This is an optimization exercise on Yosys and OpenROAD, whose aim is small area, not a production implementation.
In this exercise RTL edits were held to simulation tests only and were not proved equivalent to the original.
The series may have gaps, and a smaller design here may also do less where the tests do not look.

==> run_1/congestion.png <==
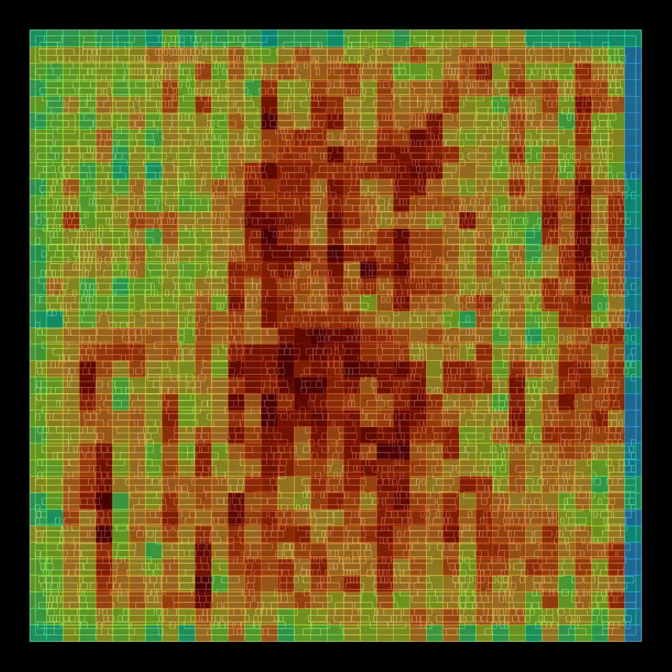
==> run_1/wires.png <==
Bar = 100 µm. Two of the layers only.
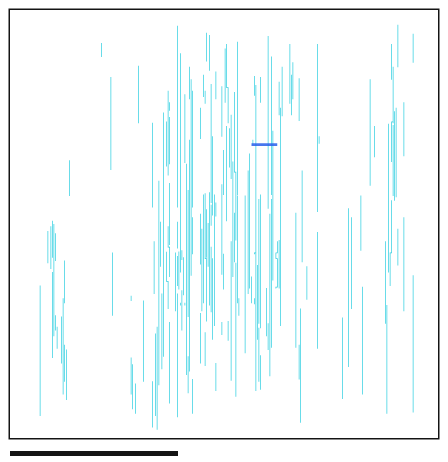
==> run_1/io_fan.png <==
Bar = 100 µm.
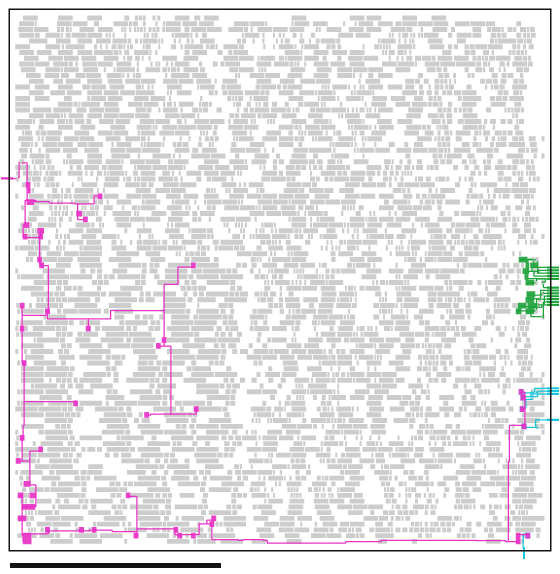
--- flow/design.v: outline only ---
// module fir_filt: 143 lines
// module fir_mac: 996 lines
module fir_filt
#(
	parameter sig_width = 12,
	parameter reg_width = 32,
	parameter coef_width = 24,
	parameter coef_count = 8,
	localparam coef_id_w = $clog2(coef_count),
	parameter max_shift = 32,
	localparam max_shift_w = $clog2(max_shift)
)
(
	input rst,
	input flush,
	input clk,
	input [coef_id_w-1:0] addr,
	input [coef_width-1:0] coef,
	input coef_ready,
	output reg coef_done,
	output [coef_width-1:0] coef_r,
	input result_shift_ready,
	input [max_shift_w-1:0] result_shift_i,
	output reg result_shift_done,
	output reg [max_shift_w-1:0] result_shift,
	input conv_done,
	input [sig_width-1:0] adc_in_a,
	input [sig_width-1:0] adc_in_b,
	output [sig_width-1:0] filt_out_a,
	output [sig_width-1:0] filt_out_b,
	output reg filt_done
);
  // ...
==> flow/flow/run.sh <==
#!/bin/bash
# The standard synthesis, then polarity.py drops inverters from its netlist
# (full adders and gates with a complemented twin change polarity), then the
# standard layout of that netlist.
set -euo pipefail
R=orfs/results/${FLOW_PLATFORM}/fir_filt/base
LIB=${FLOW_HOME}/platforms/${FLOW_PLATFORM}/lib/sky130_fd_sc_hd__tt_025C_1v80.lib
bash standard.sh synth > synth.log 2>&1
cp $R/1_2_yosys.v $R/1_2_yosys.standard.v
python3 flow/polarity.py $LIB $R/1_2_yosys.standard.v $R/1_2_yosys.v > polarity.log 2>&1
rm -f $R/1_synth.odb $R/1_synth.sdc
bash standard.sh "BUFFER_PORTS_ARGS=-buffer_cell sky130_fd_sc_hd__buf_2" finish > layout.log 2>&1
==> flow/flow/polarity.py <==
#!/usr/bin/env python3
"""Re-chooses the output polarity of full adders and of gates that have a
complemented twin in the library, to drop inverters from a mapped netlist.

A full adder is self-dual: with all three inputs inverted, both outputs come
out inverted. A gate such as and2 has a twin, nand2, with the same inputs and
the complemented output. Every inverter of the netlist is taken out; each
signal is then driven in one polarity, and one inverter is put back for a
signal only where some load needs the other polarity. A local search picks
the polarities that minimise the area of the cells that change.

usage: polarity.py LIB IN.v OUT.v
"""
import re, sys, random, collections

LIB, SRC, DST = sys.argv[1:4]
P = "sky130_fd_sc_hd__"

# --- library: area, pins, and functions of one-output cells ---------------
lib = open(LIB).read()
cells = {}
for m in re.finditer(r'\n\s*cell\s*\(\s*"?(\w+)"?\s*\)\s*\{', lib):
    name = m.group(1)
    start = m.end()
    # find the end of this cell: next "cell (" at the same level
    nxt = re.search(r'\n\s*cell\s*\(', lib[start:])
    body = lib[start:start + nxt.start()] if nxt else lib[start:]
    area = float(re.search(r'area\s*:\s*([\d.]+)', body).group(1))
    pins = {}
    for pm in re.finditer(r'\n\s*pin\s*\(\s*"?(\w+)"?\s*\)\s*\{', body):
        pb = body[pm.end():pm.end() + 4000]
        d = re.search(r'direction\s*:\s*"?(\w+)"?', pb).group(1)
        f = re.search(r'function\s*:\s*"([^"]*)"', pb.split('\n\s*pin')[0]) if d == 'output' else None
        pins[pm.group(1)] = (d, f.group(1) if f else None)
    cells[name] = dict(area=area, pins=pins, ff=('ff (' in body or 'ff(' in body or 'latch' in body))

def truth(func, ins):
    expr = func.replace('!', ' not ').replace('&', ' and ').replace('|', ' or ').replace('+', ' or ')
    expr = re.sub(r'\b([A-Z]\w*)\b', lambda m: f'v["{m.group(1)}"]', expr)
    tt = 0
    for i in range(1 << len(ins)):
        v = {p: bool((i >> k) & 1) for k, p in enumerate(ins)}
        tt |= int(bool(eval(expr))) << i
    return tt

bad = re.compile(r'lpflow|probe|dly|clkdly|conb|tap|fill|decap|diode|sdf|dfx|dfr|dfs|dfb|edf|dl[xr]|ebuf|einv|mux2i|macro')
func1 = {}
for n, c in cells.items():
    if not n.startswith(P) or bad.search(n) or c['ff']:
        continue
    outs = [p for p, (d, f) in c['pins'].items() if d == 'output']
    ins = sorted(p for p, (d, f) in c['pins'].items() if d == 'input')
    if len(outs) != 1 or c['pins'][outs[0]][1] is None or len(ins) > 6:
        continue
    try:
        tt = truth(c['pins'][outs[0]][1], ins)
    except Exception:
        continue
    func1[n] = (tuple(ins), outs[0], tt)

twin = {}
for n, (ins, o, tt) in func1.items():
    comp = tt ^ ((1 << (1 << len(ins))) - 1)
    best = None
    for m, (ins2, o2, tt2) in func1.items():
        if ins2 == ins and tt2 == comp:
            if best is None or cells[m]['area'] < cells[best]['area']:
                best = m
    if best:
        twin[n] = (best, o, func1[best][1])

INV = P + "inv_1"
A_INV = cells[INV]['area']

# --- netlist ----------------------------------------------------------------
src = open(SRC).read()
mods = re.findall(r'\nmodule ', src)
assert len(mods) <= 1 and src.count('module ') == 1, "one module expected"
assert not re.search(r'^\s*assign\s', src, re.M), "assign statements not handled"
assert not re.search(r"\d'[bh]", src), "constants not handled"
head_end = re.search(r'\n\s*' + P + r'\w+\s+\S+\s*\(', src).start()
head = src[:head_end]
tail = '\nendmodule\n'
inst = []
for m in re.finditer(r'\n\s*(' + P + r'\w+)\s+(\S+)\s*\((.*?)\);', src[head_end:], re.S):
    t, name, body = m.groups()
    pins = {}
    for pm in re.finditer(r'\.(\w+)\(\s*([^()]*?)\s*\)', body):
        pins[pm.group(1)] = pm.group(2)
    inst.append([t, name, pins])

ports_out = set()
ports_in = set()
for m in re.finditer(r'^\s*(input|output)\s*(\[(\d+):(\d+)\])?\s*(\w+);', head, re.M):
    d, _, hi, lo, nm = m.groups()
    names = [nm] if hi is None else [f"{nm}[{i}]" for i in range(int(lo), int(hi) + 1)]
    (ports_out if d == 'output' else ports_in).update(names)

def outpins(t):
    return [p for p, (d, f) in cells[t]['pins'].items() if d == 'output']

driver = {}
loads = collections.defaultdict(list)
for i, (t, name, pins) in enumerate(inst):
    ops = outpins(t)
    for p, n in pins.items():
        if n == '':
            continue
        if p in ops:
            driver[n] = (i, p)
        else:
            loads[n].append((i, p))

is_inv = lambda t: re.fullmatch(P + r'(inv|clkinv)_\d+', t) is not None
is_fa = lambda t: re.fullmatch(P + r'fa_\d+', t) is not None

# base signal of each net through inverters
base = {}
def get_base(n):
    if n in base:
        return base[n]
    d = driver.get(n)
    if d is not None and is_inv(inst[d[0]][0]) and n not in ports_out:
        b, k = get_base(inst[d[0]][2]['A'])
        r = (b, k ^ 1)
    else:
        r = (n, 0)
    base[n] = r
    return r

nets = set(driver) | set(loads)
for n in nets:
    get_base(n)

# variables: FA cells (flip all) and twin cells (flip output)
var = {}
for i, (t, name, pins) in enumerate(inst):
    if is_fa(t) or (t in twin and not is_inv(t)):
        var[i] = 0
# a driver whose signal reaches an output port keeps its polarity
fixed = set()
for n in ports_out:
    b, k = base.get(n, (n, 0))
    d = driver.get(b)
    if d is not None and d[0] in var:
        fixed.add(d[0])

# loads of each base signal: (cell index, pin, parity); cell -1 = output port
bl = collections.defaultdict(list)
for n in nets:
    b, k = base[n]
    for (i, p) in loads[n]:
        if is_inv(inst[i][0]) and inst[i][2]['Y'] not in ports_out:
            continue
        bl[b].append((i, p, k))
    if n in ports_out:
        bl[b].append((-1, n, k))

def produced(b):
    d = driver.get(b)
    if d is None:
        return 0
    return var.get(d[0], 0)

def need(i, k):
    return k ^ (var.get(i, 0) if i >= 0 and is_fa(inst[i][0]) else 0)

def cost_b(b):
    q = produced(b)
    return A_INV if any(need(i, k) != q for (i, p, k) in bl[b]) else 0.0

def cell_cost(i):
    t = inst[i][0]
    if var.get(i) and t in twin:
        return cells[twin[t][0]]['area'] - cells[t]['area']
    return 0.0

# bases touched by a variable
touch = collections.defaultdict(set)
for i in var:
    t, name, pins = inst[i]
    for p, n in pins.items():
        if n == '' or n not in base:
            continue
        b = base[n][0]
        if p in outpins(t):
            touch[i].add(b)
        elif is_fa(t):
            touch[i].add(b)

def total():
    return sum(cost_b(b) for b in bl) + sum(cell_cost(i) for i in var)

before = total() + 0.0
orig_inv = sum(A_INV if is_inv(t) else 0 for t, _, _ in inst)
random.seed(1)
order = [i for i in var if i not in fixed]
def delta_flip(i):
    old = sum(cost_b(b) for b in touch[i]) + cell_cost(i)
    var[i] ^= 1
    new = sum(cost_b(b) for b in touch[i]) + cell_cost(i)
    return new - old
# simulated annealing over single flips, then greedy descent
import math
cur = total()
best = cur
best_var = dict(var)
steps = 400 * len(order)
for s_ in range(steps):
    T = 4.0 * (0.002 ** (s_ / steps))
    i = random.choice(order)
    d = delta_flip(i)
    if d <= 0 or random.random() < math.exp(-d / T):
        cur += d
        if cur < best - 1e-9:
            best = cur
            best_var = dict(var)
    else:
        var[i] ^= 1
var.update(best_var)
for it in range(30):
    random.shuffle(order)
    changed = 0
    for i in order:
        d = delta_flip(i)
        if d < -1e-9:
            changed += 1
        else:
            var[i] ^= 1
    if not changed:
        break
after = total()

# --- rebuild ----------------------------------------------------------------
newinst = []
extra_wires = []
cnt = [0]
inv_net = {}
def inverted(b):
    if b not in inv_net:
        cnt[0] += 1
        w = f"_pol{cnt[0]}_"
        extra_wires.append(w)
        src_net = b
        newinst.append([INV, f"_polinv{cnt[0]}_", {"A": src_net, "Y": w}])
        inv_net[b] = w
    return inv_net[b]

# net names: a base's driver keeps the base's net name, carrying its produced
# polarity; the other polarity is an inverter's output.
out_port_driver = {}
for i, (t, name, pins) in enumerate(inst):
    if is_inv(t) and pins['Y'] not in ports_out:
        continue
    t2 = t
    np = {}
    flip_out = var.get(i, 0) and t in twin
    if flip_out:
        t2, oldo, newo = twin[t]
    for p, n in pins.items():
        if n == '' or n not in base:
            np[p] = n
            continue
        if p in outpins(t):
            np[newo if flip_out and p == oldo else p] = n
            continue
        b, k = base[n]
        want = need(i, k)
        np[p] = b if want == produced(b) else inverted(b)
    newinst.append([t2, name, np])

# output ports: the port net must carry the true value
for n in ports_out:
    b, k = base.get(n, (n, 0))
    if b == n:
        continue
    q = produced(b)
    srcn = b if k == q else inverted(b)
    # drive the port from srcn with an inverter pair would add cells; instead
    # re-point: the port net name is driven by an inverter of the other polarity
    if k != q:
        raise SystemExit("port polarity case not handled")
    cnt[0] += 1
    newinst.append([P + "buf_1", f"_polbuf{cnt[0]}_", {"A": b, "X": n}])

def fmt(n):
    return n + ' ' if n.startswith('\\') else n
out = [head]
for w in extra_wires:
    out.append(f"  wire {w};\n")
for t, name, pins in newinst:
    ps = ",\n".join(f"    .{p}({fmt(n)})" for p, n in pins.items())
    out.append(f"  {t} {fmt(name)} (\n{ps}\n  );\n")
out.append("endmodule\n")
open(DST, 'w').write("".join(out))
nfa = sum(1 for i in var if is_fa(inst[i][0]) and var[i])
ntw = sum(1 for i in var if not is_fa(inst[i][0]) and var[i])
print(f"inverters before {orig_inv/A_INV:.0f}, after {len(inv_net)}; flipped {nfa} adders, {ntw} gates; "
      f"area change {after - before - orig_inv + 0.0:+.1f} (model {before:.1f} -> {after:.1f})")
==> flow/standard.sh <==
#!/bin/bash
# synth_recipe.tcl (not shown) runs the flow's synth.tcl, then flattens the netlist and writes it again
# the make line also repeats each setting of config.mk as NAME=value (left out here)
make -C /OpenROAD-flow-scripts/flow DESIGN_CONFIG=/design/flow/config.mk WORK_HOME=/design/flow/orfs CLKGATE_MAP_FILE= SYNTH_SCRIPT=/design/flow/synth_recipe.tcl "${@:-finish}"
==> flow/config.mk <==
export PLATFORM = sky130hd
export DESIGN_NAME = fir_filt
export DESIGN_NICKNAME = fir_filt
export VERILOG_FILES = /design/flow/design.v
export SDC_FILE = /design/flow/constraint.sdc
export NUM_CORES = 4
export LEC_CHECK = 0
export CAP_MARGIN = 20
export CORE_MARGIN = 2
export CORE_UTILIZATION = 55
export SLEW_MARGIN = 20
==> flow/constraint.sdc <==
create_clock -name core_clock -period 10.0 [get_ports {clk}]
set_input_delay 2.0000 -clock core_clock [delete_from_list [all_inputs] [get_ports {clk}]]
set_output_delay 2.0000 -clock core_clock [all_outputs]
set_load 0.01 [all_outputs]
==> impl_metrics.ini, run 1 <==
[critical_path]
path_delay_family = adder cells
crit_fanout = 13
required_ps = 8000
endpoint_kind = output port
crit_cells = 24
crit_type = register to output port
critPathArrivalTime_ps = 7780
rrSetupSlack_ps = 3630
critical_path.max_stage_delay_ps = 520
reg2regPathDepth = 17
crit_path_top_delay_cell = fa_1
timing.critical_path.from_type = register
crit_top_cell = fa_1
crit_buf_inv = 5

[sta]
whs_ps = 305
worst_slack_ps = 216
fin_crit_ps = 9780
hold_viol_final = 0
max_freq_mhz = 102
rsz0062_at_grt = true
relSlewSlack_pct = 35.4
worst_pin_slew_ps = 968
min_period_over_period_pct = 97.8
setup_viol = 0
finClkSkew_ps = 36.2
final.setup.tns_ps = 0

[clocking]
cts_setup_buffers = 3
clk_latency_ps = 630
cts_made_buffers = 50
clkSinkCount = 488
cts-root-buf = clkbuf_16
path_clk_slew_ps = 70
htree_levels = 2
ctsHoldBuffers = 0
cts_resized = 17
clk_path_buf_depth = 3

[run]
max_cap_violations = 0

[drt]
viasPerCell = 6.24
ant_nets = 0
wl_per_cell_um = 27.2
wl_um = 118000
dr.pass1.iters = 6
highest_layer = met5
drt_iter0_markers = 2920
wl_met2_um = 52000
dr_total_vias = 27156

[status]
status = finished clean

[placement]
placed_cells_incl_taps = 4241
io_buffers = 117
place_hpwl_um = 87300
dp_slack_ps = 311
place_area_um2 = 37800

[yosys]
synth_warnings = 4
syn_nets = 3872
synth_area_um2 = 34800
synth_cells = 3221

[hold_path]
min_path_cells = 0

[floorplanning]
initial_core_util_pct = 55.4
die_y_um = 255
die_x_um = 255
io-pin-count = 118
rows = 92
dieArea_um2 = 65200

[finish]
area_share_nonclk_buffers_pct = 6.95
nClkBuffers = 68
largest_register_ffs = 192
finalInstanceArea_um2 = 39800
seq_share_pct = 29.5
dominant_cells = multi-input gates
seq_cells = 488
n_fill_cell = 5059
nets = 4113

[global_routing]
grt.total_usage_pct = 36.2
grt_overflow_total = 0
Notes on congestion.png above:
GR peak layer: met2
met1 usage: 49.2%
Layout Utilization: 63.5%

Notes on wires.png above:
Cyan marks metal 4, wire length 7410 µm. Blue marks metal 5, wire length 13.8 µm.

Notes on io_fan.png above:
Green marks filt_out_a, direction output, end cells 12, wire 176 µm. Cyan marks result_shift_i, direction input, end cells 5, wire 80.1 µm. Magenta marks rst, direction input, end cells 51, wire 908 µm.

==> run_1/sizes.png <==
Bar = 100 µm.
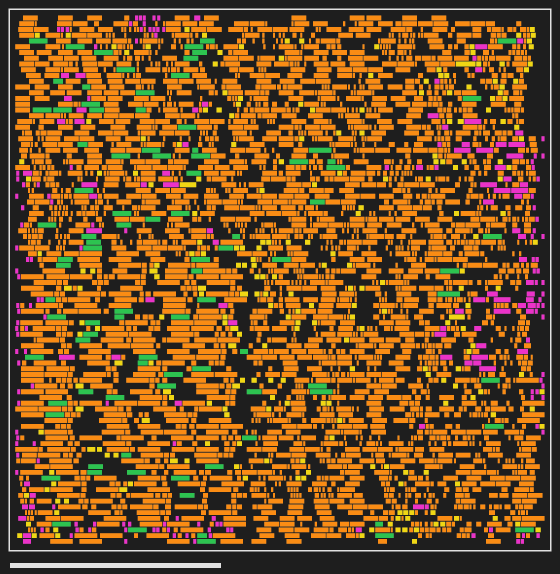

--- run 2 (diff from run 1) ---
--- a/flow/config.mk
+++ b/flow/config.mk
@@ -5,6 +5,7 @@
 export SDC_FILE = /design/flow/constraint.sdc
 export NUM_CORES = 4
 export LEC_CHECK = 0
+export ABC_AREA = 1
 export CAP_MARGIN = 20
 export CORE_MARGIN = 2
 export CORE_UTILIZATION = 55
==> run_2/sizes.png <==
Bar = 100 µm.
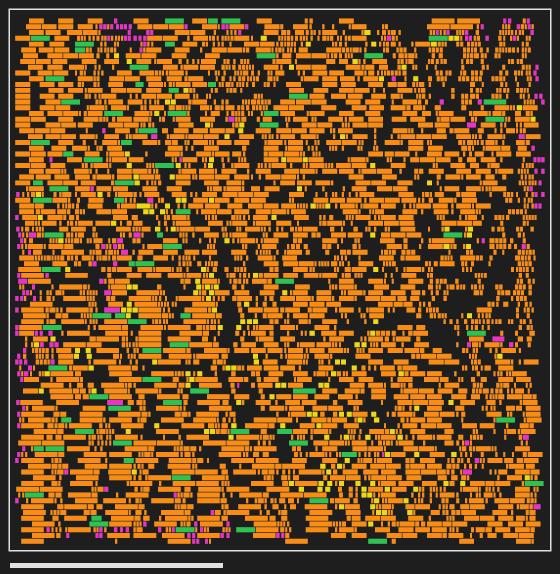
Yellow marks _3 and _4 cells, cells 182, most used buf_4. Magenta marks _2 cells, cells 163, most used buf_2. Orange marks _0 and _1 cells, cells 3434, most used nand2_1. Green marks _6 and larger, cells 78, most used clkbuf_16.

==> impl_metrics.ini, run 2 <==
[sta]
fin_crit_ps = 9640
whs_ps = 318
final.setup.tns_ps = 0
hold_viol_final = 0
relSlewSlack_pct = 28.1
finClkSkew_ps = 23.8
min_period_over_period_pct = 96.4

[critical_path]
rrSetupSlack_ps = 3720
timing.critical_path.from_type = register
crit_path_top_delay_cell = fa_1
crit_buf_inv = 5
path_delay_family = adder cells
crit_fanout = 8
critical_path.max_stage_delay_ps = 570
crit_type = register to output port
reg2regPathDepth = 23
required_ps = 8000
crit_cells = 30
critPathArrivalTime_ps = 7640

[floorplanning]
die_x_um = 254
die_y_um = 254
rows = 91
io-pin-count = 118
dieArea_um2 = 64500

[status]
status = finished clean

[finish]
nets = 4467
n_fill_cell = 5190
seq_cells = 488
largest_register_ffs = 192
dominant_cells = multi-input gates

[drt]
viasPerCell = 5.79
wl_per_cell_um = 23.8
highest_layer = met5
wl_um = 112000
dr_total_vias = 27174
wl_met2_um = 52000
drt_iter0_markers = 2478

[clocking]
cts_setup_buffers = 0
cts_made_buffers = 51
cts-root-buf = clkbuf_16
htree_levels = 2
clkSinkCount = 488
clk_latency_ps = 620
path_clk_slew_ps = 60
clk_path_buf_depth = 3

[placement]
place_hpwl_um = 82200
dp_slack_ps = 684
place_area_um2 = 36400
placed_cells_incl_taps = 4564

[global_routing]
grt_overflow_total = 0
grt.total_usage_pct = 35.3
grt-busiest-layer = met2

[hold_path]
min_path_cells = 0

[yosys]
syn_nets = 4282
==> run_2/congestion.png <==
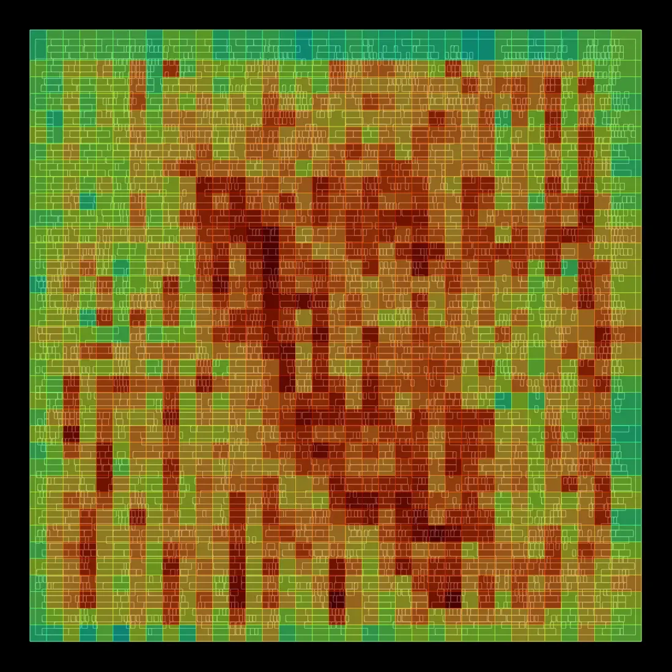
M2 GR Usage: 56.6%
GRT met3 Usage: 7.06%
Layout Utilization: 62.6%

==> run_2/wires.png <==
Bar = 100 µm. Two of the layers only.
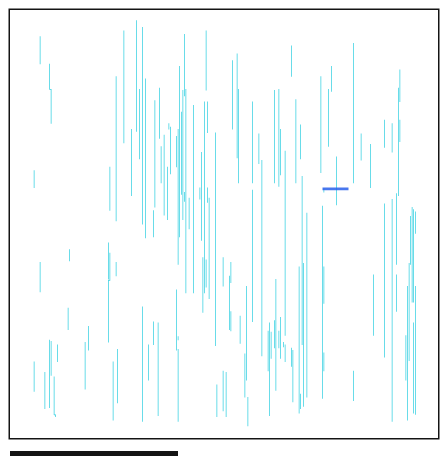

--- run 3 (diff from run 2) ---
--- a/flow/config.mk
+++ b/flow/config.mk
@@ -9,4 +9,6 @@
 export CAP_MARGIN = 20
 export CORE_MARGIN = 2
 export CORE_UTILIZATION = 55
+export CTS_CLUSTER_DIAMETER = 80
+export CTS_CLUSTER_SIZE = 20
 export SLEW_MARGIN = 20
==> run_3/wires.png <==
Bar = 100 µm. Two of the layers only.
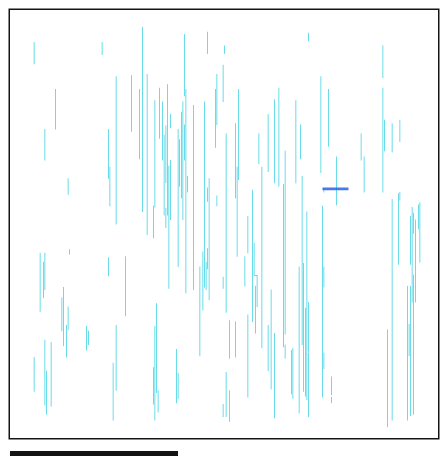
Blue marks metal 5, wire length 13.8 µm. Cyan marks metal 4, wire length 5460 µm.

==> impl_metrics.ini, run 3 <==
[placement]
place_area_um2 = 36400
place_hpwl_um = 82200
dp_slack_ps = 684

[global_routing]
grt-busiest-layer = met2
grt_overflow_total = 0
use_met2_pct = 56.4
grt.met3_usage_pct = 6.90

[floorplanning]
rows = 91
die_x_um = 254
io-pin-count = 118
die_y_um = 254
dieArea_um2 = 64500

[critical_path]
required_ps = 8000
timing.critical_path.from_type = register
critical_path.max_stage_delay_ps = 480
crit_fanout = 24
path_delay_family = adder cells
crit_type = register to output port
reg2regPathDepth = 21
crit_buf_inv = 5
critPathArrivalTime_ps = 7640

[clocking]
clk_latency_ps = 610
htree_levels = 2
path_clk_slew_ps = 90
clkSinkCount = 488
clk_path_buf_depth = 3
cts_setup_buffers = 0

[status]
status = finished clean

[sta]
finClkSkew_ps = 41.7
min_period_over_period_pct = 96.4
hold_viol_final = 0

[finish]
nets = 4442
dominant_cells = multi-input gates
seq_cells = 488
largest_register_ffs = 192

[drt]
viasPerCell = 5.81
wl_um = 111000
wl_per_cell_um = 23.8

[hold_path]
min_path_cells = 0
==> run_3/congestion.png <==
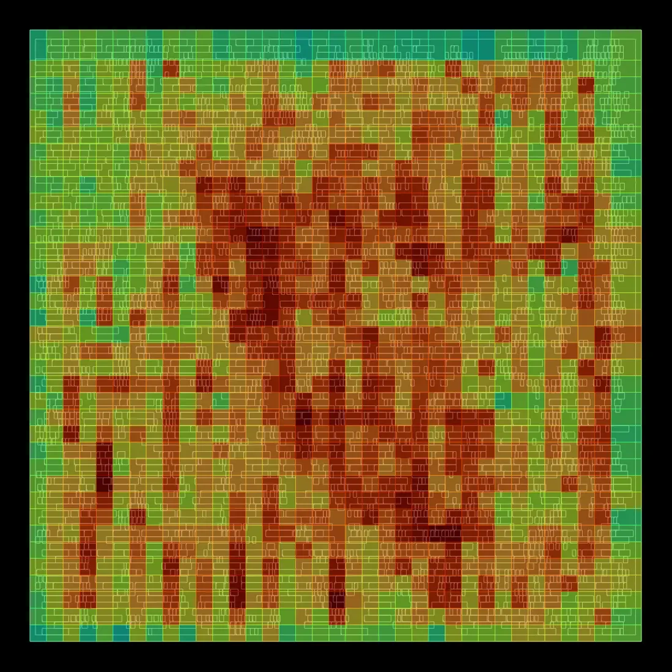
met1 usage: 46.4%
All-Layer GR Usage: 35.1%

==> run_3/cell_density.png <==
Bar = 100 µm. 25 x 25 tiles, from dark purple (low) to yellow (high), 0 to 100% covered.
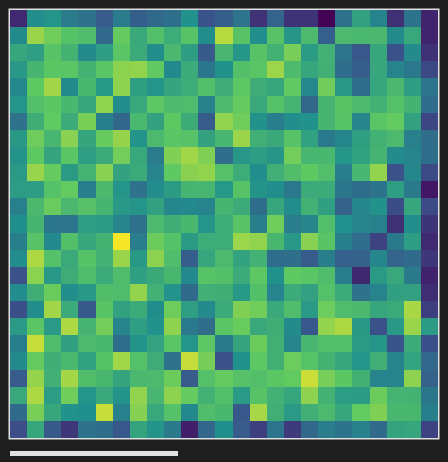

--- run 4 (diff from run 3) ---
--- a/flow/config.mk
+++ b/flow/config.mk
@@ -9,6 +9,6 @@
 export CAP_MARGIN = 20
 export CORE_MARGIN = 2
 export CORE_UTILIZATION = 55
-export CTS_CLUSTER_DIAMETER = 80
-export CTS_CLUSTER_SIZE = 20
+export CTS_CLUSTER_DIAMETER = 100
+export CTS_CLUSTER_SIZE = 30
 export SLEW_MARGIN = 20
==> run_4/cell_density.png <==
Bar = 100 µm. 25 x 25 tiles, from dark purple (low) to yellow (high), 0 to 100% covered.
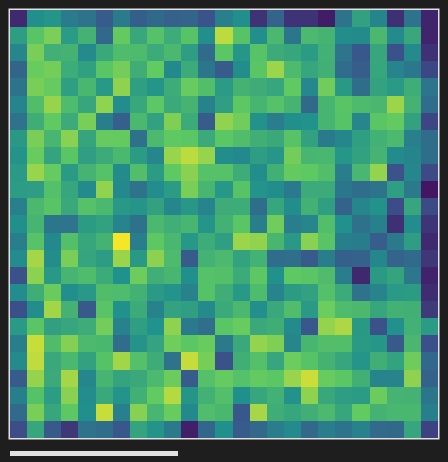
15% of the tiles are over 75% full. The fullest tile reaches 99%. The mean over all tiles is 57%.

==> impl_metrics.ini, run 4 <==
[drt]
viasPerCell = 5.81
wl_um = 110000
wl_per_cell_um = 23.8
dr.pass1.iters = 6

[critical_path]
path_delay_family = adder cells
required_ps = 8000
critPathArrivalTime_ps = 7610
crit_buf_inv = 5
crit_type = register to output port
crit_fanout = 15
critical_path.max_stage_delay_ps = 570
reg2regPathDepth = 21

[global_routing]
grt_overflow_total = 0
antenna_found_initial = 2
grt-busiest-layer = met2

[floorplanning]
rows = 91
io-pin-count = 118
dieArea_um2 = 64500
die_x_um = 254
die_y_um = 254

[status]
status = finished clean

[sta]
whs_ps = 324
hold_viol_final = 0
finClkSkew_ps = 29.8
min_period_over_period_pct = 96.1

[finish]
dominant_cells = multi-input gates
largest_register_ffs = 192
seq_cells = 488
nets = 4429

[clocking]
clk_path_buf_depth = 3
cts-root-buf = clkbuf_16
clkSinkCount = 488
path_clk_slew_ps = 110
htree_levels = 1
cts_setup_buffers = 0

[hold_path]
min_path_cells = 0

[placement]
place_area_um2 = 36400
dp_slack_ps = 684
place_hpwl_um = 82200

[yosys]
synth_area_um2 = 34400
==> run_4/congestion.png <==
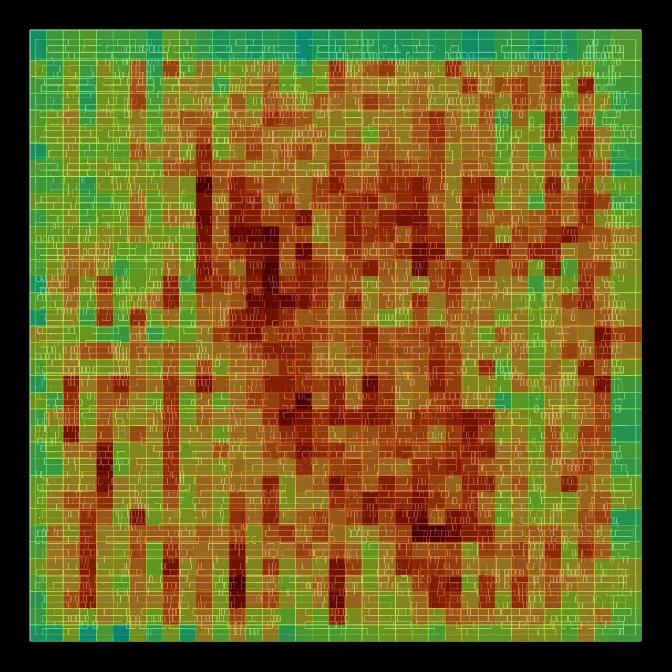
met1 usage: 46.6%
GRT met3 Usage: 6.36%
All-Layer GR Usage: 34.9%
Layout Utilization: 60.9%

==> run_4/sizes.png <==
Bar = 100 µm.
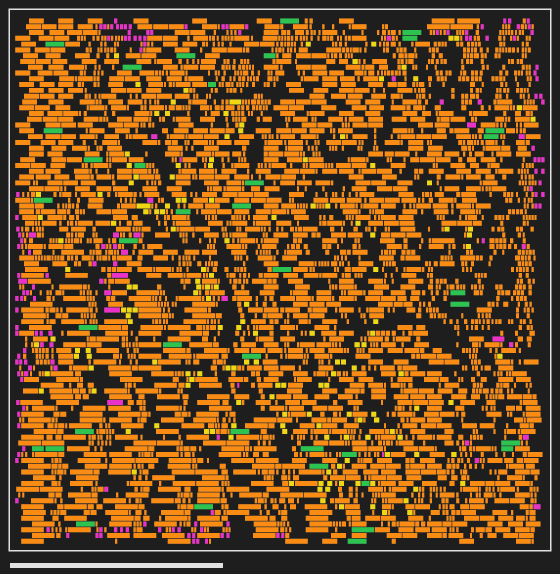

--- run 5 (diff from run 4) ---
--- a/flow/flow/run.sh
+++ b/flow/flow/run.sh
@@ -9,4 +9,4 @@
 cp $R/1_2_yosys.v $R/1_2_yosys.standard.v
 python3 flow/polarity.py $LIB $R/1_2_yosys.standard.v $R/1_2_yosys.v > polarity.log 2>&1
 rm -f $R/1_synth.odb $R/1_synth.sdc
-bash standard.sh "BUFFER_PORTS_ARGS=-buffer_cell sky130_fd_sc_hd__buf_2" finish > layout.log 2>&1
+bash standard.sh "BUFFER_PORTS_ARGS=-buffer_cell sky130_fd_sc_hd__buf_1" GPL_KEEP_OVERFLOW=0 finish > layout.log 2>&1
--- a/flow/config.mk
+++ b/flow/config.mk
@@ -8,7 +8,7 @@
 export ABC_AREA = 1
 export CAP_MARGIN = 20
 export CORE_MARGIN = 2
-export CORE_UTILIZATION = 55
-export CTS_CLUSTER_DIAMETER = 100
-export CTS_CLUSTER_SIZE = 30
+export CORE_UTILIZATION = 62
+export CTS_CLUSTER_DIAMETER = 80
+export CTS_CLUSTER_SIZE = 20
 export SLEW_MARGIN = 20
==> run_5/sizes.png <==
Bar = 50 µm.
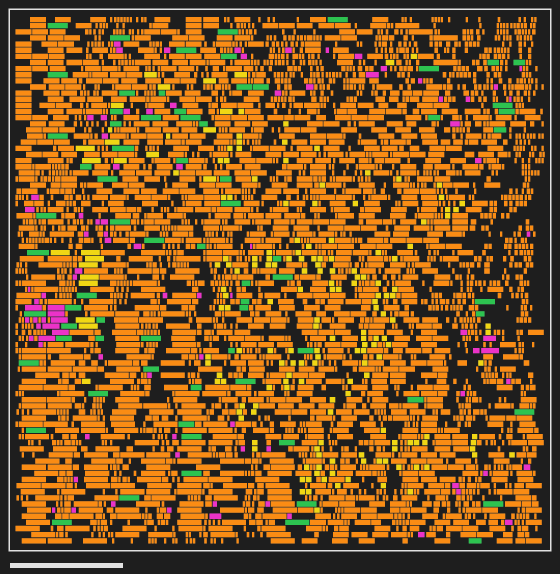
Yellow marks _3 and _4 cells, cells 187, most used buf_4. Magenta marks _2 cells, cells 90, most used nand2_2. Green marks _6 and larger, cells 71, most used clkbuf_16. Orange marks _0 and _1 cells, cells 3455, most used nand2_1.
fin area: 38100 µm²
synthesis-to-finish area growth: 10.8%

==> run_5/io_fan.png <==
Bar = 50 µm.
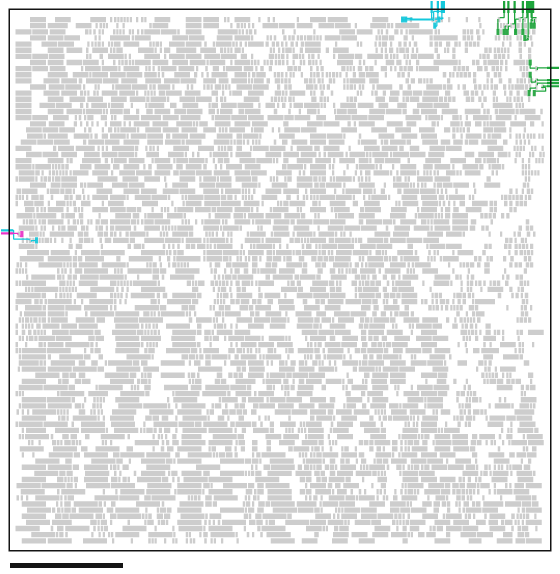
Cyan marks result_shift_i, direction input, end cells 5, wire 71.2 µm. Magenta marks rst, direction input, end cells 1, wire 4.00 µm. Green marks filt_out_a, direction output, end cells 12, wire 118 µm.
# IOs: 118
PortBufs: 117

==> impl_metrics.ini, run 5 <==
[global_routing]
grt_overflow_total = 0
grt.met3_usage_pct = 10.4
antenna_found_initial = 1
use_met1_pct = 49.7
grt-busiest-layer = met2
grt.total_usage_pct = 39.1

[sta]
hold_viol_final = 0
max_freq_mhz = 103
whs_ps = 323
setup_viol = 0
min_period_over_period_pct = 97.0
finClkSkew_ps = 47.3

[critical_path]
crit_buf_inv = 5
critPathArrivalTime_ps = 7700
reg2regPathDepth = 18
crit_fanout = 24
crit_type = register to output port
path_delay_family = adder cells
crit_cells = 27
required_ps = 8000
critical_path.max_stage_delay_ps = 690

[yosys]
syn_nets = 4282
synth_cells = 3631
synth_area_um2 = 34400

[finish]
stdcell_count = 4551
seq_cells = 488
dominant_cells = multi-input gates
largest_register_ffs = 192
final_core_util_pct = 69.3
nets = 4437
nClkBuffers = 40

[clocking]
ctsHoldBuffers = 0
cts-root-buf = clkbuf_16
cts_setup_buffers = 56
path_clk_slew_ps = 80
htree_levels = 1
clkSinkCount = 488
cts_resized = 58
clk_path_buf_depth = 3

[drt]
dr.pass1.iters = 6
wl_um = 111000
highest_layer = met5
drc = 0
viasPerCell = 6.12
wl_per_cell_um = 24.4
ant_nets = 0

[floorplanning]
die_x_um = 240
dieArea_um2 = 57400
initial_core_util_pct = 62.5
rows = 86
num_tap_cells = 748
die_y_um = 240

[placement]
dp_slack_ps = -525
place_congestion = 0.967
place_area_um2 = 35600
place_hpwl_um = 78800

[hold_path]
min_path_cells = 0

[status]
status = finished clean
==> run_5/wires.png <==
Bar = 50 µm. Two of the layers only.
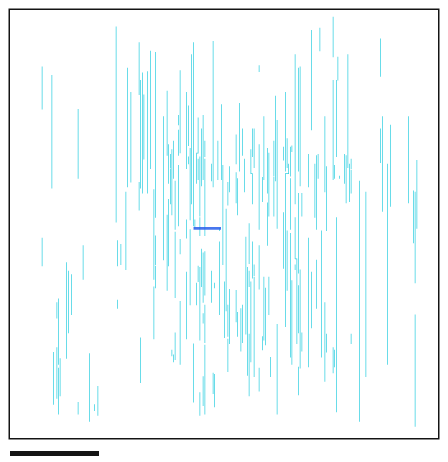

--- run 6 (diff from run 5) ---
--- a/flow/flow/run.sh
+++ b/flow/flow/run.sh
@@ -9,4 +9,4 @@
 cp $R/1_2_yosys.v $R/1_2_yosys.standard.v
 python3 flow/polarity.py $LIB $R/1_2_yosys.standard.v $R/1_2_yosys.v > polarity.log 2>&1
 rm -f $R/1_synth.odb $R/1_synth.sdc
-bash standard.sh "BUFFER_PORTS_ARGS=-buffer_cell sky130_fd_sc_hd__buf_1" GPL_KEEP_OVERFLOW=0 finish > layout.log 2>&1
+bash standard.sh "BUFFER_PORTS_ARGS=-buffer_cell sky130_fd_sc_hd__buf_1" finish > layout.log 2>&1
==> run_6/wires.png <==
Bar = 50 µm. Two of the layers only.
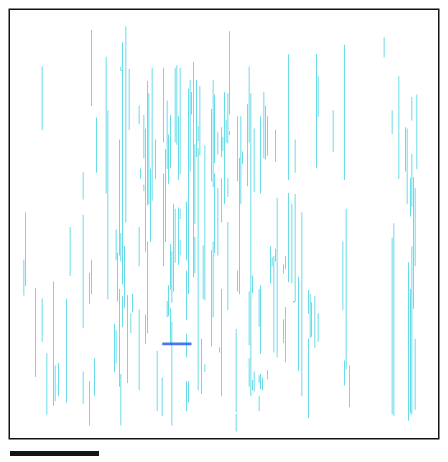
Blue marks metal 5, wire length 14.7 µm. Cyan marks metal 4, wire length 7070 µm.
Total Wirelength: 110000 µm
All-Layer GR Usage: 39.3%

==> run_6/congestion.png <==
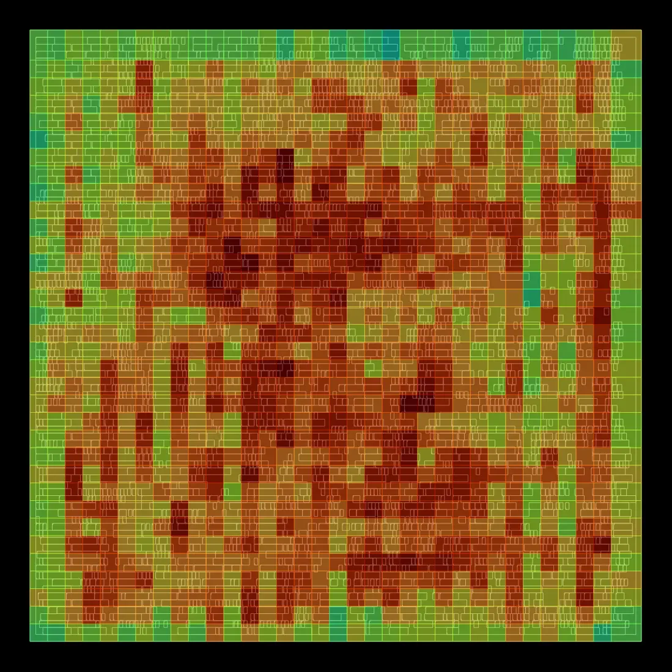
DR WL/cell: 24.2 µm
GRT met3 Usage: 8.48%
met1 usage: 51.2%
M2 GR Usage: 61.4%

==> impl_metrics.ini, run 6 <==
[floorplanning]
num_tap_cells = 748
initial_core_util_pct = 62.5
io-pin-count = 118
dieArea_um2 = 57400
die_y_um = 240
rows = 86

[clocking]
clkSinkCount = 488
clk_path_buf_depth = 3
htree_levels = 2
ctsHoldBuffers = 0
cts_resized = 3
cts-root-buf = clkbuf_16
cts_setup_buffers = 1

[finish]
finalInstanceArea_um2 = 37500
final_core_util_pct = 68.2
stdcell_count = 4552
dominant_cells = multi-input gates
largest_register_ffs = 192
nets = 4434
nClkBuffers = 42

[drt]
viasPerCell = 6.06
drc = 0

[critical_path]
crit_fanout = 14
crit_cells = 26
crit_type = register to output port
critPathArrivalTime_ps = 7620
reg2regPathDepth = 23
critical_path.max_stage_delay_ps = 650

[sta]
finClkSkew_ps = 31.9
min_period_over_period_pct = 96.2
hold_viol_final = 0

[hold_path]
min_path_cells = 0

[placement]
place_congestion = 0.977
io_buffers = 117
dp_slack_ps = 490
place_area_um2 = 36200
place_hpwl_um = 82100

[yosys]
synth_area_um2 = 34400
syn_nets = 4282

[global_routing]
antenna_found_initial = 2
grt_overflow_total = 0

[status]
status = finished clean
==> run_6/sizes.png <==
Bar = 50 µm.
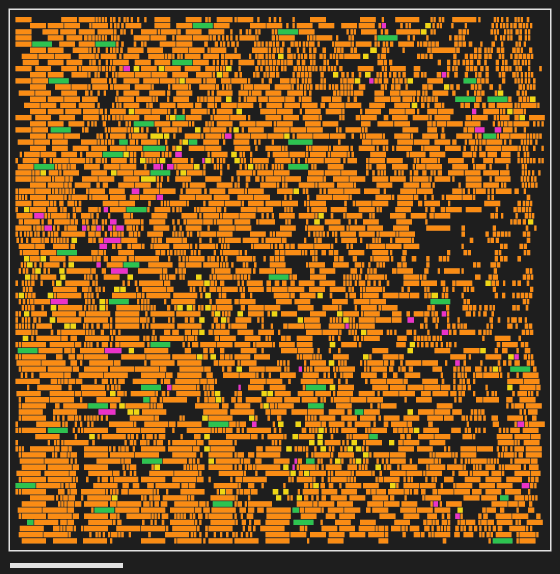

--- run 7 (diff from run 6) ---
--- a/flow/config.mk
+++ b/flow/config.mk
@@ -8,7 +8,7 @@
 export ABC_AREA = 1
 export CAP_MARGIN = 20
 export CORE_MARGIN = 2
-export CORE_UTILIZATION = 62
-export CTS_CLUSTER_DIAMETER = 80
-export CTS_CLUSTER_SIZE = 20
+export CORE_UTILIZATION = 68
+export CTS_CLUSTER_DIAMETER = 90
+export CTS_CLUSTER_SIZE = 24
 export SLEW_MARGIN = 20
==> run_7/sizes.png <==
Bar = 50 µm.
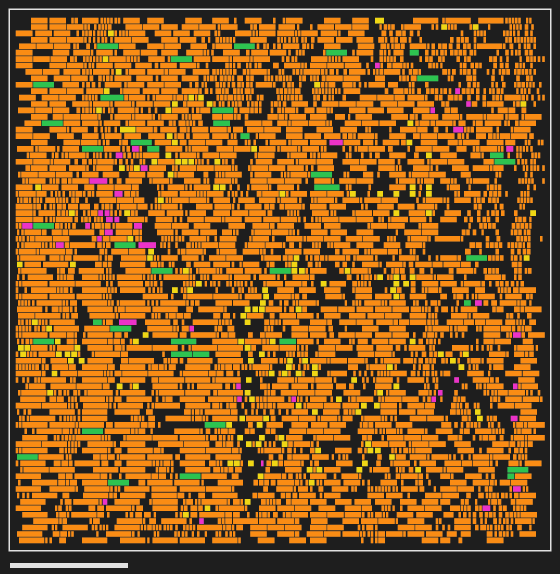
Green marks _6 and larger, cells 39, most used clkbuf_16. Magenta marks _2 cells, cells 40, most used nand2_2. Orange marks _0 and _1 cells, cells 3552, most used nand2_1. Yellow marks _3 and _4 cells, cells 160, most used buf_4.

==> run_7/io_fan.png <==
Bar = 50 µm.
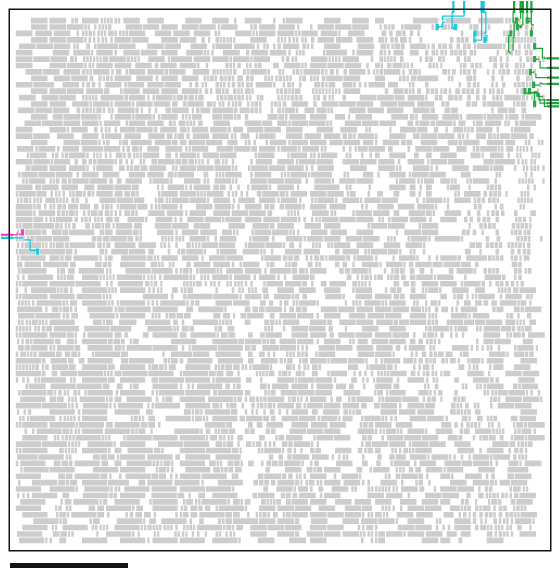
Magenta marks rst, direction input, end cells 1, wire 4.30 µm. Green marks filt_out_a, direction output, end cells 12, wire 129 µm. Cyan marks result_shift_i, direction input, end cells 5, wire 78.7 µm.

==> impl_metrics.ini, run 7 <==
[status]
status = finished clean

[finish]
n_all_inverters = 334
nClkBuffers = 35
layout-drive-gt1-share_pct = 6.30
finalInstanceArea_um2 = 37200
nets = 4428
dominant_cells = multi-input gates
stdcell_count = 4463

[drt]
dr.pass1.iters = 6
wl_met2_um = 50100
wl_per_cell_um = 24.7
drc = 0
viasPerCell = 6.28
wl_um = 110000
highest_layer = met5

[floorplanning]
num_tap_cells = 672
dieArea_um2 = 52400
initial_core_util_pct = 68.7
die_y_um = 229
io-pin-count = 118

[global_routing]
grt.total_usage_pct = 42.8
grt_overflow_total = 0
use_met1_pct = 53.7
use_met2_pct = 67.5
antenna_found_initial = 3
grt.met3_usage_pct = 10.7

[critical_path]
timing.critical_path.from_type = register
crit_cells = 29
crit_fanout = 15
crit_type = register to output port
critPathArrivalTime_ps = 7760
critical_path.max_stage_delay_ps = 560

[placement]
place_area_um2 = 36000
dp_slack_ps = 623
place_congestion = 1.00
io_buffers = 117

[sta]
finClkSkew_ps = 24.3
min_period_over_period_pct = 97.6
hold_viol_final = 0

[hold_path]
min_path_cells = 0
hold_class = register to register

[clocking]
cts_resized = 3
clkSinkCount = 488
cts_setup_buffers = 0
clk_path_buf_depth = 3
ctsHoldBuffers = 0
htree_levels = 1

[yosys]
synth_area_um2 = 34400
syn_nets = 4282
==> run_7/cell_density.png <==
Bar = 50 µm. 23 x 23 tiles, from dark purple (low) to yellow (high), 0 to 100% covered.
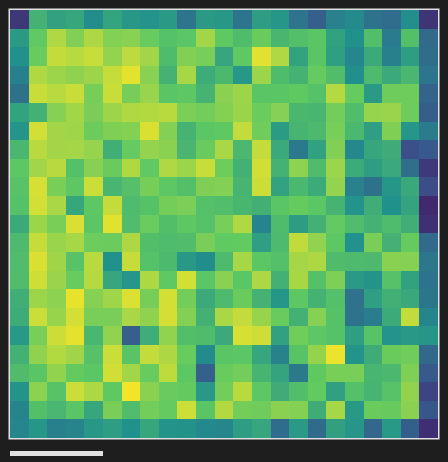

--- run 8 (diff from run 7) ---
--- a/flow/flow/run.sh
+++ b/flow/flow/run.sh
@@ -1,7 +1,7 @@
 #!/bin/bash
 # The standard synthesis, then polarity.py drops inverters from its netlist
-# (full adders and gates with a complemented twin change polarity), then the
-# standard layout of that netlist.
+# (full adders, half adders and gates change polarity), then the standard
+# layout of that netlist, with buf_1 cells as the port buffers.
 set -euo pipefail
 R=orfs/results/${FLOW_PLATFORM}/fir_filt/base
 LIB=${FLOW_HOME}/platforms/${FLOW_PLATFORM}/lib/sky130_fd_sc_hd__tt_025C_1v80.lib
==> flow/flow/polarity.py (replaced) <==
#!/usr/bin/env python3
"""Re-chooses the polarity of the signals of a mapped netlist to drop inverters.

Every inverter of the netlist is taken out. Each signal is then driven in one
polarity, and one inverter is put back for a signal only where some load needs
the other polarity. A cell may change so that it needs all its inputs inverted
or gives its output inverted:
  - a full adder is self-dual: with all inputs inverted, both outputs invert;
  - a one-output gate may become the library gate that computes the same
    function of inverted inputs and/or with an inverted output (and2 -> nand2,
    and2 -> nor2 of inverted inputs, ...), with the same input pins;
  - a half adder may take both inputs inverted, as an xor2 and a nor2.
A simulated annealing search picks the choices that minimise the area.
Registers, ports and every other cell keep their polarity.

usage: polarity.py LIB IN.v OUT.v
"""
import re, sys, random, math, collections

LIB, SRC, DST = sys.argv[1:4]
P = "sky130_fd_sc_hd__"

# --- library ---------------------------------------------------------------
lib = open(LIB).read()
cells = {}
heads = list(re.finditer(r'\n\s*cell\s*\(\s*"?(\w+)"?\s*\)\s*\{', lib))
for k, m in enumerate(heads):
    body = lib[m.end():heads[k + 1].start() if k + 1 < len(heads) else len(lib)]
    area = float(re.search(r'area\s*:\s*([\d.]+)', body).group(1))
    pins = {}
    pm_all = list(re.finditer(r'\n\s*pin\s*\(\s*"?(\w+)"?\s*\)\s*\{', body))
    for q, pm in enumerate(pm_all):
        pb = body[pm.end():pm_all[q + 1].start() if q + 1 < len(pm_all) else len(body)]
        d = re.search(r'direction\s*:\s*"?(\w+)"?', pb).group(1)
        f = re.search(r'function\s*:\s*"([^"]*)"', pb) if d == 'output' else None
        pins[pm.group(1)] = (d, f.group(1) if f else None)
    cells[m.group(1)] = dict(area=area, pins=pins,
                             seq=bool(re.search(r'\b(ff|latch|statetable)\s*\(', body)))

def truth(func, ins):
    expr = func.replace('!', ' not ').replace('&', ' and ').replace('|', ' or ').replace('+', ' or ')
    expr = re.sub(r'\b([A-Z]\w*)\b', lambda m: f'v["{m.group(1)}"]', expr)
    tt = 0
    for i in range(1 << len(ins)):
        v = {p: bool((i >> k) & 1) for k, p in enumerate(ins)}
        tt |= int(bool(eval(expr))) << i
    return tt

bad = re.compile(r'lpflow|probe|dly|conb|tap|fill|decap|diode|ebuf|einv|macro|clk')
func1 = {}
for n, c in cells.items():
    if not n.startswith(P) or bad.search(n) or c['seq']:
        continue
    outs = [p for p, (d, f) in c['pins'].items() if d == 'output']
    ins = tuple(sorted(p for p, (d, f) in c['pins'].items() if d == 'input'))
    if len(outs) != 1 or c['pins'][outs[0]][1] is None or not 1 <= len(ins) <= 6:
        continue
    try:
        func1[n] = (ins, outs[0], truth(c['pins'][outs[0]][1], ins))
    except Exception:
        pass
by_func = {}
for n, (ins, o, tt) in func1.items():
    key = (ins, tt)
    if key not in by_func or cells[n]['area'] < cells[by_func[key]]['area']:
        by_func[key] = n

def variants(t):
    """(in_inv, out_inv) -> replacement cell for a one-output gate t."""
    if t not in func1:
        return {}
    ins, o, tt = func1[t]
    N = 1 << len(ins)
    full = (1 << N) - 1
    res = {(0, 0): t}
    for ii in (0, 1):
        for oo in (0, 1):
            if (ii, oo) == (0, 0):
                continue
            t2 = 0
            for x in range(N):
                bit = (tt >> (x ^ (full if ii else 0) & (N - 1))) & 1
                t2 |= (bit ^ oo) << x
            r = by_func.get((ins, t2))
            if r:
                res[(ii, oo)] = r
    return res

INV = P + "inv_1"
A_INV = cells[INV]['area']
XOR2, NOR2 = P + "xor2_1", P + "nor2_1"

# --- netlist ----------------------------------------------------------------
src = open(SRC).read()
assert src.count('\nmodule ') + src.startswith('module ') == 1, "one module expected"
assert not re.search(r'^\s*assign\s', src, re.M), "assign statements not handled"
assert not re.search(r"\d'[bh]", src), "constants not handled"
head_end = re.search(r'\n\s*' + P + r'\w+\s+\S+\s*\(', src).start()
head = src[:head_end]
inst = []
for m in re.finditer(r'\n\s*(' + P + r'\w+)\s+(\S+)\s*\((.*?)\);', src[head_end:], re.S):
    t, name, body = m.groups()
    pins = {pm.group(1): pm.group(2) for pm in re.finditer(r'\.(\w+)\(\s*([^()]*?)\s*\)', body)}
    inst.append([t, name, pins])

ports_out = set()
for m in re.finditer(r'^\s*output\s*(\[(\d+):(\d+)\])?\s*(\w+);', head, re.M):
    _, hi, lo, nm = m.groups()
    ports_out.update([nm] if hi is None else [f"{nm}[{i}]" for i in range(int(lo), int(hi) + 1)])

def outpins(t):
    return [p for p, (d, f) in cells[t]['pins'].items() if d == 'output']

driver = {}
loads = collections.defaultdict(list)
for i, (t, name, pins) in enumerate(inst):
    ops = outpins(t)
    for p, n in pins.items():
        if n == '':
            continue
        if p in ops:
            driver[n] = (i, p)
        else:
            loads[n].append((i, p))

is_inv = lambda t: re.fullmatch(P + r'(inv|clkinv)_\d+', t) is not None
is_fa = lambda t: re.fullmatch(P + r'fa_\d+', t) is not None
is_ha = lambda t: re.fullmatch(P + r'ha_\d+', t) is not None
removable = lambda i: is_inv(inst[i][0]) and inst[i][2]['Y'] not in ports_out

base = {}
def get_base(n):
    if n not in base:
        d = driver.get(n)
        if d is not None and removable(d[0]):
            b, k = get_base(inst[d[0]][2]['A'])
            base[n] = (b, k ^ 1)
        else:
            base[n] = (n, 0)
    return base[n]
nets = set(driver) | set(loads)
for n in nets:
    get_base(n)

# states of each flexible cell: list of (in_inv, out_inv, area change)
states = {}
for i, (t, name, pins) in enumerate(inst):
    if removable(i):
        continue
    a0 = cells[t]['area']
    if is_fa(t):
        states[i] = [(0, 0, 0.0), (1, 1, 0.0)]
    elif is_ha(t):
        states[i] = [(0, 0, 0.0), (1, 0, cells[XOR2]['area'] + cells[NOR2]['area'] - a0)]
    else:
        v = variants(t)
        if len(v) > 1:
            states[i] = [(0, 0, 0.0)] + [(ii, oo, cells[r]['area'] - a0)
                                         for (ii, oo), r in v.items() if (ii, oo) != (0, 0)]
# a driver whose signal reaches an output port keeps its output polarity;
# a cell with an unconnected pin keeps its form
for i in list(states):
    t, name, pins = inst[i]
    if any(n == '' for n in pins.values()) or any(pins.get(p) in ports_out for p in outpins(t)):
        states[i] = [s for s in states[i] if s[1] == 0 and not (is_ha(t) and s[0])]
        if len(states[i]) <= 1:
            del states[i]
sel = {i: 0 for i in states}

def in_inv(i):
    return states[i][sel[i]][0] if i in sel else 0
def out_inv(i):
    return states[i][sel[i]][1] if i in sel else 0

bl = collections.defaultdict(list)
for n in nets:
    b, k = base[n]
    for (i, p) in loads[n]:
        if removable(i):
            continue
        bl[b].append((i, k))
    if n in ports_out:
        bl[b].append((-1, k))

def produced(b):
    d = driver.get(b)
    return out_inv(d[0]) if d is not None else 0

def cost_b(b):
    q = produced(b)
    for (i, k) in bl[b]:
        if (k ^ (in_inv(i) if i >= 0 else 0)) != q:
            return A_INV
    return 0.0

def cell_cost(i):
    return states[i][sel[i]][2]

touch = collections.defaultdict(set)
for i in states:
    t, name, pins = inst[i]
    for p, n in pins.items():
        if n in base:
            touch[i].add(base[n][0])

def total():
    return sum(cost_b(b) for b in bl) + sum(cell_cost(i) for i in states)

orig_inv = sum(1 for i in range(len(inst)) if removable(i))
before = total()
random.seed(1)
order = list(states)
def local(i):
    return sum(cost_b(b) for b in touch[i]) + cell_cost(i)
cur = before
best, best_sel = cur, dict(sel)
steps = 300 * len(order)
for s_ in range(steps):
    T = 4.0 * (0.002 ** (s_ / steps))
    i = random.choice(order)
    old_s = sel[i]
    new_s = random.randrange(len(states[i]) - 1)
    new_s += new_s >= old_s
    old = local(i)
    sel[i] = new_s
    d = local(i) - old
    if d <= 0 or random.random() < math.exp(-d / T):
        cur += d
        if cur < best - 1e-9:
            best, best_sel = cur, dict(sel)
    else:
        sel[i] = old_s
sel.update(best_sel)
for it in range(30):
    changed = 0
    random.shuffle(order)
    for i in order:
        for s in range(len(states[i])):
            if s == sel[i]:
                continue
            old_s = sel[i]
            old = local(i)
            sel[i] = s
            if local(i) < old - 1e-9:
                changed += 1
            else:
                sel[i] = old_s
    if not changed:
        break
after = total()

# --- rebuild ----------------------------------------------------------------
newinst = []
extra = []
inv_net = {}
def inverted(b):
    if b not in inv_net:
        k = len(inv_net) + 1
        w = f"_pol{k}_"
        extra.append(w)
        newinst.append([INV, f"_polinv{k}_", {"A": b, "Y": w}])
        inv_net[b] = w
    return inv_net[b]

def input_net(i, n):
    b, k = base[n]
    want = k ^ in_inv(i)
    return b if want == produced(b) else inverted(b)

def rename(name, suffix):
    return name[:-1] + suffix + '_' if name.endswith('_') and not name.startswith('\\') else name + suffix

nflip = collections.Counter()
for i, (t, name, pins) in enumerate(inst):
    if removable(i):
        continue
    ii, oo = in_inv(i), out_inv(i)
    if (ii, oo) != (0, 0):
        nflip['fa' if is_fa(t) else 'ha' if is_ha(t) else 'gate'] += 1
    if is_ha(t) and ii:
        a, b_ = input_net(i, pins['A']), input_net(i, pins['B'])
        newinst.append([XOR2, rename(name, 'x'), {"A": a, "B": b_, "X": pins['SUM']}])
        newinst.append([NOR2, rename(name, 'n'), {"A": a, "B": b_, "Y": pins['COUT']}])
        continue
    t2 = t
    if i in states and not is_fa(t) and (ii, oo) != (0, 0):
        t2 = variants(t)[(ii, oo)]
    np = {}
    ops = outpins(t)
    for p, n in pins.items():
        if n == '' or n not in base:
            np[p] = n
        elif p in ops:
            np[outpins(t2)[0] if t2 != t else p] = n
        else:
            np[p] = input_net(i, n)
    newinst.append([t2, name, np])

def fmt(n):
    return n + ' ' if n.startswith('\\') else n
out = [head]
for w in extra:
    out.append(f"  wire {w};\n")
for t, name, pins in newinst:
    ps = ",\n".join(f"    .{p}({fmt(n)})" for p, n in pins.items())
    out.append(f"  {t} {fmt(name)} (\n{ps}\n  );\n")
out.append("endmodule\n")
open(DST, 'w').write("".join(out))
print(f"inverters before {orig_inv}, after {len(inv_net)}; changed {dict(nflip)}; "
      f"model cost {before:.1f} -> {after:.1f}")
--- a/flow/config.mk
+++ b/flow/config.mk
@@ -8,7 +8,7 @@
 export ABC_AREA = 1
 export CAP_MARGIN = 20
 export CORE_MARGIN = 2
-export CORE_UTILIZATION = 68
-export CTS_CLUSTER_DIAMETER = 90
-export CTS_CLUSTER_SIZE = 24
+export CORE_UTILIZATION = 62
+export CTS_CLUSTER_DIAMETER = 80
+export CTS_CLUSTER_SIZE = 20
 export SLEW_MARGIN = 20
==> run_8/cell_density.png <==
Bar = 50 µm. 24 x 24 tiles, from dark purple (low) to yellow (high), 0 to 100% covered.
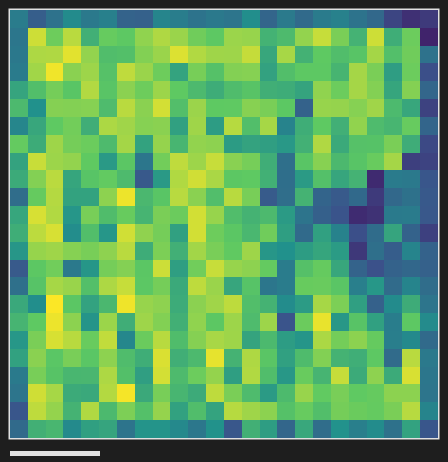
The mean over all tiles is 66%. The emptiest ninth of the die: right middle. 42% of the tiles are over 75% full.

==> run_8/congestion.png <==
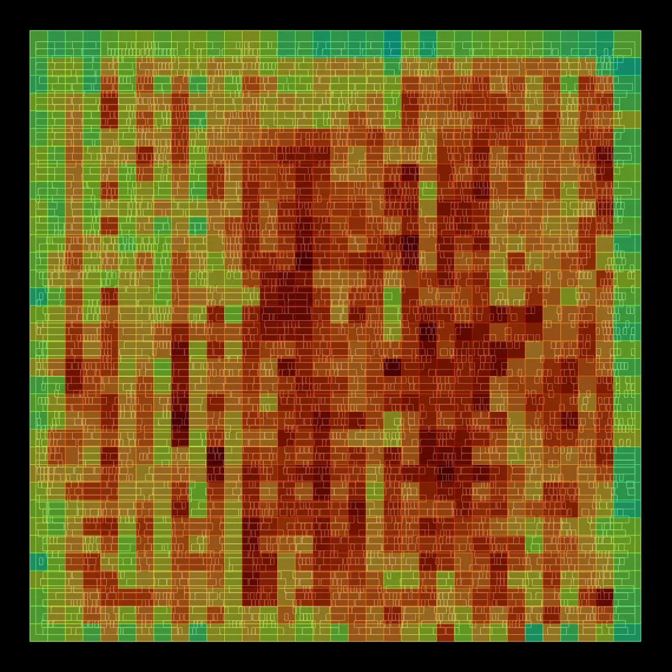
GRT met3 Usage: 9.47%
Layout Utilization: 71.0%
All-Layer GR Usage: 39.1%
met1 usage: 48.5%
M2 GR Usage: 63.3%

==> impl_metrics.ini, run 8 <==
[drt]
dr.pass1.iters = 6
drc = 0
ant_nets = 0
wl_um = 110000
wl_met2_um = 51200
wl_per_cell_um = 24.8
wl_met1_um = 39700
viasPerCell = 6.17
drt_iter0_markers = 2530
highest_layer = met5
met3WireLength_um = 12000

[global_routing]
grt_overflow_total = 0
antenna_found_initial = 4
grt_max_degree = 49
grt_first_pass_wirelength_um = 165000

[finish]
multi_input_area_um2 = 21400
area_share_nonclk_buffers_pct = 5.81
finalInstanceArea_um2 = 38400
layout-drive-gt1-share_pct = 10.5
final_cell_mix = nor2_1, nand2_1, fa_1, dfxtp_1, edfxtp_1
nets = 4359
dominant_cells = multi-input gates
stdcell_count = 4434
ff_latch_area_um2 = 11800
nClkBuffers = 45
n_all_inverters = 204

[hold_path]
min_path_cells = 0
hold_class = register to register

[run]
max_cap_violations = 0

[sta]
hold_viol_final = 0
fin_crit_ps = 9770
finClkSkew_ps = 40.3
whs_ps = 301
min_period_over_period_pct = 97.7
worst_pin_slew_ps = 1020
max_freq_mhz = 102

[critical_path]
reg2regPathDepth = 24
critPathArrivalTime_ps = 7770
crit_cells = 29
critical_path.max_stage_delay_ps = 540
rrSetupSlack_ps = 3810
required_ps = 8000
timing.critical_path.from_type = register
crit_fanout = 8
crit_top_cell = fa_1
crit_type = register to output port

[floorplanning]
io-pin-count = 118
initial_core_util_pct = 63.0
rows = 85
dieArea_um2 = 56800
num_tap_cells = 696
die_y_um = 238

[clocking]
cts-root-buf = clkbuf_16
clk_path_buf_depth = 3
ctsHoldBuffers = 0
clkSinkCount = 488
cts_resized = 47
htree_levels = 2
cts_setup_buffers = 18

[yosys]
synth_warnings = 4
synth.avg_cell_area_um2 = 9.72
synth_area_um2 = 34000
synth_cells = 3501
syn_nets = 4144

[placement]
dp_slack_ps = 211
place_area_um2 = 35900
place_congestion = 1.02
io_buffers = 117

[status]
status = finished clean
==> run_8/io_fan.png <==
Bar = 50 µm.
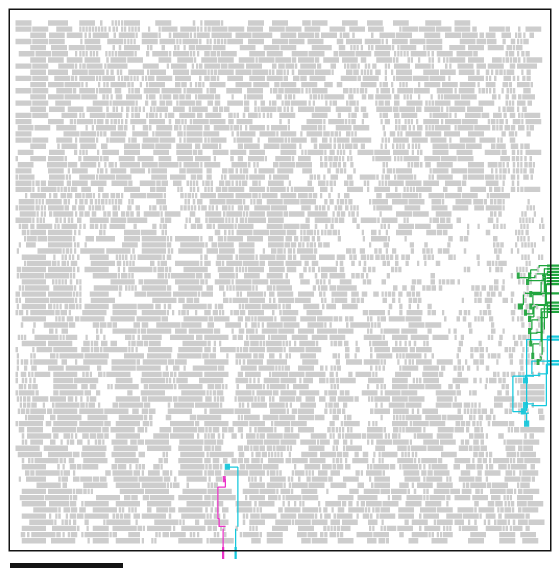

--- run 9 (diff from run 8) ---
--- a/flow/config.mk
+++ b/flow/config.mk
@@ -8,7 +8,7 @@
 export ABC_AREA = 1
 export CAP_MARGIN = 20
 export CORE_MARGIN = 2
-export CORE_UTILIZATION = 62
-export CTS_CLUSTER_DIAMETER = 80
-export CTS_CLUSTER_SIZE = 20
+export CORE_UTILIZATION = 68
+export CTS_CLUSTER_DIAMETER = 90
+export CTS_CLUSTER_SIZE = 24
 export SLEW_MARGIN = 20
==> run_9/io_fan.png <==
Bar = 50 µm.
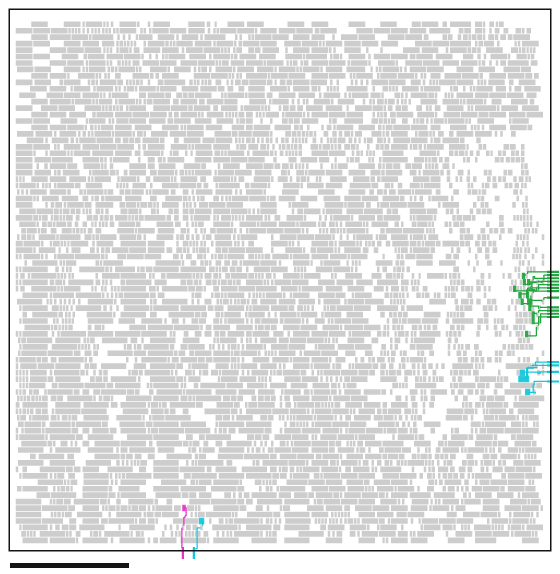
Green marks filt_out_a, direction output, end cells 12, wire 145 µm. Magenta marks rst, direction input, end cells 1, wire 18.9 µm. Cyan marks result_shift_i, direction input, end cells 5, wire 75.9 µm.

==> impl_metrics.ini, run 9 <==
[yosys]
synth_cells = 3501
synth_area_um2 = 34000
syn_nets = 4144
synth_warnings = 4
synth.avg_cell_area_um2 = 9.72

[finish]
area_share_nonclk_buffers_pct = 6.76
dominant_cells = multi-input gates
layout-drive-gt1-share_pct = 11.2
nClkBuffers = 37
ff_latch_area_um2 = 11800
n_all_inverters = 205
multi_input_area_um2 = 21600
final_core_util_pct = 78.5
stdcell_count = 4417
final_cell_mix = nor2_1, nand2_1, fa_1, dfxtp_1, edfxtp_1
nets = 4379

[sta]
relSlewSlack_pct = 27.7
worst_slack_ps = 156
fin_crit_ps = 9840
whs_ps = 322
worst_pin_slew_ps = 1080
finClkSkew_ps = 32.8
hold_viol_final = 0
max_freq_mhz = 102
min_period_over_period_pct = 98.4
slew_violations = 0

[floorplanning]
dieArea_um2 = 51800
rows = 81
die_y_um = 228
num_tap_cells = 664
io-pin-count = 118
initial_core_util_pct = 69.2

[global_routing]
grt.met3_usage_pct = 12.3
grt_first_pass_wirelength_um = 165000
grt_overflow_total = 0
grt_max_degree = 43
use_met2_pct = 64.6
grt.total_usage_pct = 41.7
antenna_found_initial = 2
use_met1_pct = 52.9

[critical_path]
critical_path.max_stage_delay_ps = 580
crit_top_cell = fa_1
crit_cells = 30
timing.critical_path.from_type = register
rrSetupSlack_ps = 3790
crit_type = register to output port
required_ps = 8000
crit_fanout = 23
critPathArrivalTime_ps = 7840
reg2regPathDepth = 23

[placement]
place_area_um2 = 35900
place_hpwl_um = 78000
place_congestion = 1.09
dp_slack_ps = 358

[drt]
wl_met1_um = 38100
drt_iter0_markers = 3709
met3WireLength_um = 15100
wl_met2_um = 48700
wl_um = 110000
wl_per_cell_um = 25.0
highest_layer = met5
ant_nets = 0
dr.pass1.iters = 9
viasPerCell = 6.34
drc = 0

[status]
status = finished clean

[hold_path]
hold_class = register to register
min_path_cells = 0

[clocking]
ctsHoldBuffers = 0
cts-root-buf = clkbuf_16
htree_levels = 1
clk_path_buf_depth = 3
clk_latency_ps = 640
cts_resized = 42
cts_setup_buffers = 18
clkSinkCount = 488

[run]
max_cap_violations = 0
==> run_9/sizes.png <==
Bar = 50 µm.
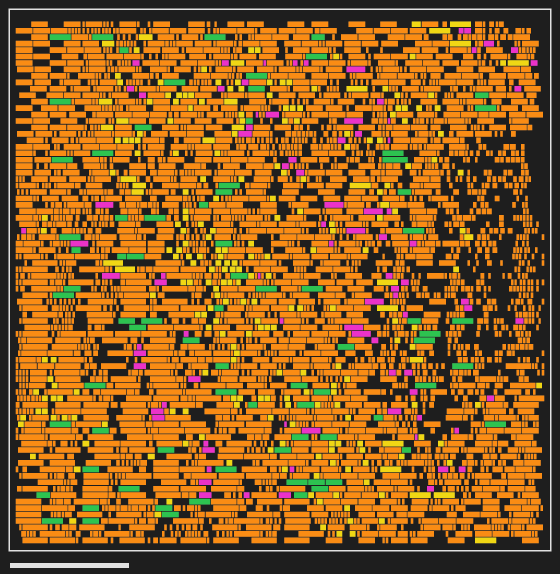
Green marks _6 and larger, cells 78, most used clkbuf_16. Magenta marks _2 cells, cells 87. Yellow marks _3 and _4 cells, cells 257, most used buf_4. Orange marks _0 and _1 cells, cells 3330, most used nor2_1.
synthesis-to-finish area growth: 13.4%
fin area: 38600 µm²

==> run_9/cell_density.png <==
Bar = 50 µm. 23 x 23 tiles, from dark purple (low) to yellow (high), 0 to 100% covered.
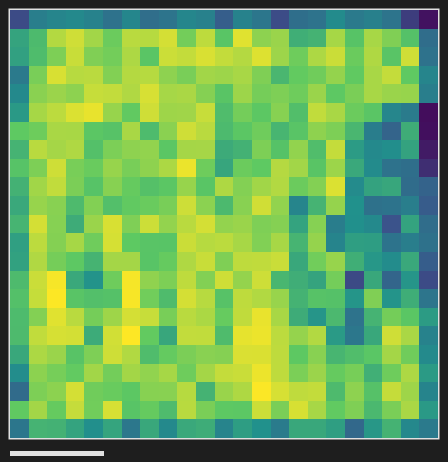

--- run 10 (diff from run 9) ---
--- a/flow/flow/polarity.py
+++ b/flow/flow/polarity.py
@@ -46,7 +46,7 @@
         tt |= int(bool(eval(expr))) << i
     return tt
 
-bad = re.compile(r'lpflow|probe|dly|conb|tap|fill|decap|diode|ebuf|einv|macro|clk')
+bad = re.compile(r'lpflow|probe|dly|conb|tap|fill|decap|diode|ebuf|einv|macro|clk|_0$')
 func1 = {}
 for n, c in cells.items():
     if not n.startswith(P) or bad.search(n) or c['seq']:
@@ -87,6 +87,7 @@
     return res
 
 INV = P + "inv_1"
+CHANGE = 1.0
 A_INV = cells[INV]['area']
 XOR2, NOR2 = P + "xor2_1", P + "nor2_1"
 
@@ -151,11 +152,11 @@
     if is_fa(t):
         states[i] = [(0, 0, 0.0), (1, 1, 0.0)]
     elif is_ha(t):
-        states[i] = [(0, 0, 0.0), (1, 0, cells[XOR2]['area'] + cells[NOR2]['area'] - a0)]
+        states[i] = [(0, 0, 0.0), (1, 0, cells[XOR2]['area'] + cells[NOR2]['area'] - a0 + CHANGE)]
     else:
         v = variants(t)
         if len(v) > 1:
-            states[i] = [(0, 0, 0.0)] + [(ii, oo, cells[r]['area'] - a0)
+            states[i] = [(0, 0, 0.0)] + [(ii, oo, cells[r]['area'] - a0 + CHANGE)
                                          for (ii, oo), r in v.items() if (ii, oo) != (0, 0)]
 # a driver whose signal reaches an output port keeps its output polarity;
 # a cell with an unconnected pin keeps its form
==> run_10/cell_density.png <==
Bar = 50 µm. 23 x 23 tiles, from dark purple (low) to yellow (high), 0 to 100% covered.
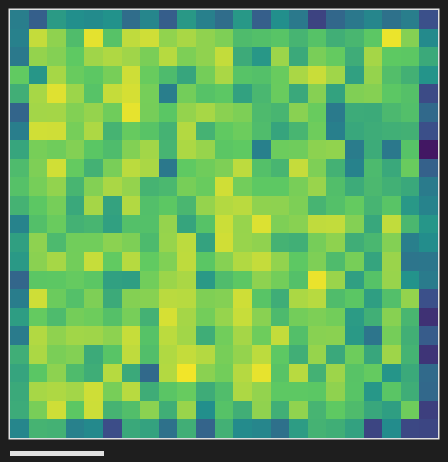
The fullest tile reaches 98%. 47% of the tiles are over 75% full. The mean over all tiles is 70%.
Core ar.: 49000 µm²
Initial Util: 69.0%
Layout Utilization: 75.6%

==> run_10/congestion.png <==
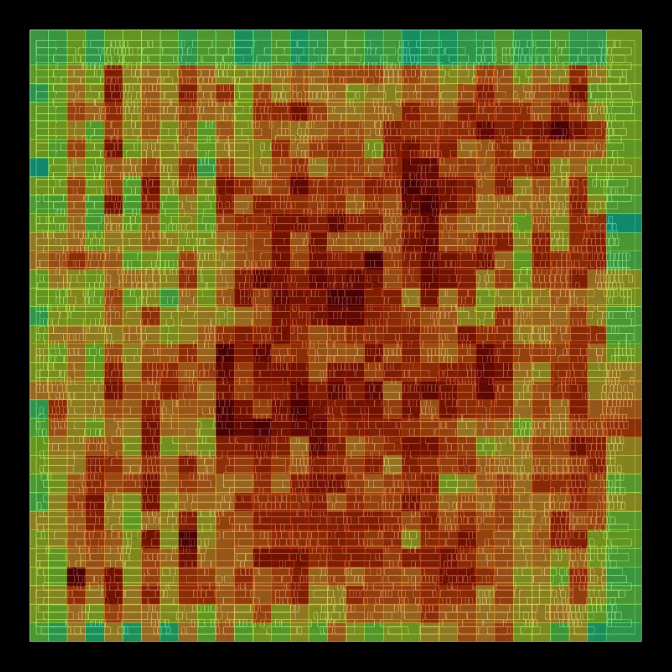
GRT met3 Usage: 10.6%
met1 usage: 52.8%
DR WL/cell: 24.0 µm
M2 GR Usage: 64.0%

==> impl_metrics.ini, run 10 <==
[sta]
slew_violations = 0
final.setup.tns_ps = 0
whs_ps = 324
setup_viol = 0
relSlewSlack_pct = 17.5
finClkSkew_ps = 30.7
min_period_over_period_pct = 98.1
fin_crit_ps = 9810
max_freq_mhz = 102
hold_viol_final = 0
worst_pin_slew_ps = 1240
worst_slack_ps = 194

[finish]
n_fill_cell = 3464
dominant_cells = multi-input gates
multi_input_area_um2 = 20800
seq_share_pct = 31.8
ff_latch_area_um2 = 11800
n_all_inverters = 202
multi_input_area_share_pct = 56.3
seq_cells = 488
nets = 4301
layout-drive-gt1-share_pct = 7.68
area_share_nonclk_buffers_pct = 4.56
stdcell_count = 4335
clk_share_pct = 2.68
finalInstanceArea_um2 = 37000
final_common_cell = nand2_1
nClkBuffers = 39
final_cell_mix = nand2_1, nor2_1, fa_1, dfxtp_1, nand3_1
area_growth_pct = 9.51

[drt]
drc = 0
wl_met2_um = 47300
dr_total_vias = 27458
ant_nets = 0
wl_met1_um = 36400
wl_um = 104000
dr.pass1.iters = 13
drt_iter0_markers = 3526
met3WireLength_um = 13500
viasPerCell = 6.33
highest_layer = met5

[placement]
place_hpwl_um = 75100
io_buffers = 117
place_area_um2 = 35100
place_congestion = 0.981
dp_slack_ps = 430

[critical_path]
timing.critical_path.from_type = register
rrSetupSlack_ps = 3550
reg2regPathDepth = 20
crit_fanout = 15
crit_cells = 27
crit_type = register to output port
path_delay_family = adder cells
critical_path.max_stage_delay_ps = 530
endpoint_kind = output port
crit_top_cell = fa_1
required_ps = 8000
crit_path_top_delay_cell = fa_1
critPathArrivalTime_ps = 7810

[global_routing]
grt_pass1_vias = 28028
grt_first_pass_wirelength_um = 158000
grt.total_usage_pct = 41.2
antenna_found_initial = 2
grt_max_degree = 49
grt_overflow_total = 0

[floorplanning]
rows = 81
io-pin-count = 118
dieArea_um2 = 51500
die_x_um = 227
num_tap_cells = 664
die_y_um = 227

[yosys]
synth_warnings = 4
synth_cells = 3500
synth.avg_cell_area_um2 = 9.65
synth_area_um2 = 33800
syn_nets = 4149

[run]
max_cap_violations = 0

[clocking]
cts_resized = 17
cts-root-buf = clkbuf_16
cts_made_buffers = 30
clk_latency_ps = 640
htree_levels = 1
ctsHoldBuffers = 0
clkSinkCount = 488
clk_path_buf_depth = 3
cts_setup_buffers = 1

[status]
status = finished clean

[hold_path]
hold_class = register to register
min_path_cells = 0
==> run_10/sizes.png <==
Bar = 50 µm.
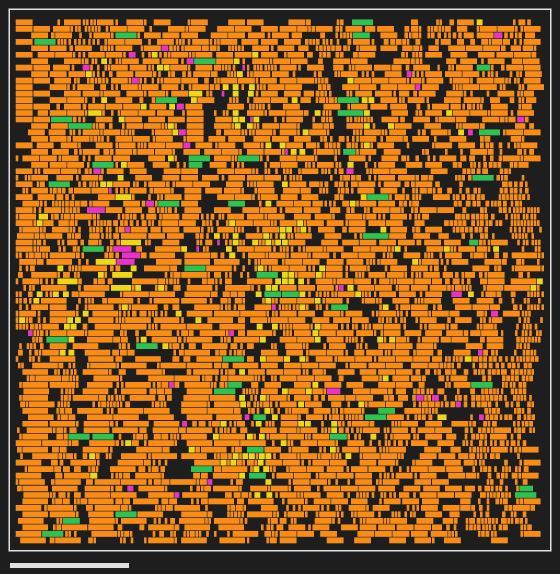

--- run 11 (diff from run 10) ---
--- a/flow/config.mk
+++ b/flow/config.mk
@@ -8,7 +8,7 @@
 export ABC_AREA = 1
 export CAP_MARGIN = 20
 export CORE_MARGIN = 2
-export CORE_UTILIZATION = 68
-export CTS_CLUSTER_DIAMETER = 90
-export CTS_CLUSTER_SIZE = 24
+export CORE_UTILIZATION = 62
+export CTS_CLUSTER_DIAMETER = 80
+export CTS_CLUSTER_SIZE = 20
 export SLEW_MARGIN = 20
==> run_11/sizes.png <==
Bar = 50 µm.
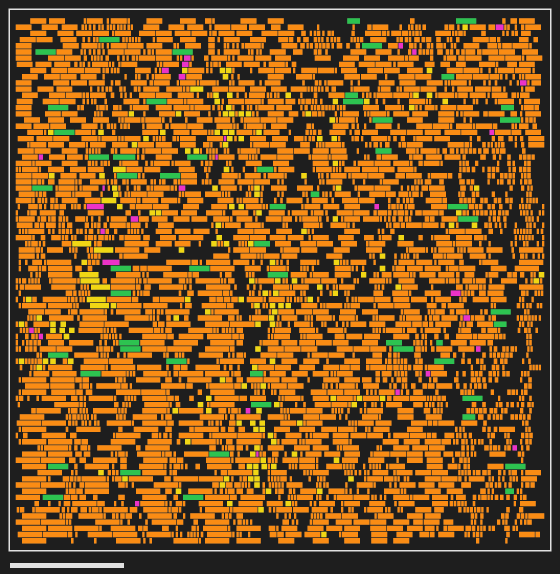
Green marks _6 and larger, cells 54, most used clkbuf_16. Orange marks _0 and _1 cells, cells 3407, most used nand2_1. Magenta marks _2 cells, cells 30, most used nand2_2. Yellow marks _3 and _4 cells, cells 175, most used buf_4.

==> run_11/cell_density.png <==
Bar = 50 µm. 24 x 24 tiles, from dark purple (low) to yellow (high), 0 to 100% covered.
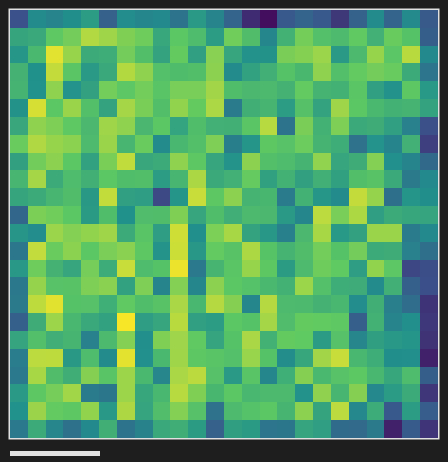
The fullest tile reaches 99%. The emptiest ninth of the die: bottom right. 28% of the tiles are over 75% full. The mean over all tiles is 64%.

==> impl_metrics.ini, run 11 <==
[status]
status = finished clean

[sta]
min_period_over_period_pct = 96.7
finClkSkew_ps = 24.8
whs_ps = 324
slew_violations = 0

[finish]
layout-drive-gt1-share_pct = 7.06
n_fill_cell = 4176
final_cell_mix = nand2_1, nor2_1, fa_1, dfxtp_1, nand3_1
final_common_cell = nand2_1
area_share_nonclk_buffers_pct = 4.19
dominant_cells = multi-input gates
multi_input_area_um2 = 20800
clk_share_pct = 3.13
ff_latch_area_um2 = 11800

[clocking]
cts_resized = 11
cts-root-buf = clkbuf_16
clk_path_buf_depth = 3
cts_made_buffers = 36
ctsHoldBuffers = 0

[drt]
drt_iter0_markers = 3122
dr.pass1.iters = 7
wl_met2_um = 48300
met3WireLength_um = 11400
wl_met1_um = 39000
dr_total_vias = 26632

[floorplanning]
num_tap_cells = 696
die_x_um = 237
io-pin-count = 118
die_y_um = 237
initial_core_util_pct = 62.8
core_um2 = 53800

[critical_path]
critPathArrivalTime_ps = 7670
crit_cells = 28
crit_fanout = 16
critical_path.max_stage_delay_ps = 550
crit_top_cell = fa_1
crit_type = register to output port
reg2regPathDepth = 21
required_ps = 8000

[global_routing]
grt.met3_usage_pct = 9.48
grt_max_degree = 49
use_met2_pct = 60.5
use_met1_pct = 48.5
grt.total_usage_pct = 37.5
grt_first_pass_wirelength_um = 158000

[hold_path]
hold_class = register to register
min_path_cells = 0

[placement]
dp_slack_ps = 446
place_congestion = 0.992

[run]
max_cap_violations = 0

[yosys]
synth_area_um2 = 33800
==> run_11/congestion.png <==
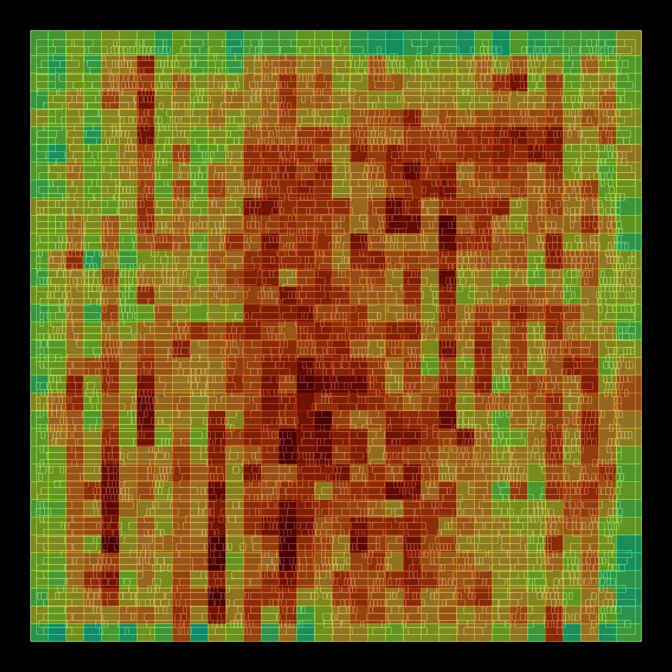

--- run 12 (diff from run 11) ---
--- a/flow/config.mk
+++ b/flow/config.mk
@@ -11,4 +11,5 @@
 export CORE_UTILIZATION = 62
 export CTS_CLUSTER_DIAMETER = 80
 export CTS_CLUSTER_SIZE = 20
+export PLACE_DENSITY = 0.72
 export SLEW_MARGIN = 20
==> run_12/congestion.png <==
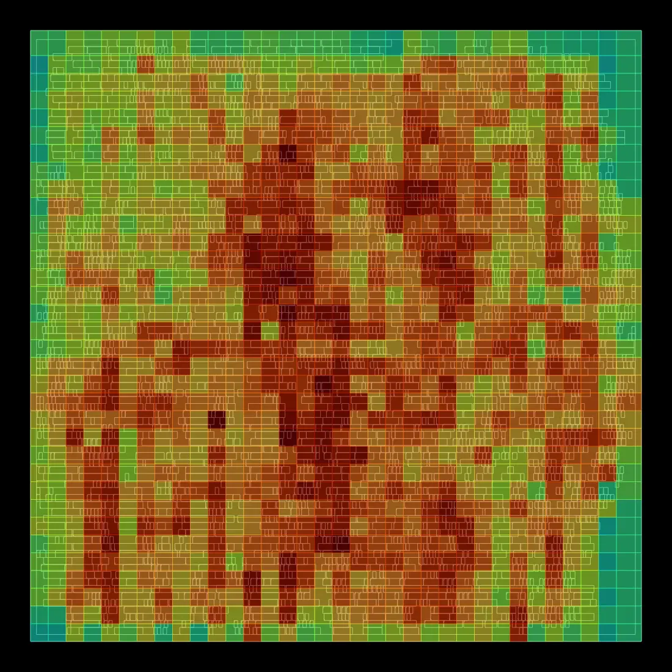
Layout Utilization: 68.7%
DR WL/cell: 23.6 µm
GRT met3 Usage: 9.92%
met1 usage: 48.4%
M2 GR Usage: 58.3%

==> run_12/wires.png <==
Bar = 50 µm. Two of the layers only.
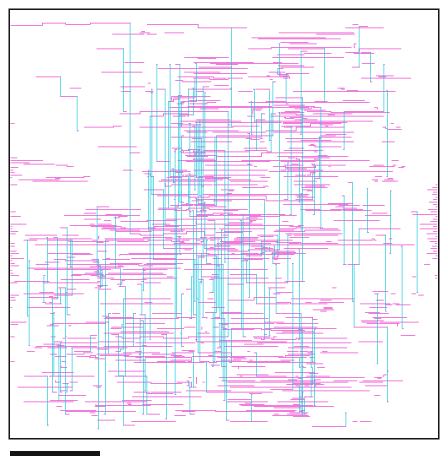
Cyan marks metal 4, wire length 6090 µm. Magenta marks metal 3, wire length 12200 µm.
Total Wirelength: 103000 µm
All-Layer GR Usage: 37.2%
number of vias in the routed layout: 26934

==> impl_metrics.ini, run 12 <==
[global_routing]
grt_first_pass_wirelength_um = 158000
grt_pass1_vias = 27809
grt_max_degree = 49
grt-busiest-layer = met2
antenna_found_initial = 2
grt_overflow_total = 0

[floorplanning]
core_um2 = 53800
initial_core_util_pct = 62.8
die_y_um = 237
num_tap_cells = 696
io-pin-count = 118
die_x_um = 237
dieArea_um2 = 56400
rows = 85

[drt]
ant_nets = 0
drc = 0
met3WireLength_um = 12200
viasPerCell = 6.18
wl_met1_um = 38200
wl_met2_um = 46400
drt_iter0_markers = 2709
dr.pass1.iters = 6

[finish]
n_antenna_cell = 5
seq_share_pct = 31.8
multi_input_cells = 2663
final_common_cell = nand2_1
stdcell_count = 4360
finalInstanceArea_um2 = 36900
nets = 4285
ff_latch_area_um2 = 11800
n_fill_cell = 4153
largest_register_ffs = 192
area_share_nonclk_buffers_pct = 4.12
clk_share_pct = 3.12
multi_input_area_um2 = 20800
layout-drive-gt1-share_pct = 6.86
area_growth_pct = 9.38
dominant_cells = multi-input gates
multi_input_area_share_pct = 56.2
nClkBuffers = 48
final_cell_mix = nand2_1, nor2_1, fa_1, dfxtp_1, nand3_1

[sta]
max_freq_mhz = 104
final.setup.tns_ps = 0
finClkSkew_ps = 59.9
relSlewSlack_pct = 35.2
slew_violations = 0
fin_crit_ps = 9640
worst_slack_ps = 359
min_period_over_period_pct = 96.4
setup_viol = 0
whs_ps = 308
hold_viol_final = 0

[critical_path]
required_ps = 8000
crit_cells = 29
crit_top_cell = nand2_1
crit_buf_inv = 3
reg2regPathDepth = 22
crit_path_top_delay_cell = dfxtp_2
path_delay_family = adder cells
critPathArrivalTime_ps = 7640
crit_fanout = 14
critical_path.max_stage_delay_ps = 580
endpoint_kind = output port
crit_type = register to output port

[clocking]
htree_levels = 2
clk_path_buf_depth = 3
cts_tree = yes
ctsHoldBuffers = 0
cts_resized = 4
cts-root-buf = clkbuf_16
cts_made_buffers = 36
clkSinkCount = 488
cts_setup_buffers = 0

[run]
max_cap_violations = 0

[yosys]
syn_nets = 4149
synth.avg_cell_area_um2 = 9.65
synth_cells = 3500
synth_warnings = 4
synth_area_um2 = 33800

[placement]
dp_slack_ps = 488
placed_cells_incl_taps = 4257
place_congestion = 1.01
io_buffers = 117
place_hpwl_um = 75300

[hold_path]
hold_class = register to register
min_path_cells = 0

[status]
status = finished clean

-- separate check: timing with driven ports --
The flow's constraints put no driver on any port. The routed layouts listed below were extracted and timed again, unchanged, in two steps.
Step 1 assumes that a clkbuf_16 drives the clock port and a buf_2 every other input.
Step 2 also shifts input and output timing later by t, the mid clock arrival at the registers, as if the neighbouring blocks saw the same clock.
Three values: no drivers, after step 1, after step 2; two values: the first two.
run	t, ns	slack for setup (ns)	worst slew at a driven data input, ns
run 1	0.680	0.216 / 0.150 / 0.831	0.05
run 2	0.673	0.357 / 0.291 / 0.964	0.04
run 3	0.650	0.365 / 0.302 / 0.952	0.04
run 4	0.666	0.393 / 0.328 / 0.994	0.04
run 5	0.690	0.304 / 0.239 / 0.929	0.04
run 6	0.649	0.381 / 0.318 / 0.967	0.04
run 7	0.698	0.239 / 0.174 / 0.872	0.04
run 8	0.643	0.233 / 0.170 / 0.814	0.05
run 9	0.684	0.156 / 0.092 / 0.777	0.04
run 10	0.683	0.194 / 0.132 / 0.816	0.05
run 11	0.649	0.334 / 0.274 / 0.924	0.04
run 12	0.639	0.359 / 0.294 / 0.934	0.05
After both steps every run listed still meets setup and hold.
